This is an optimization exercise on Yosys and OpenROAD, whose aim is small area and a short achievable clock period, not a production implementation.
Where RTL was checked, it was by simulation tests only, not by an equivalence proof against the original.
Some runs may be left out. An edit can pass the tests and still lose a function that they never use.
Function not checked in runs 2 to 4: the RTL went through the layout flow alone.

==> design/flow/design.v <==
`timescale 1 ns / 1 ps
module gng_lzd (
    input [60:0] data_in,         
    output [5:0] data_out         
);
wire [63:0] d;
wire p1 [31:0];
wire [31:0] v1;
wire [1:0] p2 [15:0];
wire [15:0] v2;
wire [2:0] p3 [7:0];
wire [7:0] v3;
wire [3:0] p4 [3:0];
wire [3:0] v4;
wire [4:0] p5 [1:0];
wire [1:0] v5;
wire [5:0] p6;
assign d = {data_in, 3'b111};     
assign p1[0 ] = ~d[1 ];
assign p1[1 ] = ~d[3 ];
assign p1[2 ] = ~d[5 ];
assign p1[3 ] = ~d[7 ];
assign p1[4 ] = ~d[9 ];
assign p1[5 ] = ~d[11];
assign p1[6 ] = ~d[13];
assign p1[7 ] = ~d[15];
assign p1[8 ] = ~d[17];
assign p1[9 ] = ~d[19];
assign p1[10] = ~d[21];
assign p1[11] = ~d[23];
assign p1[12] = ~d[25];
assign p1[13] = ~d[27];
assign p1[14] = ~d[29];
assign p1[15] = ~d[31];
assign p1[16] = ~d[33];
assign p1[17] = ~d[35];
assign p1[18] = ~d[37];
assign p1[19] = ~d[39];
assign p1[20] = ~d[41];
assign p1[21] = ~d[43];
assign p1[22] = ~d[45];
assign p1[23] = ~d[47];
assign p1[24] = ~d[49];
assign p1[25] = ~d[51];
assign p1[26] = ~d[53];
assign p1[27] = ~d[55];
assign p1[28] = ~d[57];
assign p1[29] = ~d[59];
assign p1[30] = ~d[61];
assign p1[31] = ~d[63];
assign v1[0 ] = d[0 ] | d[1 ];
assign v1[1 ] = d[2 ] | d[3 ];
assign v1[2 ] = d[4 ] | d[5 ];
assign v1[3 ] = d[6 ] | d[7 ];
assign v1[4 ] = d[8 ] | d[9 ];
assign v1[5 ] = d[10] | d[11];
assign v1[6 ] = d[12] | d[13];
assign v1[7 ] = d[14] | d[15];
assign v1[8 ] = d[16] | d[17];
assign v1[9 ] = d[18] | d[19];
assign v1[10] = d[20] | d[21];
assign v1[11] = d[22] | d[23];
assign v1[12] = d[24] | d[25];
assign v1[13] = d[26] | d[27];
assign v1[14] = d[28] | d[29];
assign v1[15] = d[30] | d[31];
assign v1[16] = d[32] | d[33];
assign v1[17] = d[34] | d[35];
assign v1[18] = d[36] | d[37];
assign v1[19] = d[38] | d[39];
assign v1[20] = d[40] | d[41];
assign v1[21] = d[42] | d[43];
assign v1[22] = d[44] | d[45];
assign v1[23] = d[46] | d[47];
assign v1[24] = d[48] | d[49];
assign v1[25] = d[50] | d[51];
assign v1[26] = d[52] | d[53];
assign v1[27] = d[54] | d[55];
assign v1[28] = d[56] | d[57];
assign v1[29] = d[58] | d[59];
assign v1[30] = d[60] | d[61];
assign v1[31] = d[62] | d[63];
assign p2[0 ] = {~v1[1 ], (v1[1 ] ? p1[1 ] : p1[0 ])};
assign p2[1 ] = {~v1[3 ], (v1[3 ] ? p1[3 ] : p1[2 ])};
assign p2[2 ] = {~v1[5 ], (v1[5 ] ? p1[5 ] : p1[4 ])};
assign p2[3 ] = {~v1[7 ], (v1[7 ] ? p1[7 ] : p1[6 ])};
assign p2[4 ] = {~v1[9 ], (v1[9 ] ? p1[9 ] : p1[8 ])};
assign p2[5 ] = {~v1[11], (v1[11] ? p1[11] : p1[10])};
assign p2[6 ] = {~v1[13], (v1[13] ? p1[13] : p1[12])};
assign p2[7 ] = {~v1[15], (v1[15] ? p1[15] : p1[14])};
assign p2[8 ] = {~v1[17], (v1[17] ? p1[17] : p1[16])};
assign p2[9 ] = {~v1[19], (v1[19] ? p1[19] : p1[18])};
assign p2[10] = {~v1[21], (v1[21] ? p1[21] : p1[20])};
assign p2[11] = {~v1[23], (v1[23] ? p1[23] : p1[22])};
assign p2[12] = {~v1[25], (v1[25] ? p1[25] : p1[24])};
assign p2[13] = {~v1[27], (v1[27] ? p1[27] : p1[26])};
assign p2[14] = {~v1[29], (v1[29] ? p1[29] : p1[28])};
assign p2[15] = {~v1[31], (v1[31] ? p1[31] : p1[30])};
assign v2[0 ] = v1[1 ] | v1[0 ];
assign v2[1 ] = v1[3 ] | v1[2 ];
assign v2[2 ] = v1[5 ] | v1[4 ];
assign v2[3 ] = v1[7 ] | v1[6 ];
assign v2[4 ] = v1[9 ] | v1[8 ];
assign v2[5 ] = v1[11] | v1[10];
assign v2[6 ] = v1[13] | v1[12];
assign v2[7 ] = v1[15] | v1[14];
assign v2[8 ] = v1[17] | v1[16];
assign v2[9 ] = v1[19] | v1[18];
assign v2[10] = v1[21] | v1[20];
assign v2[11] = v1[23] | v1[22];
assign v2[12] = v1[25] | v1[24];
assign v2[13] = v1[27] | v1[26];
assign v2[14] = v1[29] | v1[28];
assign v2[15] = v1[31] | v1[30];
assign p3[0] = {~v2[1 ], (v2[1 ] ? p2[1 ] : p2[0 ])};
assign p3[1] = {~v2[3 ], (v2[3 ] ? p2[3 ] : p2[2 ])};
assign p3[2] = {~v2[5 ], (v2[5 ] ? p2[5 ] : p2[4 ])};
assign p3[3] = {~v2[7 ], (v2[7 ] ? p2[7 ] : p2[6 ])};
assign p3[4] = {~v2[9 ], (v2[9 ] ? p2[9 ] : p2[8 ])};
assign p3[5] = {~v2[11], (v2[11] ? p2[11] : p2[10])};
assign p3[6] = {~v2[13], (v2[13] ? p2[13] : p2[12])};
assign p3[7] = {~v2[15], (v2[15] ? p2[15] : p2[14])};
assign v3[0] = v2[1 ] | v2[0 ];
assign v3[1] = v2[3 ] | v2[2 ];
assign v3[2] = v2[5 ] | v2[4 ];
assign v3[3] = v2[7 ] | v2[6 ];
assign v3[4] = v2[9 ] | v2[8 ];
assign v3[5] = v2[11] | v2[10];
assign v3[6] = v2[13] | v2[12];
assign v3[7] = v2[15] | v2[14];
assign p4[0] = {~v3[1], (v3[1] ? p3[1] : p3[0])};
assign p4[1] = {~v3[3], (v3[3] ? p3[3] : p3[2])};
assign p4[2] = {~v3[5], (v3[5] ? p3[5] : p3[4])};
assign p4[3] = {~v3[7], (v3[7] ? p3[7] : p3[6])};
assign v4[0] = v3[1] | v3[0];
assign v4[1] = v3[3] | v3[2];
assign v4[2] = v3[5] | v3[4];
assign v4[3] = v3[7] | v3[6];
assign p5[0] = {~v4[1], (v4[1] ? p4[1] : p4[0])};
assign p5[1] = {~v4[3], (v4[3] ? p4[3] : p4[2])};
assign v5[0] = v4[1] | v4[0];
assign v5[1] = v4[3] | v4[2];
assign p6 = {~v5[1], (v5[1] ? p5[1] : p5[0])};
assign data_out = p6;
endmodule
`timescale 1 ns / 1 ps
module gng_coef (
    input clk,                     
    input [7:0] addr,              
    output reg [17:0] c0,          
    output reg [17:0] c1,          
    output reg [16:0] c2           
);
reg [52:0] d;     
always @ (*) begin
    case (addr)
        8'd0  : d = 53'b000010101100101001_100110111110001110_10100011110000000;
        8'd1  : d = 53'b000001111101000111_101001011111011001_01011111011110011;
        8'd2  : d = 53'b000001010001100100_101010111101101110_00110010101000000;
        8'd3  : d = 53'b000000101000010001_101011101111111001_00001111111010011;
        8'd4  : d = 53'b000100100110011110_101100101100100010_10101101110011100;
        8'd5  : d = 53'b000100000010100011_101111010111110111_01110101000001100;
        8'd6  : d = 53'b000011100011000111_110001001011101011_01010011011010011;
        8'd7  : d = 53'b000011000110110001_110010011110011100_00111101101011001;
        8'd8  : d = 53'b000110001000101110_101111110110101010_10100011001000110;
        8'd9  : d = 53'b000101101010111101_110010010111100001_01101111010111011;
        8'd10 : d = 53'b000101010001011010_110100000101110001_01010000111111000;
        8'd11 : d = 53'b000100111010110110_110101010110001001_00111101100100011;
        8'd12 : d = 53'b000111011100110110_110001111001100101_10010111001100011;
        8'd13 : d = 53'b000111000010111111_110100001110101001_01100111010010101;
        8'd14 : d = 53'b000110101101000010_110101110100111010_01001011010000101;
        8'd15 : d = 53'b000110011001110111_110110111111100110_00111001011001010;
        8'd16 : d = 53'b001000100111011000_110011010110100101_10001100100110110;
        8'd17 : d = 53'b001000010000010000_110101100001001100_01011111111010010;
        8'd18 : d = 53'b000111111100110010_110111000000001000_01000101110011111;
        8'd19 : d = 53'b000111101011110111_111000000101011011_00110101001101001;
        8'd20 : d = 53'b001001101010111000_110100011100101111_10000011100100011;
        8'd21 : d = 53'b001001010101110100_110110011110011100_01011001100101001;
        8'd22 : d = 53'b001001000100001010_110111110111000110_01000001000110100;
        8'd23 : d = 53'b001000110100111000_111000110111101101_00110001100011100;
        8'd24 : d = 53'b001010101000111110_110101010011111110_01111011110111110;
        8'd25 : d = 53'b001010010101100000_110111001110000100_01010100001100011;
        8'd26 : d = 53'b001010000101010000_111000100001011001_00111101000110010;
        8'd27 : d = 53'b001001110111001111_111001011110000001_00101110011100100;
        8'd28 : d = 53'b001011100010101101_110110000000110101_01110101010001000;
        8'd29 : d = 53'b001011010000100011_110111110100011001_01001111100101010;
        8'd30 : d = 53'b001011000001011011_111001000011001010_00111001101011010;
        8'd31 : d = 53'b001010110100011010_111001111100011001_00101011110010110;
        8'd32 : d = 53'b001100011000111001_110110100110001001_01101111100010101;
        8'd33 : d = 53'b001100000111110011_111000010100000101_01001011100110010;
        8'd34 : d = 53'b001011111001100110_111001011110111001_00110110101110100;
        8'd35 : d = 53'b001011101101011011_111010010101001100_00101001100000110;
        8'd36 : d = 53'b001101001100000100_110111000101110100_01101010100010001;
        8'd37 : d = 53'b001100111011111001_111000101110110010_01001000000111110;
        8'd38 : d = 53'b001100101110011110_111001110110001010_00110100001010001;
        8'd39 : d = 53'b001100100010111110_111010101001111011_00100111100001111;
        8'd40 : d = 53'b001101111100101100_110111100001000101_01100110000110111;
        8'd41 : d = 53'b001101101101010011_111001000101101101_01000101000011110;
        8'd42 : d = 53'b001101100000100011_111010001010000011_00110001111001101;
        8'd43 : d = 53'b001101010101101000_111010111011100011_00100101110010101;
        8'd44 : d = 53'b001110101011000101_110111111000111001_01100010001010110;
        8'd45 : d = 53'b001110011100011000_111001011001101000_01000010010101101;
        8'd46 : d = 53'b001110010000001101_111010011011010001_00101111111001101;
        8'd47 : d = 53'b001110000101110011_111011001010110011_00100100010000001;
        8'd48 : d = 53'b001111010111100001_111000001101111010_01011110101000100;
        8'd49 : d = 53'b001111001001011011_111001101011001001_00111111111001110;
        8'd50 : d = 53'b001110111101110000_111010101010011000_00101110000111001;
        8'd51 : d = 53'b001110110011110011_111011011000001000_00100010111000010;
        8'd52 : d = 53'b010000000010001111_111000100000100111_01011011011100010;
        8'd53 : d = 53'b001111110100101011_111001111010101101_00111101101101001;
        8'd54 : d = 53'b001111101001011101_111010110111110001_00101100100000001;
        8'd55 : d = 53'b001111011111111001_111011100011111010_00100001101001010;
        8'd56 : d = 53'b010000101011011010_111000110001011010_01011000100010101;
        8'd57 : d = 53'b010000011110010100_111010001000101001_00111011101101101;
        8'd58 : d = 53'b010000010011100000_111011000011101110_00101011000010110;
        8'd59 : d = 53'b010000001010010010_111011101110011011_00100000100001110;
        8'd60 : d = 53'b010001010011001011_111001000000100110_01010101111001000;
        8'd61 : d = 53'b010001000110100001_111010010101001110_00111001111001011;
        8'd62 : d = 53'b010000111100000101_111011001110100000_00101001101101110;
        8'd63 : d = 53'b010000110011001011_111011110111111001_00011111100000110;
        8'd64 : d = 53'b010001111001101011_111001001110011010_01010011011101011;
        8'd65 : d = 53'b010001101101011010_111010100000101000_00111000001110110;
        8'd66 : d = 53'b010001100011010011_111011011000010001_00101000011111111;
        8'd67 : d = 53'b010001011010101100_111100000000011100_00011110100101010;
        8'd68 : d = 53'b010010011111000010_111001011011000010_01010001001101111;
        8'd69 : d = 53'b010010010011001000_111010101011000011_00110110101100101;
        8'd70 : d = 53'b010010001001010100_111011100001001011_00100111011000011;
        8'd71 : d = 53'b010010000000111110_111100001000001111_00011101101110101;
        8'd72 : d = 53'b010011000011010100_111001100110101010_01001111001001001;
        8'd73 : d = 53'b010010110111110000_111010110100101000_00110101010001111;
        8'd74 : d = 53'b010010101110001110_111011101001010101_00100110010110010;
        8'd75 : d = 53'b010010100110000111_111100001111011000_00011100111100001;
        8'd76 : d = 53'b010011100110101001_111001110001011000_01001101001101110;
        8'd77 : d = 53'b010011011011011000_111010111101011100_00110011111101110;
        8'd78 : d = 53'b010011010010000110_111011110000110110_00100101011000111;
        8'd79 : d = 53'b010011001010001101_111100010101111100_00011100001101100;
        8'd80 : d = 53'b010100001001000100_111001111011010100_01001011011010110;
        8'd81 : d = 53'b010011111110000101_111011000101100111_00110010101111010;
        8'd82 : d = 53'b010011110101000010_111011110111110011_00100100011111111;
        8'd83 : d = 53'b010011101101010110_111100011100000001_00011011100010000;
        8'd84 : d = 53'b010100101010101001_111010000100100011_01001001101111010;
        8'd85 : d = 53'b010100011111111011_111011001101001100_00110001100110000;
        8'd86 : d = 53'b010100010111000110_111011111110010000_00100011101010101;
        8'd87 : d = 53'b010100001111100110_111100100001101001_00011010111001100;
        8'd88 : d = 53'b010101001011011100_111010001101001011_01001000001010100;
        8'd89 : d = 53'b010101000000111110_111011010100010000_00110000100001100;
        8'd90 : d = 53'b010100111000010110_111100000100010001_00100010111000110;
        8'd91 : d = 53'b010100110001000001_111100100110111000_00011010010011100;
        8'd92 : d = 53'b010101101011100000_111010010101001111_01000110101011110;
        8'd93 : d = 53'b010101100001010001_111011011010111000_00101111100001000;
        8'd94 : d = 53'b010101011000110110_111100001001111000_00100010001010000;
        8'd95 : d = 53'b010101010001101011_111100101011110001_00011001110000000;
        8'd96 : d = 53'b010110001010111001_111010011100110100_01000101010010101;
        8'd97 : d = 53'b010110000000110111_111011100001000100_00101110100100011;
        8'd98 : d = 53'b010101111000101000_111100001111001001_00100001011110000;
        8'd99 : d = 53'b010101110001100111_111100110000010110_00011001001110100;
        8'd100: d = 53'b010110101001101001_111010100011111100_01000011111110011;
        8'd101: d = 53'b010110011111110100_111011100110111001_00101101101011001;
        8'd102: d = 53'b010110010111101111_111100010100000101_00100000110100100;
        8'd103: d = 53'b010110010000111000_111100110100101001_00011000101111000;
        8'd104: d = 53'b010111000111110010_111010101010101010_01000010101110101;
        8'd105: d = 53'b010110111110001010_111011101100011001_00101100110101000;
        8'd106: d = 53'b010110110110001111_111100011000101111_00100000001101010;
        8'd107: d = 53'b010110101111100000_111100111000101100_00011000010001010;
        8'd108: d = 53'b010111100101010111_111010110001000000_01000001100011001;
        8'd109: d = 53'b010111011011111010_111011110001100101_00101100000001110;
        8'd110: d = 53'b010111010100001000_111100011101001000_00011111101000001;
        8'd111: d = 53'b010111001101100010_111100111100100000_00010111110101000;
        8'd112: d = 53'b011000000010011001_111010110111000001_01000000011011011;
        8'd113: d = 53'b010111111001000111_111011110110011111_00101011010001001;
        8'd114: d = 53'b010111110001011110_111100100001010011_00011111000100111;
        8'd115: d = 53'b010111101011000000_111101000000000111_00010111011010010;
        8'd116: d = 53'b011000011110111010_111010111100101110_00111111010111001;
        8'd117: d = 53'b011000010101110010_111011111011001001_00101010100010111;
        8'd118: d = 53'b011000001110010011_111100100101001111_00011110100011011;
        8'd119: d = 53'b011000000111111011_111101000011100010_00010111000000111;
        8'd120: d = 53'b011000111010111100_111011000010001010_00111110010110001;
        8'd121: d = 53'b011000110001111110_111011111111100100_00101001110110111;
        8'd122: d = 53'b011000101010100111_111100101000111110_00011110000011100;
        8'd123: d = 53'b011000100100010110_111101000110110010_00010110101000110;
        8'd124: d = 53'b011001010110100001_111011000111010100_00111101011000001;
        8'd125: d = 53'b011001001101101100_111100000011110001_00101001001100110;
        8'd126: d = 53'b011001000110011100_111100101100100010_00011101100101001;
        8'd127: d = 53'b011001000000010011_111101001001111000_00010110010001110;
        8'd128: d = 53'b011001110001101001_111011001100001111_00111100011100111;
        8'd129: d = 53'b011001101000111101_111100000111110010_00101000100100101;
        8'd130: d = 53'b011001100001110101_111100101111111011_00011101001000001;
        8'd131: d = 53'b011001011011110010_111101001100110100_00010101111011110;
        8'd132: d = 53'b011010001100010110_111011010000111100_00111011100100001;
        8'd133: d = 53'b011010000011110011_111100001011100111_00100111111110010;
        8'd134: d = 53'b011001111100110010_111100110011001001_00011100101100011;
        8'd135: d = 53'b011001110110110101_111101001111100111_00010101100110101;
        8'd136: d = 53'b011010100110101010_111011010101011011_00111010101101111;
        8'd137: d = 53'b011010011110001111_111100001111010001_00100111011001101;
        8'd138: d = 53'b011010010111010101_111100110110001111_00011100010001111;
        8'd139: d = 53'b011010010001011101_111101010010010010_00010101010010101;
        8'd140: d = 53'b011011000000100101_111011011001101110_00111001111001110;
        8'd141: d = 53'b011010111000010010_111100010010110001_00100110110110011;
        8'd142: d = 53'b011010110001011110_111100111001001100_00011011111000011;
        8'd143: d = 53'b011010101011101100_111101010100110110_00010100111111010;
        8'd144: d = 53'b011011011010001001_111011011101110110_00111001000111110;
        8'd145: d = 53'b011011010001111101_111100010110000111_00100110010100100;
        8'd146: d = 53'b011011001011001111_111100111100000001_00011011100000000;
        8'd147: d = 53'b011011000101100010_111101010111010011_00010100101100111;
        8'd148: d = 53'b011011110011010110_111011100001110011_00111000010111101;
        8'd149: d = 53'b011011101011010001_111100011001010101_00100101110100000;
        8'd150: d = 53'b011011100100101001_111100111110101111_00011011001000100;
        8'd151: d = 53'b011011011111000010_111101011001101010_00010100011011000;
        8'd152: d = 53'b011100001100001101_111011100101100111_00110111101001100;
        8'd153: d = 53'b011100000100001111_111100011100011011_00100101010100110;
        8'd154: d = 53'b011011111101101101_111101000001010110_00011010110001111;
        8'd155: d = 53'b011011111000001010_111101011011111010_00010100001010000;
        8'd156: d = 53'b011100100100110000_111011101001010001_00110110111100111;
        8'd157: d = 53'b011100011100111000_111100011111011001_00100100110110110;
        8'd158: d = 53'b011100010110011100_111101000011110110_00011010011100010;
        8'd159: d = 53'b011100010000111110_111101011110000101_00010011111001101;
        8'd160: d = 53'b011100111100111110_111011101100110010_00110110010010000;
        8'd161: d = 53'b011100110101001101_111100100010001111_00100100011001110;
        8'd162: d = 53'b011100101110110110_111101000110010000_00011010000111010;
        8'd163: d = 53'b011100101001011100_111101100000001010_00010011101001110;
        8'd164: d = 53'b011101010100111001_111011110000001011_00110101101000101;
        8'd165: d = 53'b011101001101001110_111100100101000000_00100011111101110;
        8'd166: d = 53'b011101000110111100_111101001000100101_00011001110011001;
        8'd167: d = 53'b011101000001100111_111101100010001010_00010011011010100;
        8'd168: d = 53'b011101101100100001_111011110011011100_00110101000000101;
        8'd169: d = 53'b011101100100111101_111100100111101001_00100011100010111;
        8'd170: d = 53'b011101011110101111_111101001010110100_00011001011111101;
        8'd171: d = 53'b011101011001011110_111101100100000110_00010011001011110;
        8'd172: d = 53'b011110000011111000_111011110110100110_00110100011010000;
        8'd173: d = 53'b011101111100011001_111100101010001101_00100011001000110;
        8'd174: d = 53'b011101110110010000_111101001100111110_00011001001100111;
        8'd175: d = 53'b011101110001000011_111101100101111110_00010010111101101;
        8'd176: d = 53'b011110011010111101_111011111001101001_00110011110100110;
        8'd177: d = 53'b011110010011100100_111100101100101011_00100010101111100;
        8'd178: d = 53'b011110001101011111_111101001111000011_00011000111010110;
        8'd179: d = 53'b011110001000010110_111101100111110001_00010010101111111;
        8'd180: d = 53'b011110110001110001_111011111100100101_00110011010000101;
        8'd181: d = 53'b011110101010011101_111100101111000100_00100010010111001;
        8'd182: d = 53'b011110100100011101_111101010001000100_00011000101001001;
        8'd183: d = 53'b011110011111011000_111101101001100000_00010010100010100;
        8'd184: d = 53'b011111001000010110_111011111111011011_00110010101101101;
        8'd185: d = 53'b011111000001000111_111100110001011000_00100001111111101;
        8'd186: d = 53'b011110111011001011_111101010011000000_00011000011000001;
        8'd187: d = 53'b011110110110001001_111101101011001100_00010010010101110;
        8'd188: d = 53'b011111011110101010_111100000010001100_00110010001011110;
        8'd189: d = 53'b011111010111100000_111100110011100111_00100001101000110;
        8'd190: d = 53'b011111010001101001_111101010100111001_00011000000111101;
        8'd191: d = 53'b011111001100101010_111101101100110100_00010010001001010;
        8'd192: d = 53'b011111110100101111_111100000100110111_00110001101011000;
        8'd193: d = 53'b011111101101101010_111100110101110010_00100001010010101;
        8'd194: d = 53'b011111100111110111_111101010110101101_00010111110111110;
        8'd195: d = 53'b011111100010111100_111101101110011001_00010001111101010;
        8'd196: d = 53'b100000001010100110_111100000111011101_00110001001011010;
        8'd197: d = 53'b100000000011100101_111100110111111000_00100000111101010;
        8'd198: d = 53'b011111111101110110_111101011000011110_00010111101000010;
        8'd199: d = 53'b011111111000111110_111101101111111010_00010001110001100;
        8'd200: d = 53'b100000100000001110_111100001001111101_00110000101100101;
        8'd201: d = 53'b100000011001010010_111100111001111010_00100000101000100;
        8'd202: d = 53'b100000010011100110_111101011010001100_00010111011001011;
        8'd203: d = 53'b100000001110110010_111101110001011001_00010001100110010;
        8'd204: d = 53'b100000110101101001_111100001100011001_00110000001111001;
        8'd205: d = 53'b100000101110110001_111100111011111000_00100000010100101;
        8'd206: d = 53'b100000101001001001_111101011011110110_00010111001011000;
        8'd207: d = 53'b100000100100011000_111101110010110101_00010001011011011;
        8'd208: d = 53'b100001001010110110_111100001110110000_00101111110011010;
        8'd209: d = 53'b100001000100000010_111100111101110011_00100000000001101;
        8'd210: d = 53'b100000111110011110_111101011101011101_00010110111101010;
        8'd211: d = 53'b100000111001101111_111101110100001110_00010001010001000;
        8'd212: d = 53'b100001011111110110_111100010001000010_00101111011001100;
        8'd213: d = 53'b100001011001000111_111100111111101001_00011111101111111;
        8'd214: d = 53'b100001010011100101_111101011111000001_00010110110000010;
        8'd215: d = 53'b100001001110111010_111101110101100100_00010001000111001;
        8'd216: d = 53'b100001110100101001_111100010011001110_00101111000011000;
        8'd217: d = 53'b100001101101111110_111101000001011100_00011111100000001;
        8'd218: d = 53'b100001101000100000_111101100000100010_00010110100100101;
        8'd219: d = 53'b100001100011110111_111101110110111000_00010000111110001;
        8'd220: d = 53'b100010001001010000_111100010101010100_00101110110010010;
        8'd221: d = 53'b100010000010101001_111101000011001010_00011111010011101;
        8'd222: d = 53'b100001111101001110_111101100001111111_00010110011011000;
        8'd223: d = 53'b100001111000101000_111101111000001001_00010000110110100;
        8'd224: d = 53'b100010011101101011_111100010111010010_00101110101100100;
        8'd225: d = 53'b100010010111000111_111101000100110010_00011111001101001;
        8'd226: d = 53'b100010010001110000_111101100011011000_00010110010101000;
        8'd227: d = 53'b100010001101001101_111101111001010110_00010000110001010;
        8'd228: d = 53'b100010110001111010_111100011001000101_00101110111011101;
        8'd229: d = 53'b100010101011011010_111101000110010011_00011111010010001;
        8'd230: d = 53'b100010100110000110_111101100100101100_00010110010110000;
        8'd231: d = 53'b100010100001100101_111101111010100000_00010000110000101;
        8'd232: d = 53'b100011000101111110_111100011010100111_00101111110100001;
        8'd233: d = 53'b100010111111100010_111101000111101011_00011111101101110;
        8'd234: d = 53'b100010111010010000_111101100101111001_00010110100100111;
        8'd235: d = 53'b100010110101110010_111101111011100101_00010000111001000;
        8'd236: d = 53'b100011011001110111_111100101000100000_00000000000000000;
        8'd237: d = 53'b100011010011011110_111101010001001010_00000000000000000;
        8'd238: d = 53'b100011001110010000_111101101100110110_00000000000000000;
        8'd239: d = 53'b100011001001110100_111110000000111011_00000000000000000;
        8'd240: d = 53'b100011101101100101_000000000000000000_00000000000000000;
        8'd241: d = 53'b100011100111010000_000000000000000000_00000000000000000;
        8'd242: d = 53'b100011100010000100_000000000000000000_00000000000000000;
        8'd243: d = 53'b100011011101101011_000000000000000000_00000000000000000;
        8'd244: d = 53'b100100100111110000_000000000000000000_00000000000000000;
        8'd245: d = 53'b100100010100100001_000000000000000000_00000000000000000;
        8'd246: d = 53'b100100000001001000_000000000000000000_00000000000000000;
        8'd247: d = 53'b100011110101101101_000000000000000000_00000000000000000;
        default: d = 53'd0;
    endcase
end
always @ (posedge clk) begin
    c0 <= d[52:35];
    c1 <= d[34:17];
    c2 <= d[16:0];
end
endmodule
`timescale 1 ns / 1 ps
module gng_smul_16_18_sadd_37 (
    input clk,                   
    input [15:0] a,              
    input [17:0] b,              
    input [36:0] c,              
    output [37:0] p              
);
reg signed [15:0] a_reg;
reg signed [17:0] b_reg;
reg signed [36:0] c_reg;
reg signed [33:0] prod;
wire signed [37:0] sum;
reg [37:0] result;
always @ (posedge clk) begin
    a_reg <= a;
    b_reg <= b;
    c_reg <= c;
end
always @ (posedge clk) begin
    prod <= a_reg * b_reg;
end
assign sum = c_reg + prod;
always @ (posedge clk) begin
    result <= sum;
end
assign p = result;
endmodule
`timescale 1 ns / 1 ps
module gng_smul_16_18 (
    input clk,                   
    input [15:0] a,              
    input [17:0] b,              
    output [33:0] p              
);
reg signed [15:0] a_reg;
reg signed [17:0] b_reg;
reg signed [33:0] prod;
always @ (posedge clk) begin
    a_reg <= a;
    b_reg <= b;
end
always @ (posedge clk) begin
    prod <= a_reg * b_reg;
end
assign p = prod;
endmodule
`timescale 1 ns / 1 ps
module gng_interp (
    input clk,                     
    input rstn,                    
    input valid_in,                
    input [63:0] data_in,          
    output reg valid_out,          
    output reg [15:0] data_out     
);
wire [5:0] num_lzd;
reg [5:0] num_lzd_r;
reg [14:0] mask;
reg [1:0] offset;
wire [7:0] addr;
wire [17:0] c0;     
wire [17:0] c1;     
wire [16:0] c2;     
reg [14:0] x;       
reg [14:0] x_r1, x_r2, x_r3, x_r4;    
reg [17:0] c1_r1;     
wire [37:0] sum1;     
wire [17:0] sum1_new;     
wire [33:0] mul1;     
wire signed [13:0] mul1_new;     
reg [17:0] c0_r1, c0_r2, c0_r3, c0_r4, c0_r5;    
reg signed [18:0] sum2;     
reg [14:0] sum2_rnd;     
reg [8:0] sign_r;
reg [8:0] valid_in_r;
gng_lzd u_gng_lzd (
    .data_in(data_in[63:3]),
    .data_out(num_lzd)
);
always @ (posedge clk) begin
    if (!rstn)
        num_lzd_r <= 6'd0;
    else
        num_lzd_r <= num_lzd;
end
always @ (posedge clk) begin
    if (!rstn)
        mask <= 15'b111111111111111;
    else begin
        case (num_lzd_r)
            6'd61:   mask <= 15'b111111111111111;
            6'd60:   mask <= 15'b011111111111111;
            6'd59:   mask <= 15'b101111111111111;
            6'd58:   mask <= 15'b110111111111111;
            6'd57:   mask <= 15'b111011111111111;
            6'd56:   mask <= 15'b111101111111111;
            6'd55:   mask <= 15'b111110111111111;
            6'd54:   mask <= 15'b111111011111111;
            6'd53:   mask <= 15'b111111101111111;
            6'd52:   mask <= 15'b111111110111111;
            6'd51:   mask <= 15'b111111111011111;
            6'd50:   mask <= 15'b111111111101111;
            6'd49:   mask <= 15'b111111111110111;
            6'd48:   mask <= 15'b111111111111011;
            6'd47:   mask <= 15'b111111111111101;
            6'd46:   mask <= 15'b111111111111110;
            default: mask <= 15'b111111111111111;
        endcase
    end
end
always @ (posedge clk) begin
    if (!rstn)
        offset <= 2'd0;
    else
        offset <= {data_in[1], data_in[2]};
end
assign addr = {num_lzd_r, offset};
gng_coef u_gng_coef (
    .clk(clk),
    .addr(addr),
    .c0(c0),
    .c1(c1),
    .c2(c2)
);
always @ (posedge clk) begin
    if (!rstn)
        x <= 15'd0;
    else
        x <= {data_in[3], data_in[4], data_in[5], data_in[6], data_in[7],
              data_in[8], data_in[9], data_in[10], data_in[11], data_in[12],
              data_in[13], data_in[14], data_in[15], data_in[16], data_in[17]};
end
always @ (posedge clk) begin
    x_r1 <= x & mask;
    x_r2 <= x_r1;
    x_r3 <= x_r2;
    x_r4 <= x_r3;
end
always @ (posedge clk) begin
    c1_r1 <= c1;
end
always @ (posedge clk) begin
    c0_r1 <= c0;
    c0_r2 <= c0_r1;
    c0_r3 <= c0_r2;
    c0_r4 <= c0_r3;
    c0_r5 <= c0_r4;
end
always @ (posedge clk) begin
    sign_r <= {sign_r[7:0], data_in[0]};
end
always @ (posedge clk) begin
    if (!rstn)
        valid_in_r <= 9'd0;
    else
        valid_in_r <= {valid_in_r[7:0], valid_in};
end
gng_smul_16_18_sadd_37 u_gng_smul_16_18_sadd_37 (
    .clk(clk),
    .a({1'b0, x_r1}),
    .b({1'b0, c2}),
    .c({c1_r1, 19'd0}),
    .p(sum1)
);
assign sum1_new = sum1[37:20];
gng_smul_16_18 u_gng_smul_16_18 (
    .clk(clk),
    .a({1'b0, x_r4}),
    .b(sum1_new),
    .p(mul1)
);
assign mul1_new = mul1[32:19];
always @ (posedge clk) begin
    sum2 <= $signed({1'b0, c0_r5}) + mul1_new;
end
always @ (posedge clk) begin
    sum2_rnd <= sum2[17:3] + sum2[2];
end
always @ (posedge clk) begin
    if (!rstn)
        valid_out <= 1'b0;
    else
        valid_out <= valid_in_r[8];
end
always @ (posedge clk) begin
    if (!rstn)
        data_out <= 16'd0;
    else if (sign_r[8])
        data_out <= {1'b1, ~sum2_rnd} + 1'b1;
    else
        data_out <= {1'b0, sum2_rnd};
end
endmodule
==> design/flow/run.sh <==
#!/bin/bash
# synth_recipe.tcl (not shown) runs the flow's synth.tcl, then flattens the netlist and writes it again
# the make line also repeats each setting of config.mk as NAME=value (left out here)
make -C /OpenROAD-flow-scripts/flow DESIGN_CONFIG=/design/flow/config.mk WORK_HOME=/design/flow/orfs CLKGATE_MAP_FILE= SYNTH_SCRIPT=/design/flow/synth_recipe.tcl finish
==> design/flow/config.mk <==
export PLATFORM = sky130hd
export DESIGN_NAME = gng_interp
export DESIGN_NICKNAME = gng_interp
export VERILOG_FILES = /design/flow/design.v
export SDC_FILE = /design/flow/constraint.sdc
export NUM_CORES = 4
export LEC_CHECK = 0
export CAP_MARGIN = 20
export CORE_MARGIN = 2
export CORE_UTILIZATION = 40
export SLEW_MARGIN = 20
export SYNTH_MEMORY_MAX_BITS = 16384
==> design/flow/constraint.sdc <==
create_clock -name core_clock -period 8.0 [get_ports {clk}]
set_input_delay 1.6000 -clock core_clock [delete_from_list [all_inputs] [get_ports {clk}]]
set_output_delay 1.6000 -clock core_clock [all_outputs]
set_load 0.01 [all_outputs]
Figure 1. PDN straps and rails (run 1).
Pins as bars on the die edge.
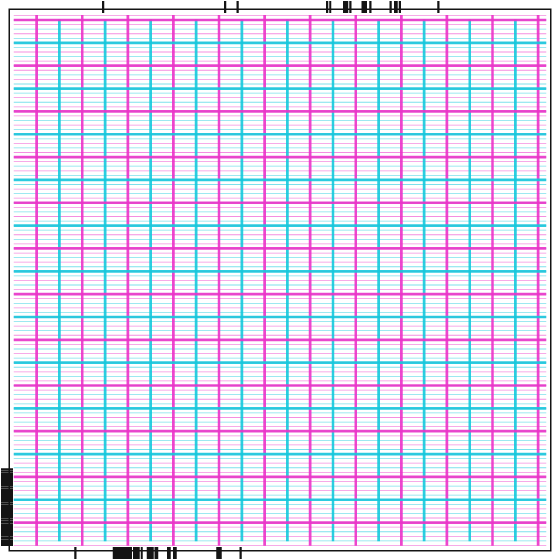
- cyan: VDD
- magenta: VSS
- rows: 116
- met4 straps: 23
- met5 straps: 23
- signal pins: 84
floorplan die width: 321 µm
total core area: 0.100 mm²
height of the die: 321 µm

Figure 2. Placement by cell class (run 1).
Bar = 100 µm.
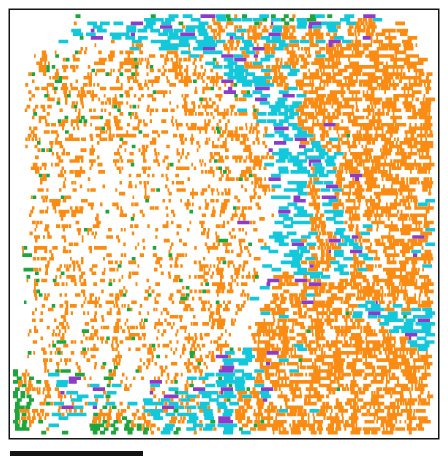
- cyan: sequential cells (cells 438; share of their area 21%)
- purple: clock drivers and dummy loads (cells 85; share of their area 3.9%)
- green: remaining buffers and delay cells (cells 228; share of their area 4.7%)
- orange: remaining logic cells (cells 4,064; share of their area 71%)
share of cell area taken by flip-flops and latches: 0.198
post-layout util: 0.445
fin area: 0.0445 mm²
row count: 116

Figure 3. Clock network drawn from the DEF (run 1).
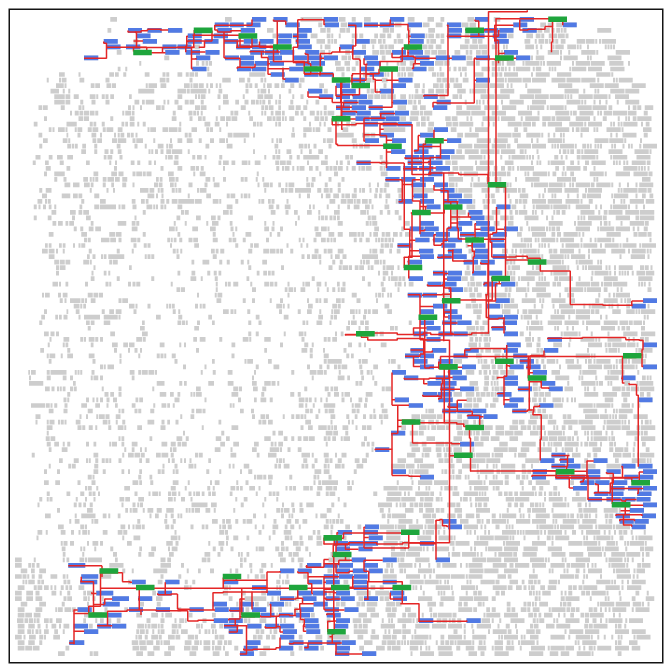
- green: clock-net drivers (count 47)
- blue: flip-flops (count 438)
- red: clock wires (length 5,610 µm)
- routed clock nets: 48
Clk Latency, worst-skew pair: 600 ps
Fin Clk Skew: 27.0 ps

Figure 4. Metal layers overlaid (run 1).
Bar = 100 µm.
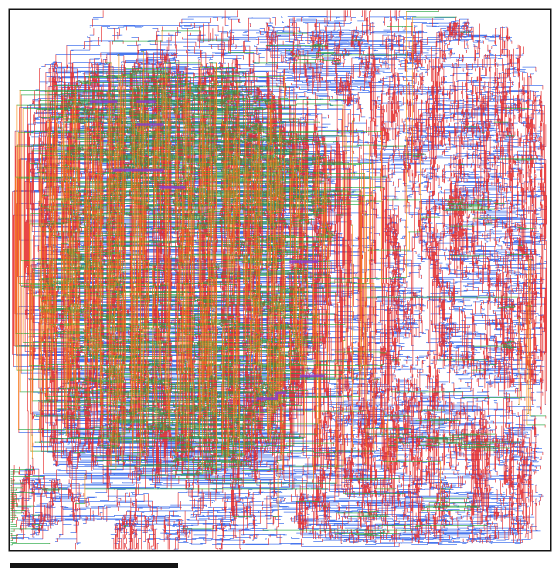
- orange: M4 (wire length 20.7 mm)
- blue: M1 (wire length 80.1 mm)
- purple: M5 (wire length 130 µm)
- red: M2 (wire length 87.5 mm)
- green: M3 (wire length 26.1 mm)
average wire length per cell after detail routing: 34.9 µm
global-route usage over all layers: 0.416
overall via count from detail_route: 39,400
Detailed Route WL: 215 mm

==> flow_summary.yaml, run 1 <==
floorplan:
  floorplan.initialDensity: 0.403
  die-area_mm2: 0.103
worst_setup_path:
  cpLargestDelayFamily: "adder cells"
  count_of_buffering_cells_on_the_critical_path_with_inverters_included: 6
  crit_top_cell: "fa_1"
  worst_ep_required_time_ps: 8520
clocking:
  clk_tree_root_cell: "clkbuf_16"
  cts.repair_timing.setup_buffer_count: 0
  cts_num_sinks: 438
  ctsHoldBuffers: 0
  cts_buffers: 47
finish:
  clock_buffer_count: 55
  multi_input_combinational_gate_total: 3513
  sequential_cell_area_mm2: 0.00879
  layout.non_clock_inverters: 551
  fill_cells: 10000
  fin_nets: 5532
timing:
  setup_total_negative_slack_ps: 0
  grt_setup_unrepaired: "false"
  post-route-min-period_ps: 6770
synth:
  synth_largest_area_cell: "fa_1"
  yosysWarnings: 5
  synth.most_common_cell: "nand2_1"
  seq_cells_post_synth: 438
  synth_cells: 4855
  netlist_area_mm2: 0.0403
  ys_dominant_reg_cell: "dfxtp_1"
  synth-edff-count: 0
global_route:
  grt_antenna_before_repair: 37
flow_run:
  timing.max_cap.violations: 0
status:
  outcome: "no timing/DRC/antenna violations"
route:
  routed_via_density: 6.42
[run 1: routing by layer]
layer | GRT usage | part of all wire | vias up
met5 | 0.00236 | 0.00060 | -
met4 | 0.320 | 0.097 | 16
met3 | 0.170 | 0.12 | 1036
met2 | 0.592 | 0.41 | 2946
met1 | 0.499 | 0.37 | 19300
li1 | - | - | 16100
[run 1: worst register-to-register path, delay by kind of cell (launching register included)]
kind / cells / cell delay (ps)
and+or+nand+nor: 2 / 280
AOI/OAI and AO/OA: 6 / 1670
buffers and inverters: 6 / 440
DFF: 1 / 800
adders and majority gates: 7 / 3370
xor gates and xnor gates: 1 / 140
[run 1: logic make-up after synthesis]
kind of cell	share of synthesized area
mux	0.0108
flops	0.217
compound gates	0.184
fa+ha+maj	0.299
simple gates	0.182
buf+inv	0.0857
xor+xnor	0.0209
[run 1: cells in the final DEF, fill, tap and decap left out, types with 43 or more instances in the layout]
master,synthesis,final
nand2_1,563,560
inv_1,545,543
fa_1,460,460
dfxtp_1,438,431
and2_1,340,341
a21oi_1,294,291
o21ai_0,291,288
nor2_1,287,266
ha_1,226,220
buf_4,0,135
nand3_1,92,92
nor3_1,91,87
clkdlybuf4s50_1,0,82
xnor2_1,68,68
o211ai_1,68,68
a31oi_1,67,67
clkbuf_16,0,49
o22ai_1,43,43
[run 1: through the flow]
step                      setup slack, ps   util
final                                1230  0.445
after global routing                  812  0.444
after CTS                            1200  0.443
after detailed placement             1240  0.426
after global placement               1220  0.426
after floorplan                      1890      -
[run 1: path summary, 6_finish.rpt]
check / start / endpoint / slack [ps] / cells past startpoint
worst min register to register: c0_r1[7]$_DFF_P_ / c0_r2[7]$_DFF_P_ / 310 / 0
worst max register to register: u_gng_smul_16_18.a_reg[7]$_DFF_P_ / u_gng_smul_16_18.prod[32]$_DFF_P_ / 1230 / 22
worst min-delay path: c0_r1[7]$_DFF_P_ / c0_r2[7]$_DFF_P_ / 310 / 0
worst max-delay path: u_gng_smul_16_18.a_reg[7]$_DFF_P_ / u_gng_smul_16_18.prod[32]$_DFF_P_ / 1230 / 22
## Run 2: files that changed since run 1, shown whole
==> design/flow/design.v <==
`timescale 1 ns / 1 ps
module gng_lzd (
    input [60:0] data_in,         
    output [5:0] data_out         
);
wire [63:0] d;
wire p1 [31:0];
wire [31:0] v1;
wire [1:0] p2 [15:0];
wire [15:0] v2;
wire [2:0] p3 [7:0];
wire [7:0] v3;
wire [3:0] p4 [3:0];
wire [3:0] v4;
wire [4:0] p5 [1:0];
wire [1:0] v5;
wire [5:0] p6;
assign d = {data_in, 3'b111};     
assign p1[0 ] = ~d[1 ];
assign p1[1 ] = ~d[3 ];
assign p1[2 ] = ~d[5 ];
assign p1[3 ] = ~d[7 ];
assign p1[4 ] = ~d[9 ];
assign p1[5 ] = ~d[11];
assign p1[6 ] = ~d[13];
assign p1[7 ] = ~d[15];
assign p1[8 ] = ~d[17];
assign p1[9 ] = ~d[19];
assign p1[10] = ~d[21];
assign p1[11] = ~d[23];
assign p1[12] = ~d[25];
assign p1[13] = ~d[27];
assign p1[14] = ~d[29];
assign p1[15] = ~d[31];
assign p1[16] = ~d[33];
assign p1[17] = ~d[35];
assign p1[18] = ~d[37];
assign p1[19] = ~d[39];
assign p1[20] = ~d[41];
assign p1[21] = ~d[43];
assign p1[22] = ~d[45];
assign p1[23] = ~d[47];
assign p1[24] = ~d[49];
assign p1[25] = ~d[51];
assign p1[26] = ~d[53];
assign p1[27] = ~d[55];
assign p1[28] = ~d[57];
assign p1[29] = ~d[59];
assign p1[30] = ~d[61];
assign p1[31] = ~d[63];
assign v1[0 ] = d[0 ] | d[1 ];
assign v1[1 ] = d[2 ] | d[3 ];
assign v1[2 ] = d[4 ] | d[5 ];
assign v1[3 ] = d[6 ] | d[7 ];
assign v1[4 ] = d[8 ] | d[9 ];
assign v1[5 ] = d[10] | d[11];
assign v1[6 ] = d[12] | d[13];
assign v1[7 ] = d[14] | d[15];
assign v1[8 ] = d[16] | d[17];
assign v1[9 ] = d[18] | d[19];
assign v1[10] = d[20] | d[21];
assign v1[11] = d[22] | d[23];
assign v1[12] = d[24] | d[25];
assign v1[13] = d[26] | d[27];
assign v1[14] = d[28] | d[29];
assign v1[15] = d[30] | d[31];
assign v1[16] = d[32] | d[33];
assign v1[17] = d[34] | d[35];
assign v1[18] = d[36] | d[37];
assign v1[19] = d[38] | d[39];
assign v1[20] = d[40] | d[41];
assign v1[21] = d[42] | d[43];
assign v1[22] = d[44] | d[45];
assign v1[23] = d[46] | d[47];
assign v1[24] = d[48] | d[49];
assign v1[25] = d[50] | d[51];
assign v1[26] = d[52] | d[53];
assign v1[27] = d[54] | d[55];
assign v1[28] = d[56] | d[57];
assign v1[29] = d[58] | d[59];
assign v1[30] = d[60] | d[61];
assign v1[31] = d[62] | d[63];
assign p2[0 ] = {~v1[1 ], (v1[1 ] ? p1[1 ] : p1[0 ])};
assign p2[1 ] = {~v1[3 ], (v1[3 ] ? p1[3 ] : p1[2 ])};
assign p2[2 ] = {~v1[5 ], (v1[5 ] ? p1[5 ] : p1[4 ])};
assign p2[3 ] = {~v1[7 ], (v1[7 ] ? p1[7 ] : p1[6 ])};
assign p2[4 ] = {~v1[9 ], (v1[9 ] ? p1[9 ] : p1[8 ])};
assign p2[5 ] = {~v1[11], (v1[11] ? p1[11] : p1[10])};
assign p2[6 ] = {~v1[13], (v1[13] ? p1[13] : p1[12])};
assign p2[7 ] = {~v1[15], (v1[15] ? p1[15] : p1[14])};
assign p2[8 ] = {~v1[17], (v1[17] ? p1[17] : p1[16])};
assign p2[9 ] = {~v1[19], (v1[19] ? p1[19] : p1[18])};
assign p2[10] = {~v1[21], (v1[21] ? p1[21] : p1[20])};
assign p2[11] = {~v1[23], (v1[23] ? p1[23] : p1[22])};
assign p2[12] = {~v1[25], (v1[25] ? p1[25] : p1[24])};
assign p2[13] = {~v1[27], (v1[27] ? p1[27] : p1[26])};
assign p2[14] = {~v1[29], (v1[29] ? p1[29] : p1[28])};
assign p2[15] = {~v1[31], (v1[31] ? p1[31] : p1[30])};
assign v2[0 ] = v1[1 ] | v1[0 ];
assign v2[1 ] = v1[3 ] | v1[2 ];
assign v2[2 ] = v1[5 ] | v1[4 ];
assign v2[3 ] = v1[7 ] | v1[6 ];
assign v2[4 ] = v1[9 ] | v1[8 ];
assign v2[5 ] = v1[11] | v1[10];
assign v2[6 ] = v1[13] | v1[12];
assign v2[7 ] = v1[15] | v1[14];
assign v2[8 ] = v1[17] | v1[16];
assign v2[9 ] = v1[19] | v1[18];
assign v2[10] = v1[21] | v1[20];
assign v2[11] = v1[23] | v1[22];
assign v2[12] = v1[25] | v1[24];
assign v2[13] = v1[27] | v1[26];
assign v2[14] = v1[29] | v1[28];
assign v2[15] = v1[31] | v1[30];
assign p3[0] = {~v2[1 ], (v2[1 ] ? p2[1 ] : p2[0 ])};
assign p3[1] = {~v2[3 ], (v2[3 ] ? p2[3 ] : p2[2 ])};
assign p3[2] = {~v2[5 ], (v2[5 ] ? p2[5 ] : p2[4 ])};
assign p3[3] = {~v2[7 ], (v2[7 ] ? p2[7 ] : p2[6 ])};
assign p3[4] = {~v2[9 ], (v2[9 ] ? p2[9 ] : p2[8 ])};
assign p3[5] = {~v2[11], (v2[11] ? p2[11] : p2[10])};
assign p3[6] = {~v2[13], (v2[13] ? p2[13] : p2[12])};
assign p3[7] = {~v2[15], (v2[15] ? p2[15] : p2[14])};
assign v3[0] = v2[1 ] | v2[0 ];
assign v3[1] = v2[3 ] | v2[2 ];
assign v3[2] = v2[5 ] | v2[4 ];
assign v3[3] = v2[7 ] | v2[6 ];
assign v3[4] = v2[9 ] | v2[8 ];
assign v3[5] = v2[11] | v2[10];
assign v3[6] = v2[13] | v2[12];
assign v3[7] = v2[15] | v2[14];
assign p4[0] = {~v3[1], (v3[1] ? p3[1] : p3[0])};
assign p4[1] = {~v3[3], (v3[3] ? p3[3] : p3[2])};
assign p4[2] = {~v3[5], (v3[5] ? p3[5] : p3[4])};
assign p4[3] = {~v3[7], (v3[7] ? p3[7] : p3[6])};
assign v4[0] = v3[1] | v3[0];
assign v4[1] = v3[3] | v3[2];
assign v4[2] = v3[5] | v3[4];
assign v4[3] = v3[7] | v3[6];
assign p5[0] = {~v4[1], (v4[1] ? p4[1] : p4[0])};
assign p5[1] = {~v4[3], (v4[3] ? p4[3] : p4[2])};
assign v5[0] = v4[1] | v4[0];
assign v5[1] = v4[3] | v4[2];
assign p6 = {~v5[1], (v5[1] ? p5[1] : p5[0])};
assign data_out = p6;
endmodule
`timescale 1 ns / 1 ps
module gng_coef_c2 (
    input [7:0] addr,
    output reg [16:0] d
);
always @ (*) begin
    case (addr)
        8'd0: d = 17'd83840;
        8'd1: d = 17'd48883;
        8'd2: d = 17'd25920;
        8'd3: d = 17'd8147;
        8'd4: d = 17'd88988;
        8'd5: d = 17'd59916;
        8'd6: d = 17'd42707;
        8'd7: d = 17'd31577;
        8'd8: d = 17'd83526;
        8'd9: d = 17'd57019;
        8'd10: d = 17'd41464;
        8'd11: d = 17'd31523;
        8'd12: d = 17'd77411;
        8'd13: d = 17'd52885;
        8'd14: d = 17'd38533;
        8'd15: d = 17'd29386;
        8'd16: d = 17'd71990;
        8'd17: d = 17'd49106;
        8'd18: d = 17'd35743;
        8'd19: d = 17'd27241;
        8'd20: d = 17'd67363;
        8'd21: d = 17'd45865;
        8'd22: d = 17'd33332;
        8'd23: d = 17'd25372;
        8'd24: d = 17'd63422;
        8'd25: d = 17'd43107;
        8'd26: d = 17'd31282;
        8'd27: d = 17'd23780;
        8'd28: d = 17'd60040;
        8'd29: d = 17'd40746;
        8'd30: d = 17'd29530;
        8'd31: d = 17'd22422;
        8'd32: d = 17'd57109;
        8'd33: d = 17'd38706;
        8'd34: d = 17'd28020;
        8'd35: d = 17'd21254;
        8'd36: d = 17'd54545;
        8'd37: d = 17'd36926;
        8'd38: d = 17'd26705;
        8'd39: d = 17'd20239;
        8'd40: d = 17'd52279;
        8'd41: d = 17'd35358;
        8'd42: d = 17'd25549;
        8'd43: d = 17'd19349;
        8'd44: d = 17'd50262;
        8'd45: d = 17'd33965;
        8'd46: d = 17'd24525;
        8'd47: d = 17'd18561;
        8'd48: d = 17'd48452;
        8'd49: d = 17'd32718;
        8'd50: d = 17'd23609;
        8'd51: d = 17'd17858;
        8'd52: d = 17'd46818;
        8'd53: d = 17'd31593;
        8'd54: d = 17'd22785;
        8'd55: d = 17'd17226;
        8'd56: d = 17'd45333;
        8'd57: d = 17'd30573;
        8'd58: d = 17'd22038;
        8'd59: d = 17'd16654;
        8'd60: d = 17'd43976;
        8'd61: d = 17'd29643;
        8'd62: d = 17'd21358;
        8'd63: d = 17'd16134;
        8'd64: d = 17'd42731;
        8'd65: d = 17'd28790;
        8'd66: d = 17'd20735;
        8'd67: d = 17'd15658;
        8'd68: d = 17'd41583;
        8'd69: d = 17'd28005;
        8'd70: d = 17'd20163;
        8'd71: d = 17'd15221;
        8'd72: d = 17'd40521;
        8'd73: d = 17'd27279;
        8'd74: d = 17'd19634;
        8'd75: d = 17'd14817;
        8'd76: d = 17'd39534;
        8'd77: d = 17'd26606;
        8'd78: d = 17'd19143;
        8'd79: d = 17'd14444;
        8'd80: d = 17'd38614;
        8'd81: d = 17'd25978;
        8'd82: d = 17'd18687;
        8'd83: d = 17'd14096;
        8'd84: d = 17'd37754;
        8'd85: d = 17'd25392;
        8'd86: d = 17'd18261;
        8'd87: d = 17'd13772;
        8'd88: d = 17'd36948;
        8'd89: d = 17'd24844;
        8'd90: d = 17'd17862;
        8'd91: d = 17'd13468;
        8'd92: d = 17'd36190;
        8'd93: d = 17'd24328;
        8'd94: d = 17'd17488;
        8'd95: d = 17'd13184;
        8'd96: d = 17'd35477;
        8'd97: d = 17'd23843;
        8'd98: d = 17'd17136;
        8'd99: d = 17'd12916;
        8'd100: d = 17'd34803;
        8'd101: d = 17'd23385;
        8'd102: d = 17'd16804;
        8'd103: d = 17'd12664;
        8'd104: d = 17'd34165;
        8'd105: d = 17'd22952;
        8'd106: d = 17'd16490;
        8'd107: d = 17'd12426;
        8'd108: d = 17'd33561;
        8'd109: d = 17'd22542;
        8'd110: d = 17'd16193;
        8'd111: d = 17'd12200;
        8'd112: d = 17'd32987;
        8'd113: d = 17'd22153;
        8'd114: d = 17'd15911;
        8'd115: d = 17'd11986;
        8'd116: d = 17'd32441;
        8'd117: d = 17'd21783;
        8'd118: d = 17'd15643;
        8'd119: d = 17'd11783;
        8'd120: d = 17'd31921;
        8'd121: d = 17'd21431;
        8'd122: d = 17'd15388;
        8'd123: d = 17'd11590;
        8'd124: d = 17'd31425;
        8'd125: d = 17'd21094;
        8'd126: d = 17'd15145;
        8'd127: d = 17'd11406;
        8'd128: d = 17'd30951;
        8'd129: d = 17'd20773;
        8'd130: d = 17'd14913;
        8'd131: d = 17'd11230;
        8'd132: d = 17'd30497;
        8'd133: d = 17'd20466;
        8'd134: d = 17'd14691;
        8'd135: d = 17'd11061;
        8'd136: d = 17'd30063;
        8'd137: d = 17'd20173;
        8'd138: d = 17'd14479;
        8'd139: d = 17'd10901;
        8'd140: d = 17'd29646;
        8'd141: d = 17'd19891;
        8'd142: d = 17'd14275;
        8'd143: d = 17'd10746;
        8'd144: d = 17'd29246;
        8'd145: d = 17'd19620;
        8'd146: d = 17'd14080;
        8'd147: d = 17'd10599;
        8'd148: d = 17'd28861;
        8'd149: d = 17'd19360;
        8'd150: d = 17'd13892;
        8'd151: d = 17'd10456;
        8'd152: d = 17'd28492;
        8'd153: d = 17'd19110;
        8'd154: d = 17'd13711;
        8'd155: d = 17'd10320;
        8'd156: d = 17'd28135;
        8'd157: d = 17'd18870;
        8'd158: d = 17'd13538;
        8'd159: d = 17'd10189;
        8'd160: d = 17'd27792;
        8'd161: d = 17'd18638;
        8'd162: d = 17'd13370;
        8'd163: d = 17'd10062;
        8'd164: d = 17'd27461;
        8'd165: d = 17'd18414;
        8'd166: d = 17'd13209;
        8'd167: d = 17'd9940;
        8'd168: d = 17'd27141;
        8'd169: d = 17'd18199;
        8'd170: d = 17'd13053;
        8'd171: d = 17'd9822;
        8'd172: d = 17'd26832;
        8'd173: d = 17'd17990;
        8'd174: d = 17'd12903;
        8'd175: d = 17'd9709;
        8'd176: d = 17'd26534;
        8'd177: d = 17'd17788;
        8'd178: d = 17'd12758;
        8'd179: d = 17'd9599;
        8'd180: d = 17'd26245;
        8'd181: d = 17'd17593;
        8'd182: d = 17'd12617;
        8'd183: d = 17'd9492;
        8'd184: d = 17'd25965;
        8'd185: d = 17'd17405;
        8'd186: d = 17'd12481;
        8'd187: d = 17'd9390;
        8'd188: d = 17'd25694;
        8'd189: d = 17'd17222;
        8'd190: d = 17'd12349;
        8'd191: d = 17'd9290;
        8'd192: d = 17'd25432;
        8'd193: d = 17'd17045;
        8'd194: d = 17'd12222;
        8'd195: d = 17'd9194;
        8'd196: d = 17'd25178;
        8'd197: d = 17'd16874;
        8'd198: d = 17'd12098;
        8'd199: d = 17'd9100;
        8'd200: d = 17'd24933;
        8'd201: d = 17'd16708;
        8'd202: d = 17'd11979;
        8'd203: d = 17'd9010;
        8'd204: d = 17'd24697;
        8'd205: d = 17'd16549;
        8'd206: d = 17'd11864;
        8'd207: d = 17'd8923;
        8'd208: d = 17'd24474;
        8'd209: d = 17'd16397;
        8'd210: d = 17'd11754;
        8'd211: d = 17'd8840;
        8'd212: d = 17'd24268;
        8'd213: d = 17'd16255;
        8'd214: d = 17'd11650;
        8'd215: d = 17'd8761;
        8'd216: d = 17'd24088;
        8'd217: d = 17'd16129;
        8'd218: d = 17'd11557;
        8'd219: d = 17'd8689;
        8'd220: d = 17'd23954;
        8'd221: d = 17'd16029;
        8'd222: d = 17'd11480;
        8'd223: d = 17'd8628;
        8'd224: d = 17'd23908;
        8'd225: d = 17'd15977;
        8'd226: d = 17'd11432;
        8'd227: d = 17'd8586;
        8'd228: d = 17'd24029;
        8'd229: d = 17'd16017;
        8'd230: d = 17'd11440;
        8'd231: d = 17'd8581;
        8'd232: d = 17'd24481;
        8'd233: d = 17'd16238;
        8'd234: d = 17'd11559;
        8'd235: d = 17'd8648;
        8'd236: d = 17'd0;
        8'd237: d = 17'd0;
        8'd238: d = 17'd0;
        8'd239: d = 17'd0;
        8'd240: d = 17'd0;
        8'd241: d = 17'd0;
        8'd242: d = 17'd0;
        8'd243: d = 17'd0;
        8'd244: d = 17'd0;
        8'd245: d = 17'd0;
        8'd246: d = 17'd0;
        8'd247: d = 17'd0;
        default: d = 17'd0;
    endcase
end
endmodule
module gng_coef_k1 (
    input [7:0] addr,
    output reg [16:0] d
);
always @ (*) begin
    case (addr)
        8'd0: d = 17'd102514;
        8'd1: d = 17'd92199;
        8'd2: d = 17'd86162;
        8'd3: d = 17'd82951;
        8'd4: d = 17'd79070;
        8'd5: d = 17'd68105;
        8'd6: d = 17'd60693;
        8'd7: d = 17'd55396;
        8'd8: d = 17'd66134;
        8'd9: d = 17'd55839;
        8'd10: d = 17'd48783;
        8'd11: d = 17'd43639;
        8'd12: d = 17'd57755;
        8'd13: d = 17'd48215;
        8'd14: d = 17'd41670;
        8'd15: d = 17'd36890;
        8'd16: d = 17'd51803;
        8'd17: d = 17'd42932;
        8'd18: d = 17'd36856;
        8'd19: d = 17'd32421;
        8'd20: d = 17'd47313;
        8'd21: d = 17'd39012;
        8'd22: d = 17'd33338;
        8'd23: d = 17'd29203;
        8'd24: d = 17'd43778;
        8'd25: d = 17'd35964;
        8'd26: d = 17'd30631;
        8'd27: d = 17'd26751;
        8'd28: d = 17'd40907;
        8'd29: d = 17'd33511;
        8'd30: d = 17'd28470;
        8'd31: d = 17'd24807;
        8'd32: d = 17'd38519;
        8'd33: d = 17'd31483;
        8'd34: d = 17'd26695;
        8'd35: d = 17'd23220;
        8'd36: d = 17'd36492;
        8'd37: d = 17'd29774;
        8'd38: d = 17'd25206;
        8'd39: d = 17'd21893;
        8'd40: d = 17'd34747;
        8'd41: d = 17'd28307;
        8'd42: d = 17'd23933;
        8'd43: d = 17'd20765;
        8'd44: d = 17'd33223;
        8'd45: d = 17'd27032;
        8'd46: d = 17'd22831;
        8'd47: d = 17'd19789;
        8'd48: d = 17'd31878;
        8'd49: d = 17'd25911;
        8'd50: d = 17'd21864;
        8'd51: d = 17'd18936;
        8'd52: d = 17'd30681;
        8'd53: d = 17'd24915;
        8'd54: d = 17'd21007;
        8'd55: d = 17'd18182;
        8'd56: d = 17'd29606;
        8'd57: d = 17'd24023;
        8'd58: d = 17'd20242;
        8'd59: d = 17'd17509;
        8'd60: d = 17'd28634;
        8'd61: d = 17'd23218;
        8'd62: d = 17'd19552;
        8'd63: d = 17'd16903;
        8'd64: d = 17'd27750;
        8'd65: d = 17'd22488;
        8'd66: d = 17'd18927;
        8'd67: d = 17'd16356;
        8'd68: d = 17'd26942;
        8'd69: d = 17'd21821;
        8'd70: d = 17'd18357;
        8'd71: d = 17'd15857;
        8'd72: d = 17'd26198;
        8'd73: d = 17'd21208;
        8'd74: d = 17'd17835;
        8'd75: d = 17'd15400;
        8'd76: d = 17'd25512;
        8'd77: d = 17'd20644;
        8'd78: d = 17'd17354;
        8'd79: d = 17'd14980;
        8'd80: d = 17'd24876;
        8'd81: d = 17'd20121;
        8'd82: d = 17'd16909;
        8'd83: d = 17'd14591;
        8'd84: d = 17'd24285;
        8'd85: d = 17'd19636;
        8'd86: d = 17'd16496;
        8'd87: d = 17'd14231;
        8'd88: d = 17'd23733;
        8'd89: d = 17'd19184;
        8'd90: d = 17'd16111;
        8'd91: d = 17'd13896;
        8'd92: d = 17'd23217;
        8'd93: d = 17'd18760;
        8'd94: d = 17'd15752;
        8'd95: d = 17'd13583;
        8'd96: d = 17'd22732;
        8'd97: d = 17'd18364;
        8'd98: d = 17'd15415;
        8'd99: d = 17'd13290;
        8'd100: d = 17'd22276;
        8'd101: d = 17'd17991;
        8'd102: d = 17'd15099;
        8'd103: d = 17'd13015;
        8'd104: d = 17'd21846;
        8'd105: d = 17'd17639;
        8'd106: d = 17'd14801;
        8'd107: d = 17'd12756;
        8'd108: d = 17'd21440;
        8'd109: d = 17'd17307;
        8'd110: d = 17'd14520;
        8'd111: d = 17'd12512;
        8'd112: d = 17'd21055;
        8'd113: d = 17'd16993;
        8'd114: d = 17'd14253;
        8'd115: d = 17'd12281;
        8'd116: d = 17'd20690;
        8'd117: d = 17'd16695;
        8'd118: d = 17'd14001;
        8'd119: d = 17'd12062;
        8'd120: d = 17'd20342;
        8'd121: d = 17'd16412;
        8'd122: d = 17'd13762;
        8'd123: d = 17'd11854;
        8'd124: d = 17'd20012;
        8'd125: d = 17'd16143;
        8'd126: d = 17'd13534;
        8'd127: d = 17'd11656;
        8'd128: d = 17'd19697;
        8'd129: d = 17'd15886;
        8'd130: d = 17'd13317;
        8'd131: d = 17'd11468;
        8'd132: d = 17'd19396;
        8'd133: d = 17'd15641;
        8'd134: d = 17'd13111;
        8'd135: d = 17'd11289;
        8'd136: d = 17'd19109;
        8'd137: d = 17'd15407;
        8'd138: d = 17'd12913;
        8'd139: d = 17'd11118;
        8'd140: d = 17'd18834;
        8'd141: d = 17'd15183;
        8'd142: d = 17'd12724;
        8'd143: d = 17'd10954;
        8'd144: d = 17'd18570;
        8'd145: d = 17'd14969;
        8'd146: d = 17'd12543;
        8'd147: d = 17'd10797;
        8'd148: d = 17'd18317;
        8'd149: d = 17'd14763;
        8'd150: d = 17'd12369;
        8'd151: d = 17'd10646;
        8'd152: d = 17'd18073;
        8'd153: d = 17'd14565;
        8'd154: d = 17'd12202;
        8'd155: d = 17'd10502;
        8'd156: d = 17'd17839;
        8'd157: d = 17'd14375;
        8'd158: d = 17'd12042;
        8'd159: d = 17'd10363;
        8'd160: d = 17'd17614;
        8'd161: d = 17'd14193;
        8'd162: d = 17'd11888;
        8'd163: d = 17'd10230;
        8'd164: d = 17'd17397;
        8'd165: d = 17'd14016;
        8'd166: d = 17'd11739;
        8'd167: d = 17'd10102;
        8'd168: d = 17'd17188;
        8'd169: d = 17'd13847;
        8'd170: d = 17'd11596;
        8'd171: d = 17'd9978;
        8'd172: d = 17'd16986;
        8'd173: d = 17'd13683;
        8'd174: d = 17'd11458;
        8'd175: d = 17'd9858;
        8'd176: d = 17'd16791;
        8'd177: d = 17'd13525;
        8'd178: d = 17'd11325;
        8'd179: d = 17'd9743;
        8'd180: d = 17'd16603;
        8'd181: d = 17'd13372;
        8'd182: d = 17'd11196;
        8'd183: d = 17'd9632;
        8'd184: d = 17'd16421;
        8'd185: d = 17'd13224;
        8'd186: d = 17'd11072;
        8'd187: d = 17'd9524;
        8'd188: d = 17'd16244;
        8'd189: d = 17'd13081;
        8'd190: d = 17'd10951;
        8'd191: d = 17'd9420;
        8'd192: d = 17'd16073;
        8'd193: d = 17'd12942;
        8'd194: d = 17'd10835;
        8'd195: d = 17'd9319;
        8'd196: d = 17'd15907;
        8'd197: d = 17'd12808;
        8'd198: d = 17'd10722;
        8'd199: d = 17'd9222;
        8'd200: d = 17'd15747;
        8'd201: d = 17'd12678;
        8'd202: d = 17'd10612;
        8'd203: d = 17'd9127;
        8'd204: d = 17'd15591;
        8'd205: d = 17'd12552;
        8'd206: d = 17'd10506;
        8'd207: d = 17'd9035;
        8'd208: d = 17'd15440;
        8'd209: d = 17'd12429;
        8'd210: d = 17'd10403;
        8'd211: d = 17'd8946;
        8'd212: d = 17'd15294;
        8'd213: d = 17'd12311;
        8'd214: d = 17'd10303;
        8'd215: d = 17'd8860;
        8'd216: d = 17'd15154;
        8'd217: d = 17'd12196;
        8'd218: d = 17'd10206;
        8'd219: d = 17'd8776;
        8'd220: d = 17'd15020;
        8'd221: d = 17'd12086;
        8'd222: d = 17'd10113;
        8'd223: d = 17'd8695;
        8'd224: d = 17'd14894;
        8'd225: d = 17'd11982;
        8'd226: d = 17'd10024;
        8'd227: d = 17'd8618;
        8'd228: d = 17'd14779;
        8'd229: d = 17'd11885;
        8'd230: d = 17'd9940;
        8'd231: d = 17'd8544;
        8'd232: d = 17'd14681;
        8'd233: d = 17'd11797;
        8'd234: d = 17'd9863;
        8'd235: d = 17'd8475;
        8'd236: d = 17'd13792;
        8'd237: d = 17'd11190;
        8'd238: d = 17'd9418;
        8'd239: d = 17'd8133;
        8'd240: d = 17'd0;
        8'd241: d = 17'd0;
        8'd242: d = 17'd0;
        8'd243: d = 17'd0;
        8'd244: d = 17'd0;
        8'd245: d = 17'd0;
        8'd246: d = 17'd0;
        8'd247: d = 17'd0;
        default: d = 17'd0;
    endcase
end
endmodule
module gng_coef_c0 (
    input [7:0] addr,
    output reg [17:0] d
);
always @ (*) begin
    case (addr)
        8'd0: d = 18'd11053;
        8'd1: d = 18'd8011;
        8'd2: d = 18'd5224;
        8'd3: d = 18'd2581;
        8'd4: d = 18'd18850;
        8'd5: d = 18'd16551;
        8'd6: d = 18'd14539;
        8'd7: d = 18'd12725;
        8'd8: d = 18'd25138;
        8'd9: d = 18'd23233;
        8'd10: d = 18'd21598;
        8'd11: d = 18'd20154;
        8'd12: d = 18'd30522;
        8'd13: d = 18'd28867;
        8'd14: d = 18'd27462;
        8'd15: d = 18'd26235;
        8'd16: d = 18'd35292;
        8'd17: d = 18'd33812;
        8'd18: d = 18'd32566;
        8'd19: d = 18'd31483;
        8'd20: d = 18'd39612;
        8'd21: d = 18'd38264;
        8'd22: d = 18'd37134;
        8'd23: d = 18'd36156;
        8'd24: d = 18'd43586;
        8'd25: d = 18'd42340;
        8'd26: d = 18'd41300;
        8'd27: d = 18'd40403;
        8'd28: d = 18'd47281;
        8'd29: d = 18'd46119;
        8'd30: d = 18'd45151;
        8'd31: d = 18'd44318;
        8'd32: d = 18'd50749;
        8'd33: d = 18'd49655;
        8'd34: d = 18'd48746;
        8'd35: d = 18'd47967;
        8'd36: d = 18'd54024;
        8'd37: d = 18'd52989;
        8'd38: d = 18'd52130;
        8'd39: d = 18'd51394;
        8'd40: d = 18'd57136;
        8'd41: d = 18'd56151;
        8'd42: d = 18'd55335;
        8'd43: d = 18'd54636;
        8'd44: d = 18'd60105;
        8'd45: d = 18'd59164;
        8'd46: d = 18'd58385;
        8'd47: d = 18'd57719;
        8'd48: d = 18'd62949;
        8'd49: d = 18'd62047;
        8'd50: d = 18'd61300;
        8'd51: d = 18'd60663;
        8'd52: d = 18'd65683;
        8'd53: d = 18'd64815;
        8'd54: d = 18'd64097;
        8'd55: d = 18'd63485;
        8'd56: d = 18'd68318;
        8'd57: d = 18'd67480;
        8'd58: d = 18'd66788;
        8'd59: d = 18'd66198;
        8'd60: d = 18'd70863;
        8'd61: d = 18'd70053;
        8'd62: d = 18'd69385;
        8'd63: d = 18'd68815;
        8'd64: d = 18'd73327;
        8'd65: d = 18'd72542;
        8'd66: d = 18'd71895;
        8'd67: d = 18'd71344;
        8'd68: d = 18'd75718;
        8'd69: d = 18'd74956;
        8'd70: d = 18'd74328;
        8'd71: d = 18'd73794;
        8'd72: d = 18'd78040;
        8'd73: d = 18'd77300;
        8'd74: d = 18'd76690;
        8'd75: d = 18'd76171;
        8'd76: d = 18'd80301;
        8'd77: d = 18'd79580;
        8'd78: d = 18'd78986;
        8'd79: d = 18'd78481;
        8'd80: d = 18'd82504;
        8'd81: d = 18'd81801;
        8'd82: d = 18'd81222;
        8'd83: d = 18'd80730;
        8'd84: d = 18'd84653;
        8'd85: d = 18'd83967;
        8'd86: d = 18'd83402;
        8'd87: d = 18'd82922;
        8'd88: d = 18'd86752;
        8'd89: d = 18'd86082;
        8'd90: d = 18'd85530;
        8'd91: d = 18'd85061;
        8'd92: d = 18'd88804;
        8'd93: d = 18'd88149;
        8'd94: d = 18'd87610;
        8'd95: d = 18'd87151;
        8'd96: d = 18'd90813;
        8'd97: d = 18'd90171;
        8'd98: d = 18'd89644;
        8'd99: d = 18'd89195;
        8'd100: d = 18'd92781;
        8'd101: d = 18'd92152;
        8'd102: d = 18'd91635;
        8'd103: d = 18'd91196;
        8'd104: d = 18'd94710;
        8'd105: d = 18'd94094;
        8'd106: d = 18'd93587;
        8'd107: d = 18'd93156;
        8'd108: d = 18'd96603;
        8'd109: d = 18'd95998;
        8'd110: d = 18'd95500;
        8'd111: d = 18'd95078;
        8'd112: d = 18'd98461;
        8'd113: d = 18'd97867;
        8'd114: d = 18'd97378;
        8'd115: d = 18'd96964;
        8'd116: d = 18'd100286;
        8'd117: d = 18'd99702;
        8'd118: d = 18'd99223;
        8'd119: d = 18'd98815;
        8'd120: d = 18'd102080;
        8'd121: d = 18'd101506;
        8'd122: d = 18'd101035;
        8'd123: d = 18'd100634;
        8'd124: d = 18'd103845;
        8'd125: d = 18'd103280;
        8'd126: d = 18'd102816;
        8'd127: d = 18'd102423;
        8'd128: d = 18'd105581;
        8'd129: d = 18'd105025;
        8'd130: d = 18'd104569;
        8'd131: d = 18'd104182;
        8'd132: d = 18'd107290;
        8'd133: d = 18'd106743;
        8'd134: d = 18'd106294;
        8'd135: d = 18'd105913;
        8'd136: d = 18'd108974;
        8'd137: d = 18'd108435;
        8'd138: d = 18'd107993;
        8'd139: d = 18'd107617;
        8'd140: d = 18'd110633;
        8'd141: d = 18'd110102;
        8'd142: d = 18'd109666;
        8'd143: d = 18'd109296;
        8'd144: d = 18'd112269;
        8'd145: d = 18'd111745;
        8'd146: d = 18'd111315;
        8'd147: d = 18'd110950;
        8'd148: d = 18'd113882;
        8'd149: d = 18'd113365;
        8'd150: d = 18'd112941;
        8'd151: d = 18'd112582;
        8'd152: d = 18'd115473;
        8'd153: d = 18'd114963;
        8'd154: d = 18'd114545;
        8'd155: d = 18'd114190;
        8'd156: d = 18'd117044;
        8'd157: d = 18'd116540;
        8'd158: d = 18'd116128;
        8'd159: d = 18'd115778;
        8'd160: d = 18'd118594;
        8'd161: d = 18'd118097;
        8'd162: d = 18'd117690;
        8'd163: d = 18'd117344;
        8'd164: d = 18'd120125;
        8'd165: d = 18'd119634;
        8'd166: d = 18'd119232;
        8'd167: d = 18'd118891;
        8'd168: d = 18'd121637;
        8'd169: d = 18'd121153;
        8'd170: d = 18'd120755;
        8'd171: d = 18'd120418;
        8'd172: d = 18'd123132;
        8'd173: d = 18'd122653;
        8'd174: d = 18'd122260;
        8'd175: d = 18'd121927;
        8'd176: d = 18'd124609;
        8'd177: d = 18'd124136;
        8'd178: d = 18'd123747;
        8'd179: d = 18'd123418;
        8'd180: d = 18'd126069;
        8'd181: d = 18'd125601;
        8'd182: d = 18'd125217;
        8'd183: d = 18'd124892;
        8'd184: d = 18'd127514;
        8'd185: d = 18'd127051;
        8'd186: d = 18'd126671;
        8'd187: d = 18'd126349;
        8'd188: d = 18'd128942;
        8'd189: d = 18'd128484;
        8'd190: d = 18'd128109;
        8'd191: d = 18'd127790;
        8'd192: d = 18'd130355;
        8'd193: d = 18'd129902;
        8'd194: d = 18'd129531;
        8'd195: d = 18'd129216;
        8'd196: d = 18'd131754;
        8'd197: d = 18'd131305;
        8'd198: d = 18'd130938;
        8'd199: d = 18'd130626;
        8'd200: d = 18'd133138;
        8'd201: d = 18'd132694;
        8'd202: d = 18'd132330;
        8'd203: d = 18'd132022;
        8'd204: d = 18'd134509;
        8'd205: d = 18'd134069;
        8'd206: d = 18'd133709;
        8'd207: d = 18'd133404;
        8'd208: d = 18'd135866;
        8'd209: d = 18'd135430;
        8'd210: d = 18'd135074;
        8'd211: d = 18'd134771;
        8'd212: d = 18'd137210;
        8'd213: d = 18'd136779;
        8'd214: d = 18'd136425;
        8'd215: d = 18'd136126;
        8'd216: d = 18'd138541;
        8'd217: d = 18'd138114;
        8'd218: d = 18'd137764;
        8'd219: d = 18'd137467;
        8'd220: d = 18'd139860;
        8'd221: d = 18'd139437;
        8'd222: d = 18'd139090;
        8'd223: d = 18'd138796;
        8'd224: d = 18'd141167;
        8'd225: d = 18'd140747;
        8'd226: d = 18'd140404;
        8'd227: d = 18'd140113;
        8'd228: d = 18'd142462;
        8'd229: d = 18'd142046;
        8'd230: d = 18'd141706;
        8'd231: d = 18'd141417;
        8'd232: d = 18'd143746;
        8'd233: d = 18'd143334;
        8'd234: d = 18'd142996;
        8'd235: d = 18'd142710;
        8'd236: d = 18'd145019;
        8'd237: d = 18'd144610;
        8'd238: d = 18'd144276;
        8'd239: d = 18'd143992;
        8'd240: d = 18'd146281;
        8'd241: d = 18'd145876;
        8'd242: d = 18'd145544;
        8'd243: d = 18'd145263;
        8'd244: d = 18'd150004;
        8'd245: d = 18'd148773;
        8'd246: d = 18'd147532;
        8'd247: d = 18'd146801;
        default: d = 18'd0;
    endcase
end
endmodule
`timescale 1 ns / 1 ps
module gng_interp (
    input clk,
    input rstn,
    input valid_in,
    input [63:0] data_in,
    output reg valid_out,
    output reg [15:0] data_out
);
reg [63:0] d0;
reg v0, rf0;
always @ (posedge clk) begin
    d0 <= data_in;
    v0 <= valid_in & rstn;
    rf0 <= rstn;
end
wire [5:0] lzd0;
gng_lzd u_lzd (.data_in(d0[63:3]), .data_out(lzd0));
wire [14:0] x0 = {d0[3], d0[4], d0[5], d0[6], d0[7], d0[8], d0[9], d0[10],
                  d0[11], d0[12], d0[13], d0[14], d0[15], d0[16], d0[17]};
reg [5:0] lzd1;
reg [1:0] off1;
reg [14:0] x1;
reg s1, v1;
wire [14:0] clr1 = (lzd1 >= 6'd46 && lzd1 <= 6'd60) ? (15'd1 << (lzd1 - 6'd46)) : 15'd0;
always @ (posedge clk) begin
    lzd1 <= rf0 ? lzd0 : 6'd0;
    off1 <= {d0[1], d0[2]};
    x1 <= x0 & ~clr1;
    s1 <= d0[0];
    v1 <= rstn & v0;
end
wire [7:0] a1 = {lzd1, off1};
wire [16:0] c2_1;
gng_coef_c2 u_c2 (.addr(a1), .d(c2_1));
reg [16:0] c2_2;
reg [7:0] a2;
reg [14:0] x2;
reg s2, v2;
always @ (posedge clk) begin
    c2_2 <= c2_1; a2 <= a1; x2 <= x1; s2 <= s1; v2 <= rstn & v1;
end
wire [16:0] k1_2;
gng_coef_k1 u_k1 (.addr(a2), .d(k1_2));
wire [35:0] t1 = {k1_2, 19'h7ffff} + 36'h80000 - x2 * c2_2;
reg [15:0] u3;
reg [7:0] a3;
reg [14:0] x3;
reg s3, v3;
always @ (posedge clk) begin
    u3 <= t1[35:20]; a3 <= a2; x3 <= x2; s3 <= s2; v3 <= rstn & v2;
end
wire [17:0] c0_3;
gng_coef_c0 u_c0 (.addr(a3), .d(c0_3));
wire [36:0] t2 = {c0_3, 19'd0} - x3 * u3;
reg [14:0] r4;
reg s4, v4;
always @ (posedge clk) begin
    r4 <= t2[36:22]; s4 <= s3; v4 <= rstn & v3;
end
reg [15:0] o5, o6, o7, o8;
reg v5, v6, v7, v8;
always @ (posedge clk) begin
    o5 <= s4 ? -{1'b0, r4} : {1'b0, r4};
    o6 <= o5; o7 <= o6; o8 <= o7; data_out <= o8;
    v5 <= rstn & v4; v6 <= rstn & v5; v7 <= rstn & v6; v8 <= rstn & v7;
    valid_out <= rstn & v8;
end
endmodule
==> design/flow/config.mk <==
export PLATFORM = sky130hd
export DESIGN_NAME = gng_interp
export DESIGN_NICKNAME = gng_interp
export VERILOG_FILES = /design/flow/design.v
export SDC_FILE = /design/flow/constraint.sdc
export NUM_CORES = 4
export LEC_CHECK = 0
export ABC_AREA = 1
export CAP_MARGIN = 20
export CORE_MARGIN = 2
export CORE_UTILIZATION = 40
export SLEW_MARGIN = 20
export SYNTH_MEMORY_MAX_BITS = 16384
==> run 2 against run 1 <==
Against the previous run:
- critical endpoint is now u3[14]$_DFF_P_
- via count up 0.59%
- non-clock buffer count down 88
- sequential share of layout area down 4.8 points
==> flow_summary.yaml, run 2 <==
status:
  outcome: "no timing/DRC/antenna violations"
worst_setup_path:
  critical_path.startpoint: "x2[6]$_DFF_P_"
  crit_end: "u3[14]$_DFF_P_"
  worstReg2RegStart: "x2[6]$_DFF_P_"
  worst_ep_required_time_ps: 8490
  worst_ep_arrival_time_ps: 6330
  register_to_register_setup_slack_ps: 2160
  worstReg2RegEnd: "u3[14]$_DFF_P_"
  worst_reg_to_reg_path_cell_count: 20
flow_run:
  timing.max_cap.violations: 0
hold_path:
  hold_path_depth: 0
  timing.hold.worst.start: "x1[11]$_DFF_P_"
clocking:
  ctsHoldBuffers: 0
  clk_tree_root_cell: "clkbuf_16"
  cts.clk_slew.worst_paths_ps: 60
  cts_tree: "done"
  cts_buffers: 37
  cts.repair_timing.setup_buffer_count: 0
route:
  routed_via_density: 5.93
floorplan:
  die-area_mm2: 0.0960
  boundaryPins: 84
  core-area_mm2: 0.0930
  die_height_um: 310
  die_width_um: 310
  rows: 112
  floorplan.initialDensity: 0.402
synth:
  synth.most_common_cell: "nand2_1"
  synth_cells: 5448
  ys_dominant_reg_cell: "dfxtp_1"
  syn-mean-instance-area_um2: 6.87
  synth_largest_area_cell: "fa_1"
  seq_cells_post_synth: 303
  synth_nets: 6197
  synth-edff-count: 0
  yosysWarnings: 5
  netlist_area_mm2: 0.0374
placed_design:
  globalplace.congestion: 1.15
  placedCellCount: 6605
  detailed_place_hpwl_mm: 150
finish:
  layout.cells.most_common: "nand2_1"
  fin_nets: 6139
  postLayoutCoreUtil: 0.437
  highest_count_cells_in_the_layout_ignoring_fill_and_taps: "nand2_1 (1,427), inv_1 (1,045), fa_1 (420)"
timing:
  fmax_ghz: 0.171
  post-route-min-period_ps: 5840
  fin_clk_skew_ps: 22.1
  final_number_of_hold_violating_endpoints: 0
  finalSetupViolCount: 0
  setup_total_negative_slack_ps: 0
  grt_setup_unrepaired: "false"
global_route:
  grt_antenna_before_repair: 19
  grt_pass1_wl_mm: 282
run 2: worst min-delay path by stage:
stage / slack [ps] / endpoint
3_5_place_dp: 310 / o7[10]$_DFF_P_
3_3_place_gp: 310 / data_out[12]$_DFF_P_
2_1_floorplan: 310 / data_out[0]$_DFF_P_
5_1_grt: 320 / o8[8]$_DFF_P_
6_report: 320 / x2[11]$_DFF_P_
4_1_cts: 320 / x2[11]$_DFF_P_
run 2: final cells by class:
type                            count  area (µm²)
Antenna cell                       15        37.5
Clock buffer                       43         978
Clock inverter                     25         363
Fill cell                        9867       52400
Inverter                         1066        4010
Multi-Input combinational cell   3842       26300
Sequential cell                   303        6080
Tap cell                         1254        1570
Timing Repair Buffer              140        1300
run 2: worst max-delay path: stages (launching register included):
cell	delay, ps
dfxtp_1	920
nand2_1	190
fa_1	570
inv_1	50
fa_1	500
inv_1	50
fa_1	560
fa_1	440
fa_1	520
fa_1	420
ha_1	360
a21oi_1	220
inv_1	60
a31oi_1	290
o21ai_0	140
inv_1	100
nor2_1	50
nor2_1	110
nand2_1	70
nand2_1	50
nand2_1	50
run 2: logic make-up (layout without fill, tap and decap cells):
group,count (synthesis),in the layout,share of synthesized area
xor gates and xnor gates,29,29,0.00679
DFF,303,303,0.162
buffers and inverters,1303,1274,0.135
and+or+nand+nor,2220,2220,0.243
other,0,15,0
adders and majority gates,682,682,0.312
AOI/OAI and AO/OA,911,911,0.141
run 2: routing by layer:
| metal | track usage | routed length, µm | up-vias |
|---|---|---|---|
| li1 | - | - | 17000 |
| met1 | 0.508 | 76400 | 19400 |
| met2 | 0.617 | 83500 | 2583 |
| met3 | 0.139 | 23600 | 705 |
| met4 | 0.260 | 14800 | 10 |
| met5 | 0 | 75 | - |
run 2: per-stage QoR:
| stage | hold slack (ps) | area (µm²) | setup WS, ps |
|---|---|---|---|
| floorplan | 310 | 37400 | 2700 |
| global placement | 310 | 39200 | 2280 |
| detailed placement | 312 | 39200 | 2210 |
| CTS | 321 | 40600 | 2210 |
| global route | 323 | 40600 | 1820 |
| finish | 323 | 40600 | 2160 |
Figure 5. Metal layers overlaid (run 2).
Bar = 100 µm.
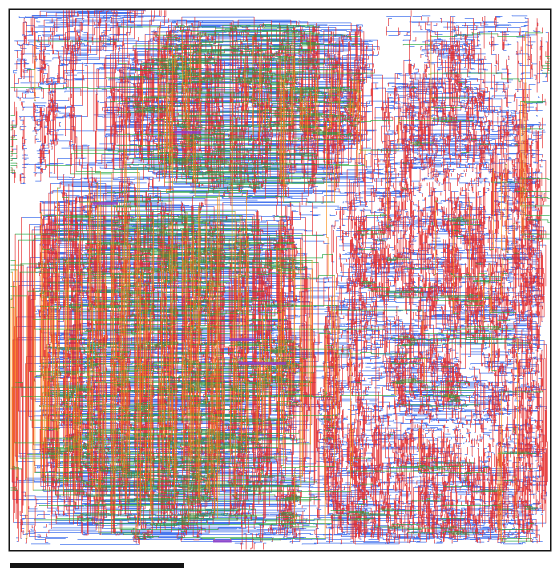
- green: M3 (wire length 23.6 mm)
- blue: M1 (wire length 76.4 mm)
- purple: M5 (wire length 75.4 µm)
- red: M2 (wire length 83.5 mm)
- orange: M4 (wire length 14,800 µm)
Detailed Route WL: 198 mm
overall via count from detail_route: 39,600
average wire length per cell after detail routing: 29.7 µm
global-route usage over all layers: 0.412

Figure 6. Clock nets (run 2).
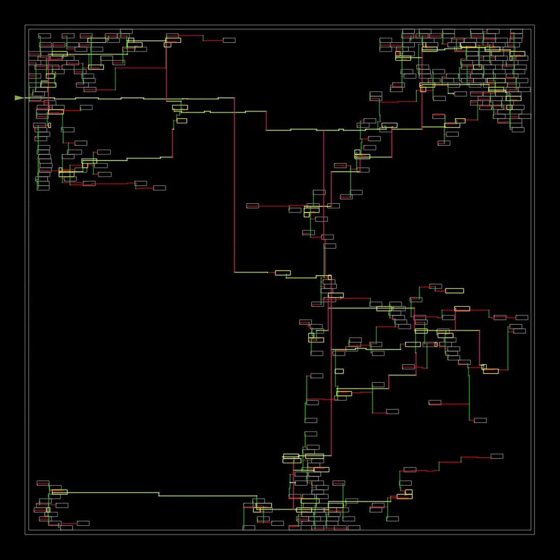
TritonCTS Sinks: 303
Clk Latency, worst-skew pair: 620 ps

--- run 3: outline of the changes from run 2 ---
design/flow/design.v: 989 -> 7240 lines; modules unchanged: 1
  gng_coef: new, 5657 lines
  gng_interp: edited, 68 -> 1436 lines
  removed: gng_coef_c2, gng_coef_k1, gng_coef_c0
==> run 3 against run 2 <==
Against the previous run:
- die area shrank 16%
- first-iteration DRC count up 8.1%
- cell count shrank 21%
- area after synthesis is 16% lower
- routed wire length up 1.7%
- clock-buffer cell count up 17
- global-route usage rose by 7.6 points
- still clean on timing, DRC and antenna
- register-to-register slack better by 1100 ps
- core utilization rose by 1.5 points
==> flow_summary.yaml, run 3 <==
synth:
  netlist_area_mm2: 0.0313
  synth.mux.area_fraction: 0.000360
  synth_top_family_by_area: "simple AND/OR/NAND/NOR gates"
  synth_nets: 4603
  yosysWarnings: 2
  synth_xor_area_frac: 0.0752
  synth_simple_gate_area_frac: 0.204
  post_synth_fa_ha_maj_area_fraction: 0.186
  synth.most_common_cell: "nand2_1"
timing:
  finalSetupViolCount: 0
  postLayoutSetupSlackWorst_ps: 3290
  fmax_ghz: 0.212
  final_number_of_hold_violating_endpoints: 0
finish:
  post-route-cell-area_mm2: 0.0350
  highest_count_cells_in_the_layout_ignoring_fill_and_taps: "nand2_1 (804), inv_1 (554), dfxtp_1 (430)"
  fin_nets: 4623
  layout.cells.most_common: "nand2_1"
route:
  drt-total-wl_mm: 202
  vias: 35200
  routed_via_density: 6.63
worst_setup_path:
  count_of_buffering_cells_on_the_critical_path_with_inverters_included: 2
  worst_ep_arrival_time_ps: 5240
  worstReg2RegEnd: "c2_1[11]$_DFF_P_"
  critical_path.slowest_cell: "dfxtp_2"
  worst_ep_required_time_ps: 8540
  worstPathCellList: "clkinv_2, nor2_4, inv_1, nor2_1, nand3b_1, nand4_1, nand2_1, a21oi_1"
  crit_path_max_incr_delay_ps: 840
  worstReg2RegStart: "a0[5]$_SDFF_PN0_"
  critical_path.startpoint: "a0[5]$_SDFF_PN0_"
placed_design:
  dpl-instance-area_mm2: 0.0333
  globalplace.congestion: 1.18
  detailed_place_hpwl_mm: 149
clocking:
  clk_tree_root_cell: "clkbuf_16"
  cts_buffers: 49
  cts_num_sinks: 433
  cts.repair_timing.setup_buffer_count: 0
  cts_tree: "done"
hold_path:
  hold_path_depth: 0
  hold-path-endpoint: "bx3[7]$_DFF_P_"
floorplan:
  die_height_um: 284
  rows: 102
  core-area_mm2: 0.0775
global_route:
  grt_antenna_before_repair: 28
  grt_pass1_wl_mm: 273
status:
  outcome: "no timing/DRC/antenna violations"
run 3: cell types whose count changed after synthesis, sizes merged, moves of 63 or more:
cell	delta
o22ai	+259
dfxtp	+130
a21oi	-109
fa	-212
inv	-487
nand2	-639
nor2	-63
ha	-129
o21ai	-113
xor2	+237
run 3: worst reg2reg max path, cell delays in order (launching register included):
cell and delay (ps):
dfxtp_2 840, clkinv_2 740, nor2_4 790, inv_1 700
nor2_1 570, nand3b_1 440, nand4_1 250, nand2_1 130
a21oi_1 190
run 3: cell families (layout without fill, tap and decap cells):
family | Yosys count | count (layout)
AND/OR/NAND/NOR | 1524 | 1524
AO/OA/AOI/OAI | 842 | 842
multiplexers | 1 | 1
adder cells (fa/ha/maj) | 341 | 341
other | 0 | 15
flip-flops | 433 | 433
XOR/XNOR | 269 | 269
buffers and inverters | 785 | 841
run 3: layout make-up:
class / instances / area (µm²)
fill: 7728 / 42500
clock buffer: 60 / 1350
inverter: 588 / 2210
sequential: 433 / 8670
multi-input combinational: 2977 / 19600
tap: 1040 / 1300
clock inverter: 27 / 329
antenna: 15 / 37.5
timing repair buffer: 166 / 1480
run 3: worst max path at each step:
stage | to | depth (start not counted)
after floorplan | cs1_2[37]$_DFF_P_ | 9
after global placement | c2_1[11]$_DFF_P_ | 8
after detailed placement | cs2_4[25]$_DFF_P_ | 9
after CTS | cs2_4[25]$_DFF_P_ | 9
after global routing | cs2_4[25]$_DFF_P_ | 9
final | c2_1[11]$_DFF_P_ | 8
run 3: metal layers:
metal | global-route usage | routed length [µm] | part of all wire
met1 | 0.603 | 76100 | 0.38
met2 | 0.654 | 76300 | 0.38
met3 | 0.268 | 33400 | 0.17
met4 | 0.294 | 15700 | 0.078
met5 | 0.0173 | 315 | 0.0016
run 3: per-stage QoR:
stage                     std cells  utilization  hold slack, ps
after floorplan                4195            -             310
after global placement         5204        0.430             310
after detailed placement       5204        0.430             312
after CTS                      5291        0.451             302
after global routing           5291        0.451             287
final                          5306        0.452             299
Figure 7. Clock network drawn from the DEF (run 3).
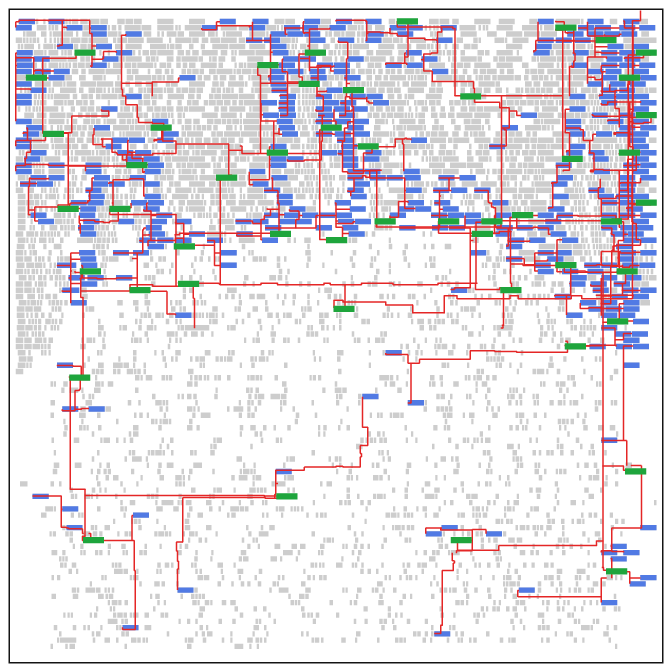
- blue: flip-flops (count 433)
- green: clock-net drivers (count 49)
- red: clock wires (length 6,210 µm)
- routed clock nets: 50
Clk Latency, worst-skew pair: 630 ps
Fin Clk Skew: 29.7 ps

Figure 8. Metal layers overlaid (run 3).
Bar = 100 µm.
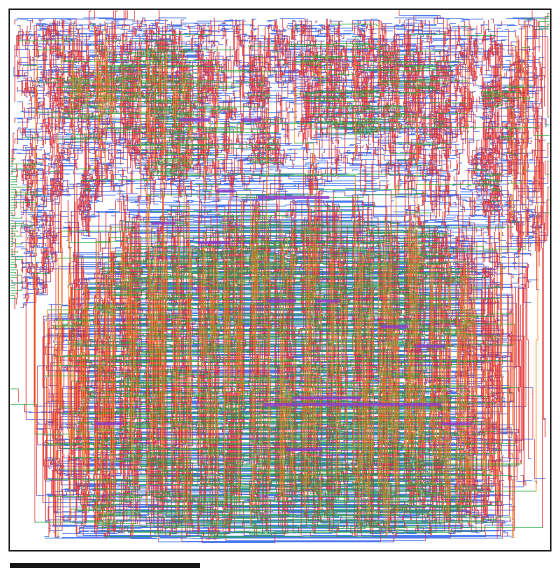
- green: M3 (wire length 33.4 mm)
- red: M2 (wire length 76.3 mm)
- purple: M5 (wire length 316 µm)
- orange: M4 (wire length 15,700 µm)
- blue: M1 (wire length 76.1 mm)
global-route usage over all layers: 0.488
average wire length per cell after detail routing: 38.0 µm

--- run 4: outline of the changes from run 3 ---
design/flow/design.v: 7240 -> 7240 lines; modules unchanged: 2
  gng_interp: edited, 1436 -> 1436 lines
--- a/design/flow/config.mk
+++ b/design/flow/config.mk
@@ -10,4 +10,5 @@
 export CORE_MARGIN = 2
 export CORE_UTILIZATION = 40
+export SETUP_SLACK_MARGIN = 5
 export SLEW_MARGIN = 20
 export SYNTH_MEMORY_MAX_BITS = 16384
==> run 4 against run 3 <==
Against the previous run:
- non-clock buffer count grew 172
- core utilization rose by 3.8 points
- register-to-register slack gained 1200 ps
- via count grew 11%
- global-route usage up 2.6 points
- synthesized cell count up 3.5%
- critical path depth fell by 1
- cell count is 6.5% higher
- clock skew is 25 ps higher
- sequential share of layout area shrank 0.087 points
- critical endpoint is now cs1_2[39]$_DFF_P_
==> flow_summary.yaml, run 4 <==
status:
  outcome: "no timing/DRC/antenna violations"
synth:
  synth_top_family_by_area: "simple AND/OR/NAND/NOR gates"
  netlist_area_mm2: 0.0327
  synth_largest_area_cell: "dfxtp_1"
  synth-edff-count: 0
  yosysWarnings: 2
  asyncSetResetFlopFracSynth: 0
  synth-compound-area-share: 0.153
  synth_simple_gate_area_frac: 0.194
  post_synth_fa_ha_maj_area_fraction: 0.181
  synth.yosys.seq_area_share: 0.296
  synth.mux.area_fraction: 0.000344
  synth_cells: 4340
  synth_nets: 4754
timing:
  fmax_ghz: 0.283
  post-route-min-period_ps: 3540
  grt_setup_unrepaired: "true"
  finalSetupViolCount: 0
  final_number_of_hold_violating_endpoints: 0
  postLayoutSetupSlackWorst_ps: 4460
  fin_worst_hold_slack_ps: 298
clocking:
  clk_tree_root_cell: "clkbuf_16"
  ctsHoldBuffers: 0
  cts_num_sinks: 484
  cts.clk_slew.worst_paths_ps: 80
worst_setup_path:
  worst_ep_required_time_ps: 8530
  worstReg2RegEnd: "cs1_2[39]$_DFF_P_"
  critical_path.startpoint: "bx1[8]$_DFF_P_"
  worstReg2RegStart: "bx1[8]$_DFF_P_"
  worst_ep_arrival_time_ps: 4070
  crit_end: "cs1_2[39]$_DFF_P_"
placed_design:
  detailed_place_hpwl_mm: 158
  placedCellCount: 5367
  place_ws_ps: 3920
  dpl-instance-area_mm2: 0.0348
  globalplace.congestion: 1.24
floorplan:
  boundaryPins: 84
  die_width_um: 290
  die_height_um: 290
finish:
  layout.cells.most_common: "nand2_1"
  post-route-cell-area_mm2: 0.0395
  postLayoutCoreUtil: 0.490
  fin_nets: 4936
  instances_no_fill: 5651
  highest_count_cells_in_the_layout_ignoring_fill_and_taps: "nand2_1 (731), inv_1 (560), dfxtp_1 (448)"
global_route:
  grt_pass1_wl_mm: 299
  grt_antenna_before_repair: 32
route:
  routed_via_density: 6.92
flow_run:
  timing.max_cap.violations: 0
## run 4: cell count changes after synthesis, sizes merged, moves of 6 or more
cell and change:
inv +85, dfxtp +51, clkbuf +16, nand3 -13, o211ai +13, nand2 -8
nand4 +7, a21boi -6, a21oi +6, nand3b +6, o21ai +6, xnor2 -6
xor2 +6
## run 4: kinds of logic (layout without fill, tap and decap cells)
kind of cell | Yosys count | in the layout
other | 0 | 25
buffers and inverters | 880 | 1106
DFF | 484 | 484
adders and majority gates | 347 | 347
muxes | 1 | 1
and+or+nand+nor | 1512 | 1512
AOI/OAI and AO/OA | 847 | 847
xor gates and xnor gates | 269 | 269
## run 4: cell type report
class / instances / area (µm²)
diodes: 25 / 62.6
clock buffers: 58 / 1380
clock inverters: 40 / 457
fillers: 7326 / 41200
inverters: 668 / 2800
multi-input cells: 2976 / 20500
flip-flops and latches: 484 / 9750
well taps: 1060 / 1330
repair buffers: 338 / 3190
repair inverters: 2 / 10.0
## run 4: metal layers
| metal | vias up | share of wire | track usage |
|---|---|---|---|
| li1 | 14600 | - | - |
| met1 | 18500 | 0.35 | 0.612 |
| met2 | 4414 | 0.37 | 0.688 |
| met3 | 1560 | 0.17 | 0.290 |
| met4 | 36 | 0.099 | 0.363 |
| met5 | - | 0.0030 | 0.0323 |
## run 4: critical path, cell delays in order, from the launching register on
cell,delay (ps)
dfxtp_2,570
clkinvlp_4,180
buf_4,190
xor2_1,680
fa_1,560
inv_1,100
fa_1,430
fa_1,680
## run 4: worst min-delay path by stage
stage / start / slack (ps) / end / cells after the start
finish: c0_1[11]$_DFF_P_ / 300 / c0_2[11]$_DFF_P_ / 0
global route: c0_1[11]$_DFF_P_ / 330 / c0_2[11]$_DFF_P_ / 0
CTS: c0_1[11]$_DFF_P_ / 310 / c0_2[11]$_DFF_P_ / 0
detailed placement: c0_2[8]$_DFF_P_ / 310 / c0_3[8]$_DFF_P_ / 0
global placement: s0$_DFF_P_ / 310 / s1$_DFF_P_ / 0
floorplan: bx2[0]$_DFF_P_ / 310 / bx3[0]$_DFF_P_ / 0
Figure 9. Metal layers overlaid (run 4).
Bar = 100 µm.
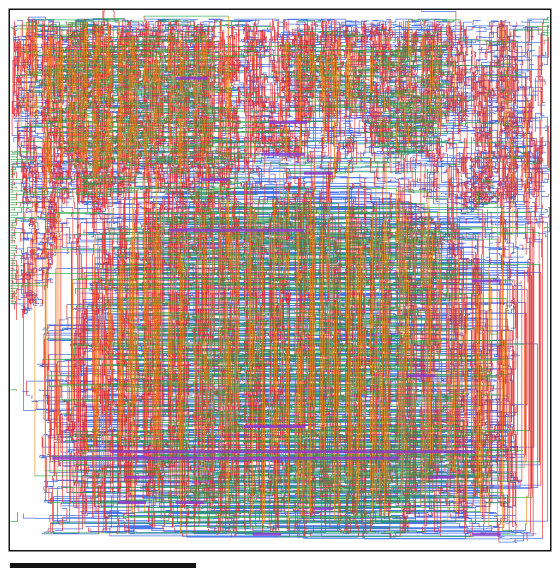
- orange: M4 (wire length 22.7 mm)
- purple: M5 (wire length 683 µm)
- red: M2 (wire length 85.7 mm)
- green: M3 (wire length 39.4 mm)
- blue: M1 (wire length 81.4 mm)
global-route usage over all layers: 0.514
overall via count from detail_route: 39,100
Detailed Route WL: 230 mm
average wire length per cell after detail routing: 40.7 µm

Figure 10. Cell outlines without signal wires (run 4).
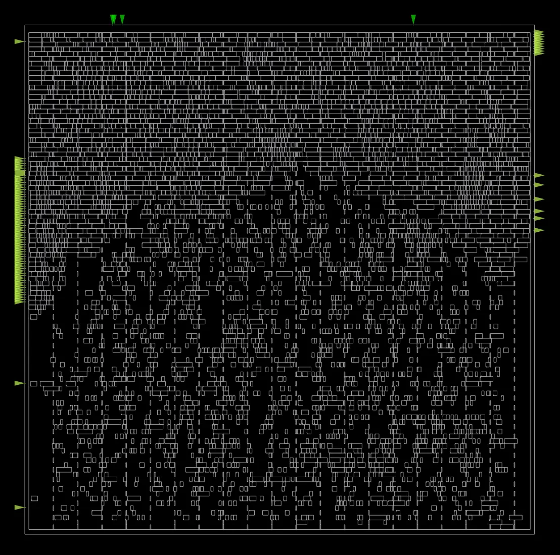
total core area: 0.0807 mm²
row count: 104
tap cell count: 1,060


## Gallery

Placement by cell class.
Bar = 100 µm.
(a)
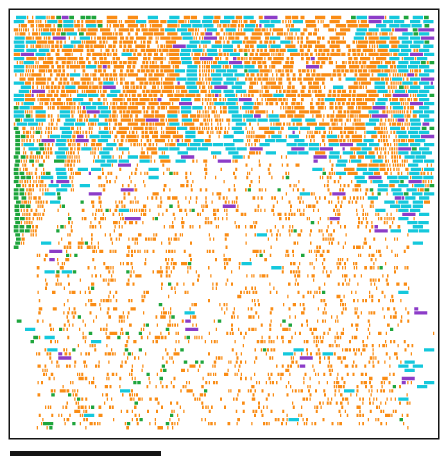
(b)
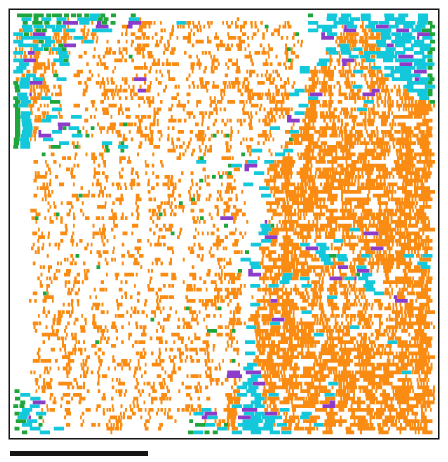
Of these, largest die: (b)
Of these, most cells: (b)
- run 2 = (b)
- run 3 = (a)


==> gallery <==
Clock nets.
panel A
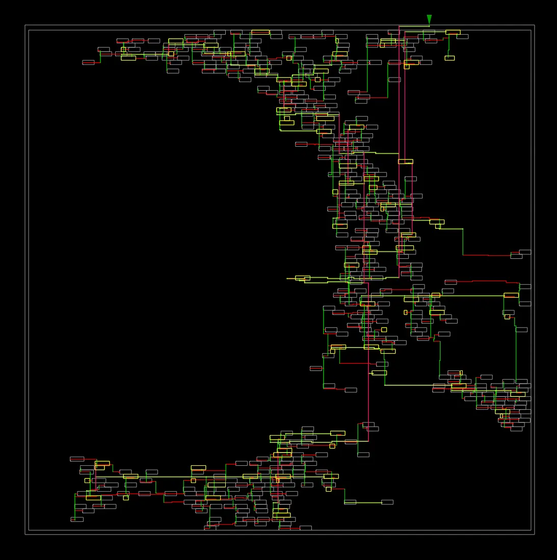
panel B
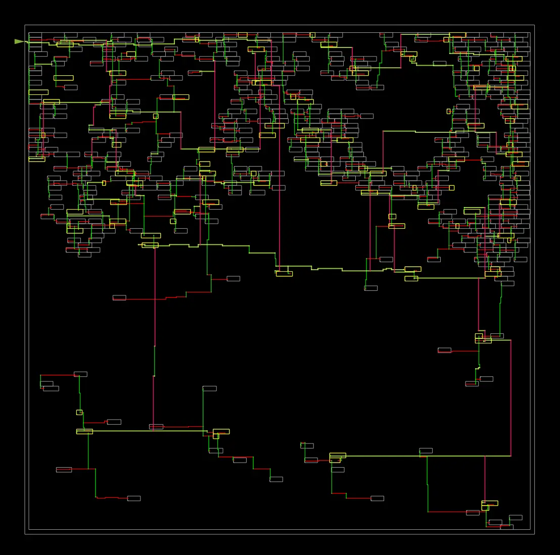
panel C
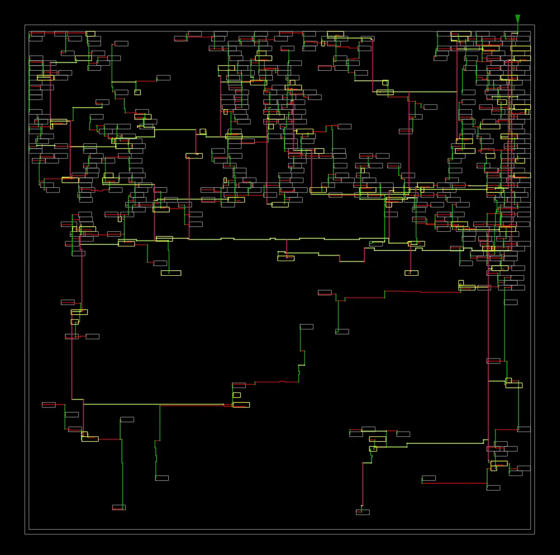
run 3 -> panel C
run 4 -> panel B
run 1 -> panel A

[afterwards: timing with drivers on the ports]
The flow's constraints put no driver on any port. The routed layouts listed below were extracted and timed again, unchanged, in two steps. Step 1 sets driving cells, clkbuf_16 on the clock port and buf_2 on the other inputs (assumed; they add their load-dependent delay and slew). Step 2, shift: input delay + t, output delay - t, t = (earliest + latest rising clock arrival at the registers) / 2. This alone moves slack from input paths to output paths. Three values: ideal, step 1, step 2; two values: the first two.
| run | t, ns | slack for setup (ns) | hold slack, ns | latest minus earliest clock arrival (ns) | cell pins on the clock port's net |
|---|---|---|---|---|---|
| run 1 | 0.651 | 1.230 / 1.230 / 1.230 | 0.307 / 0.307 / 0.307 | 0.027 / 0.027 | 1 |
| run 2 | 0.673 | 2.164 / 2.164 / 2.164 | 0.323 / 0.323 / 0.323 | 0.027 / 0.028 | 1 |
| run 3 | 0.695 | 3.293 / 3.293 / 3.293 | 0.299 / 0.299 / 0.299 | 0.032 / 0.032 | 1 |
| run 4 | 0.722 | 4.464 / 4.464 / 4.464 | 0.298 / 0.298 / 0.298 | 0.054 / 0.054 | 1 |
After both steps every run listed still meets setup and hold.
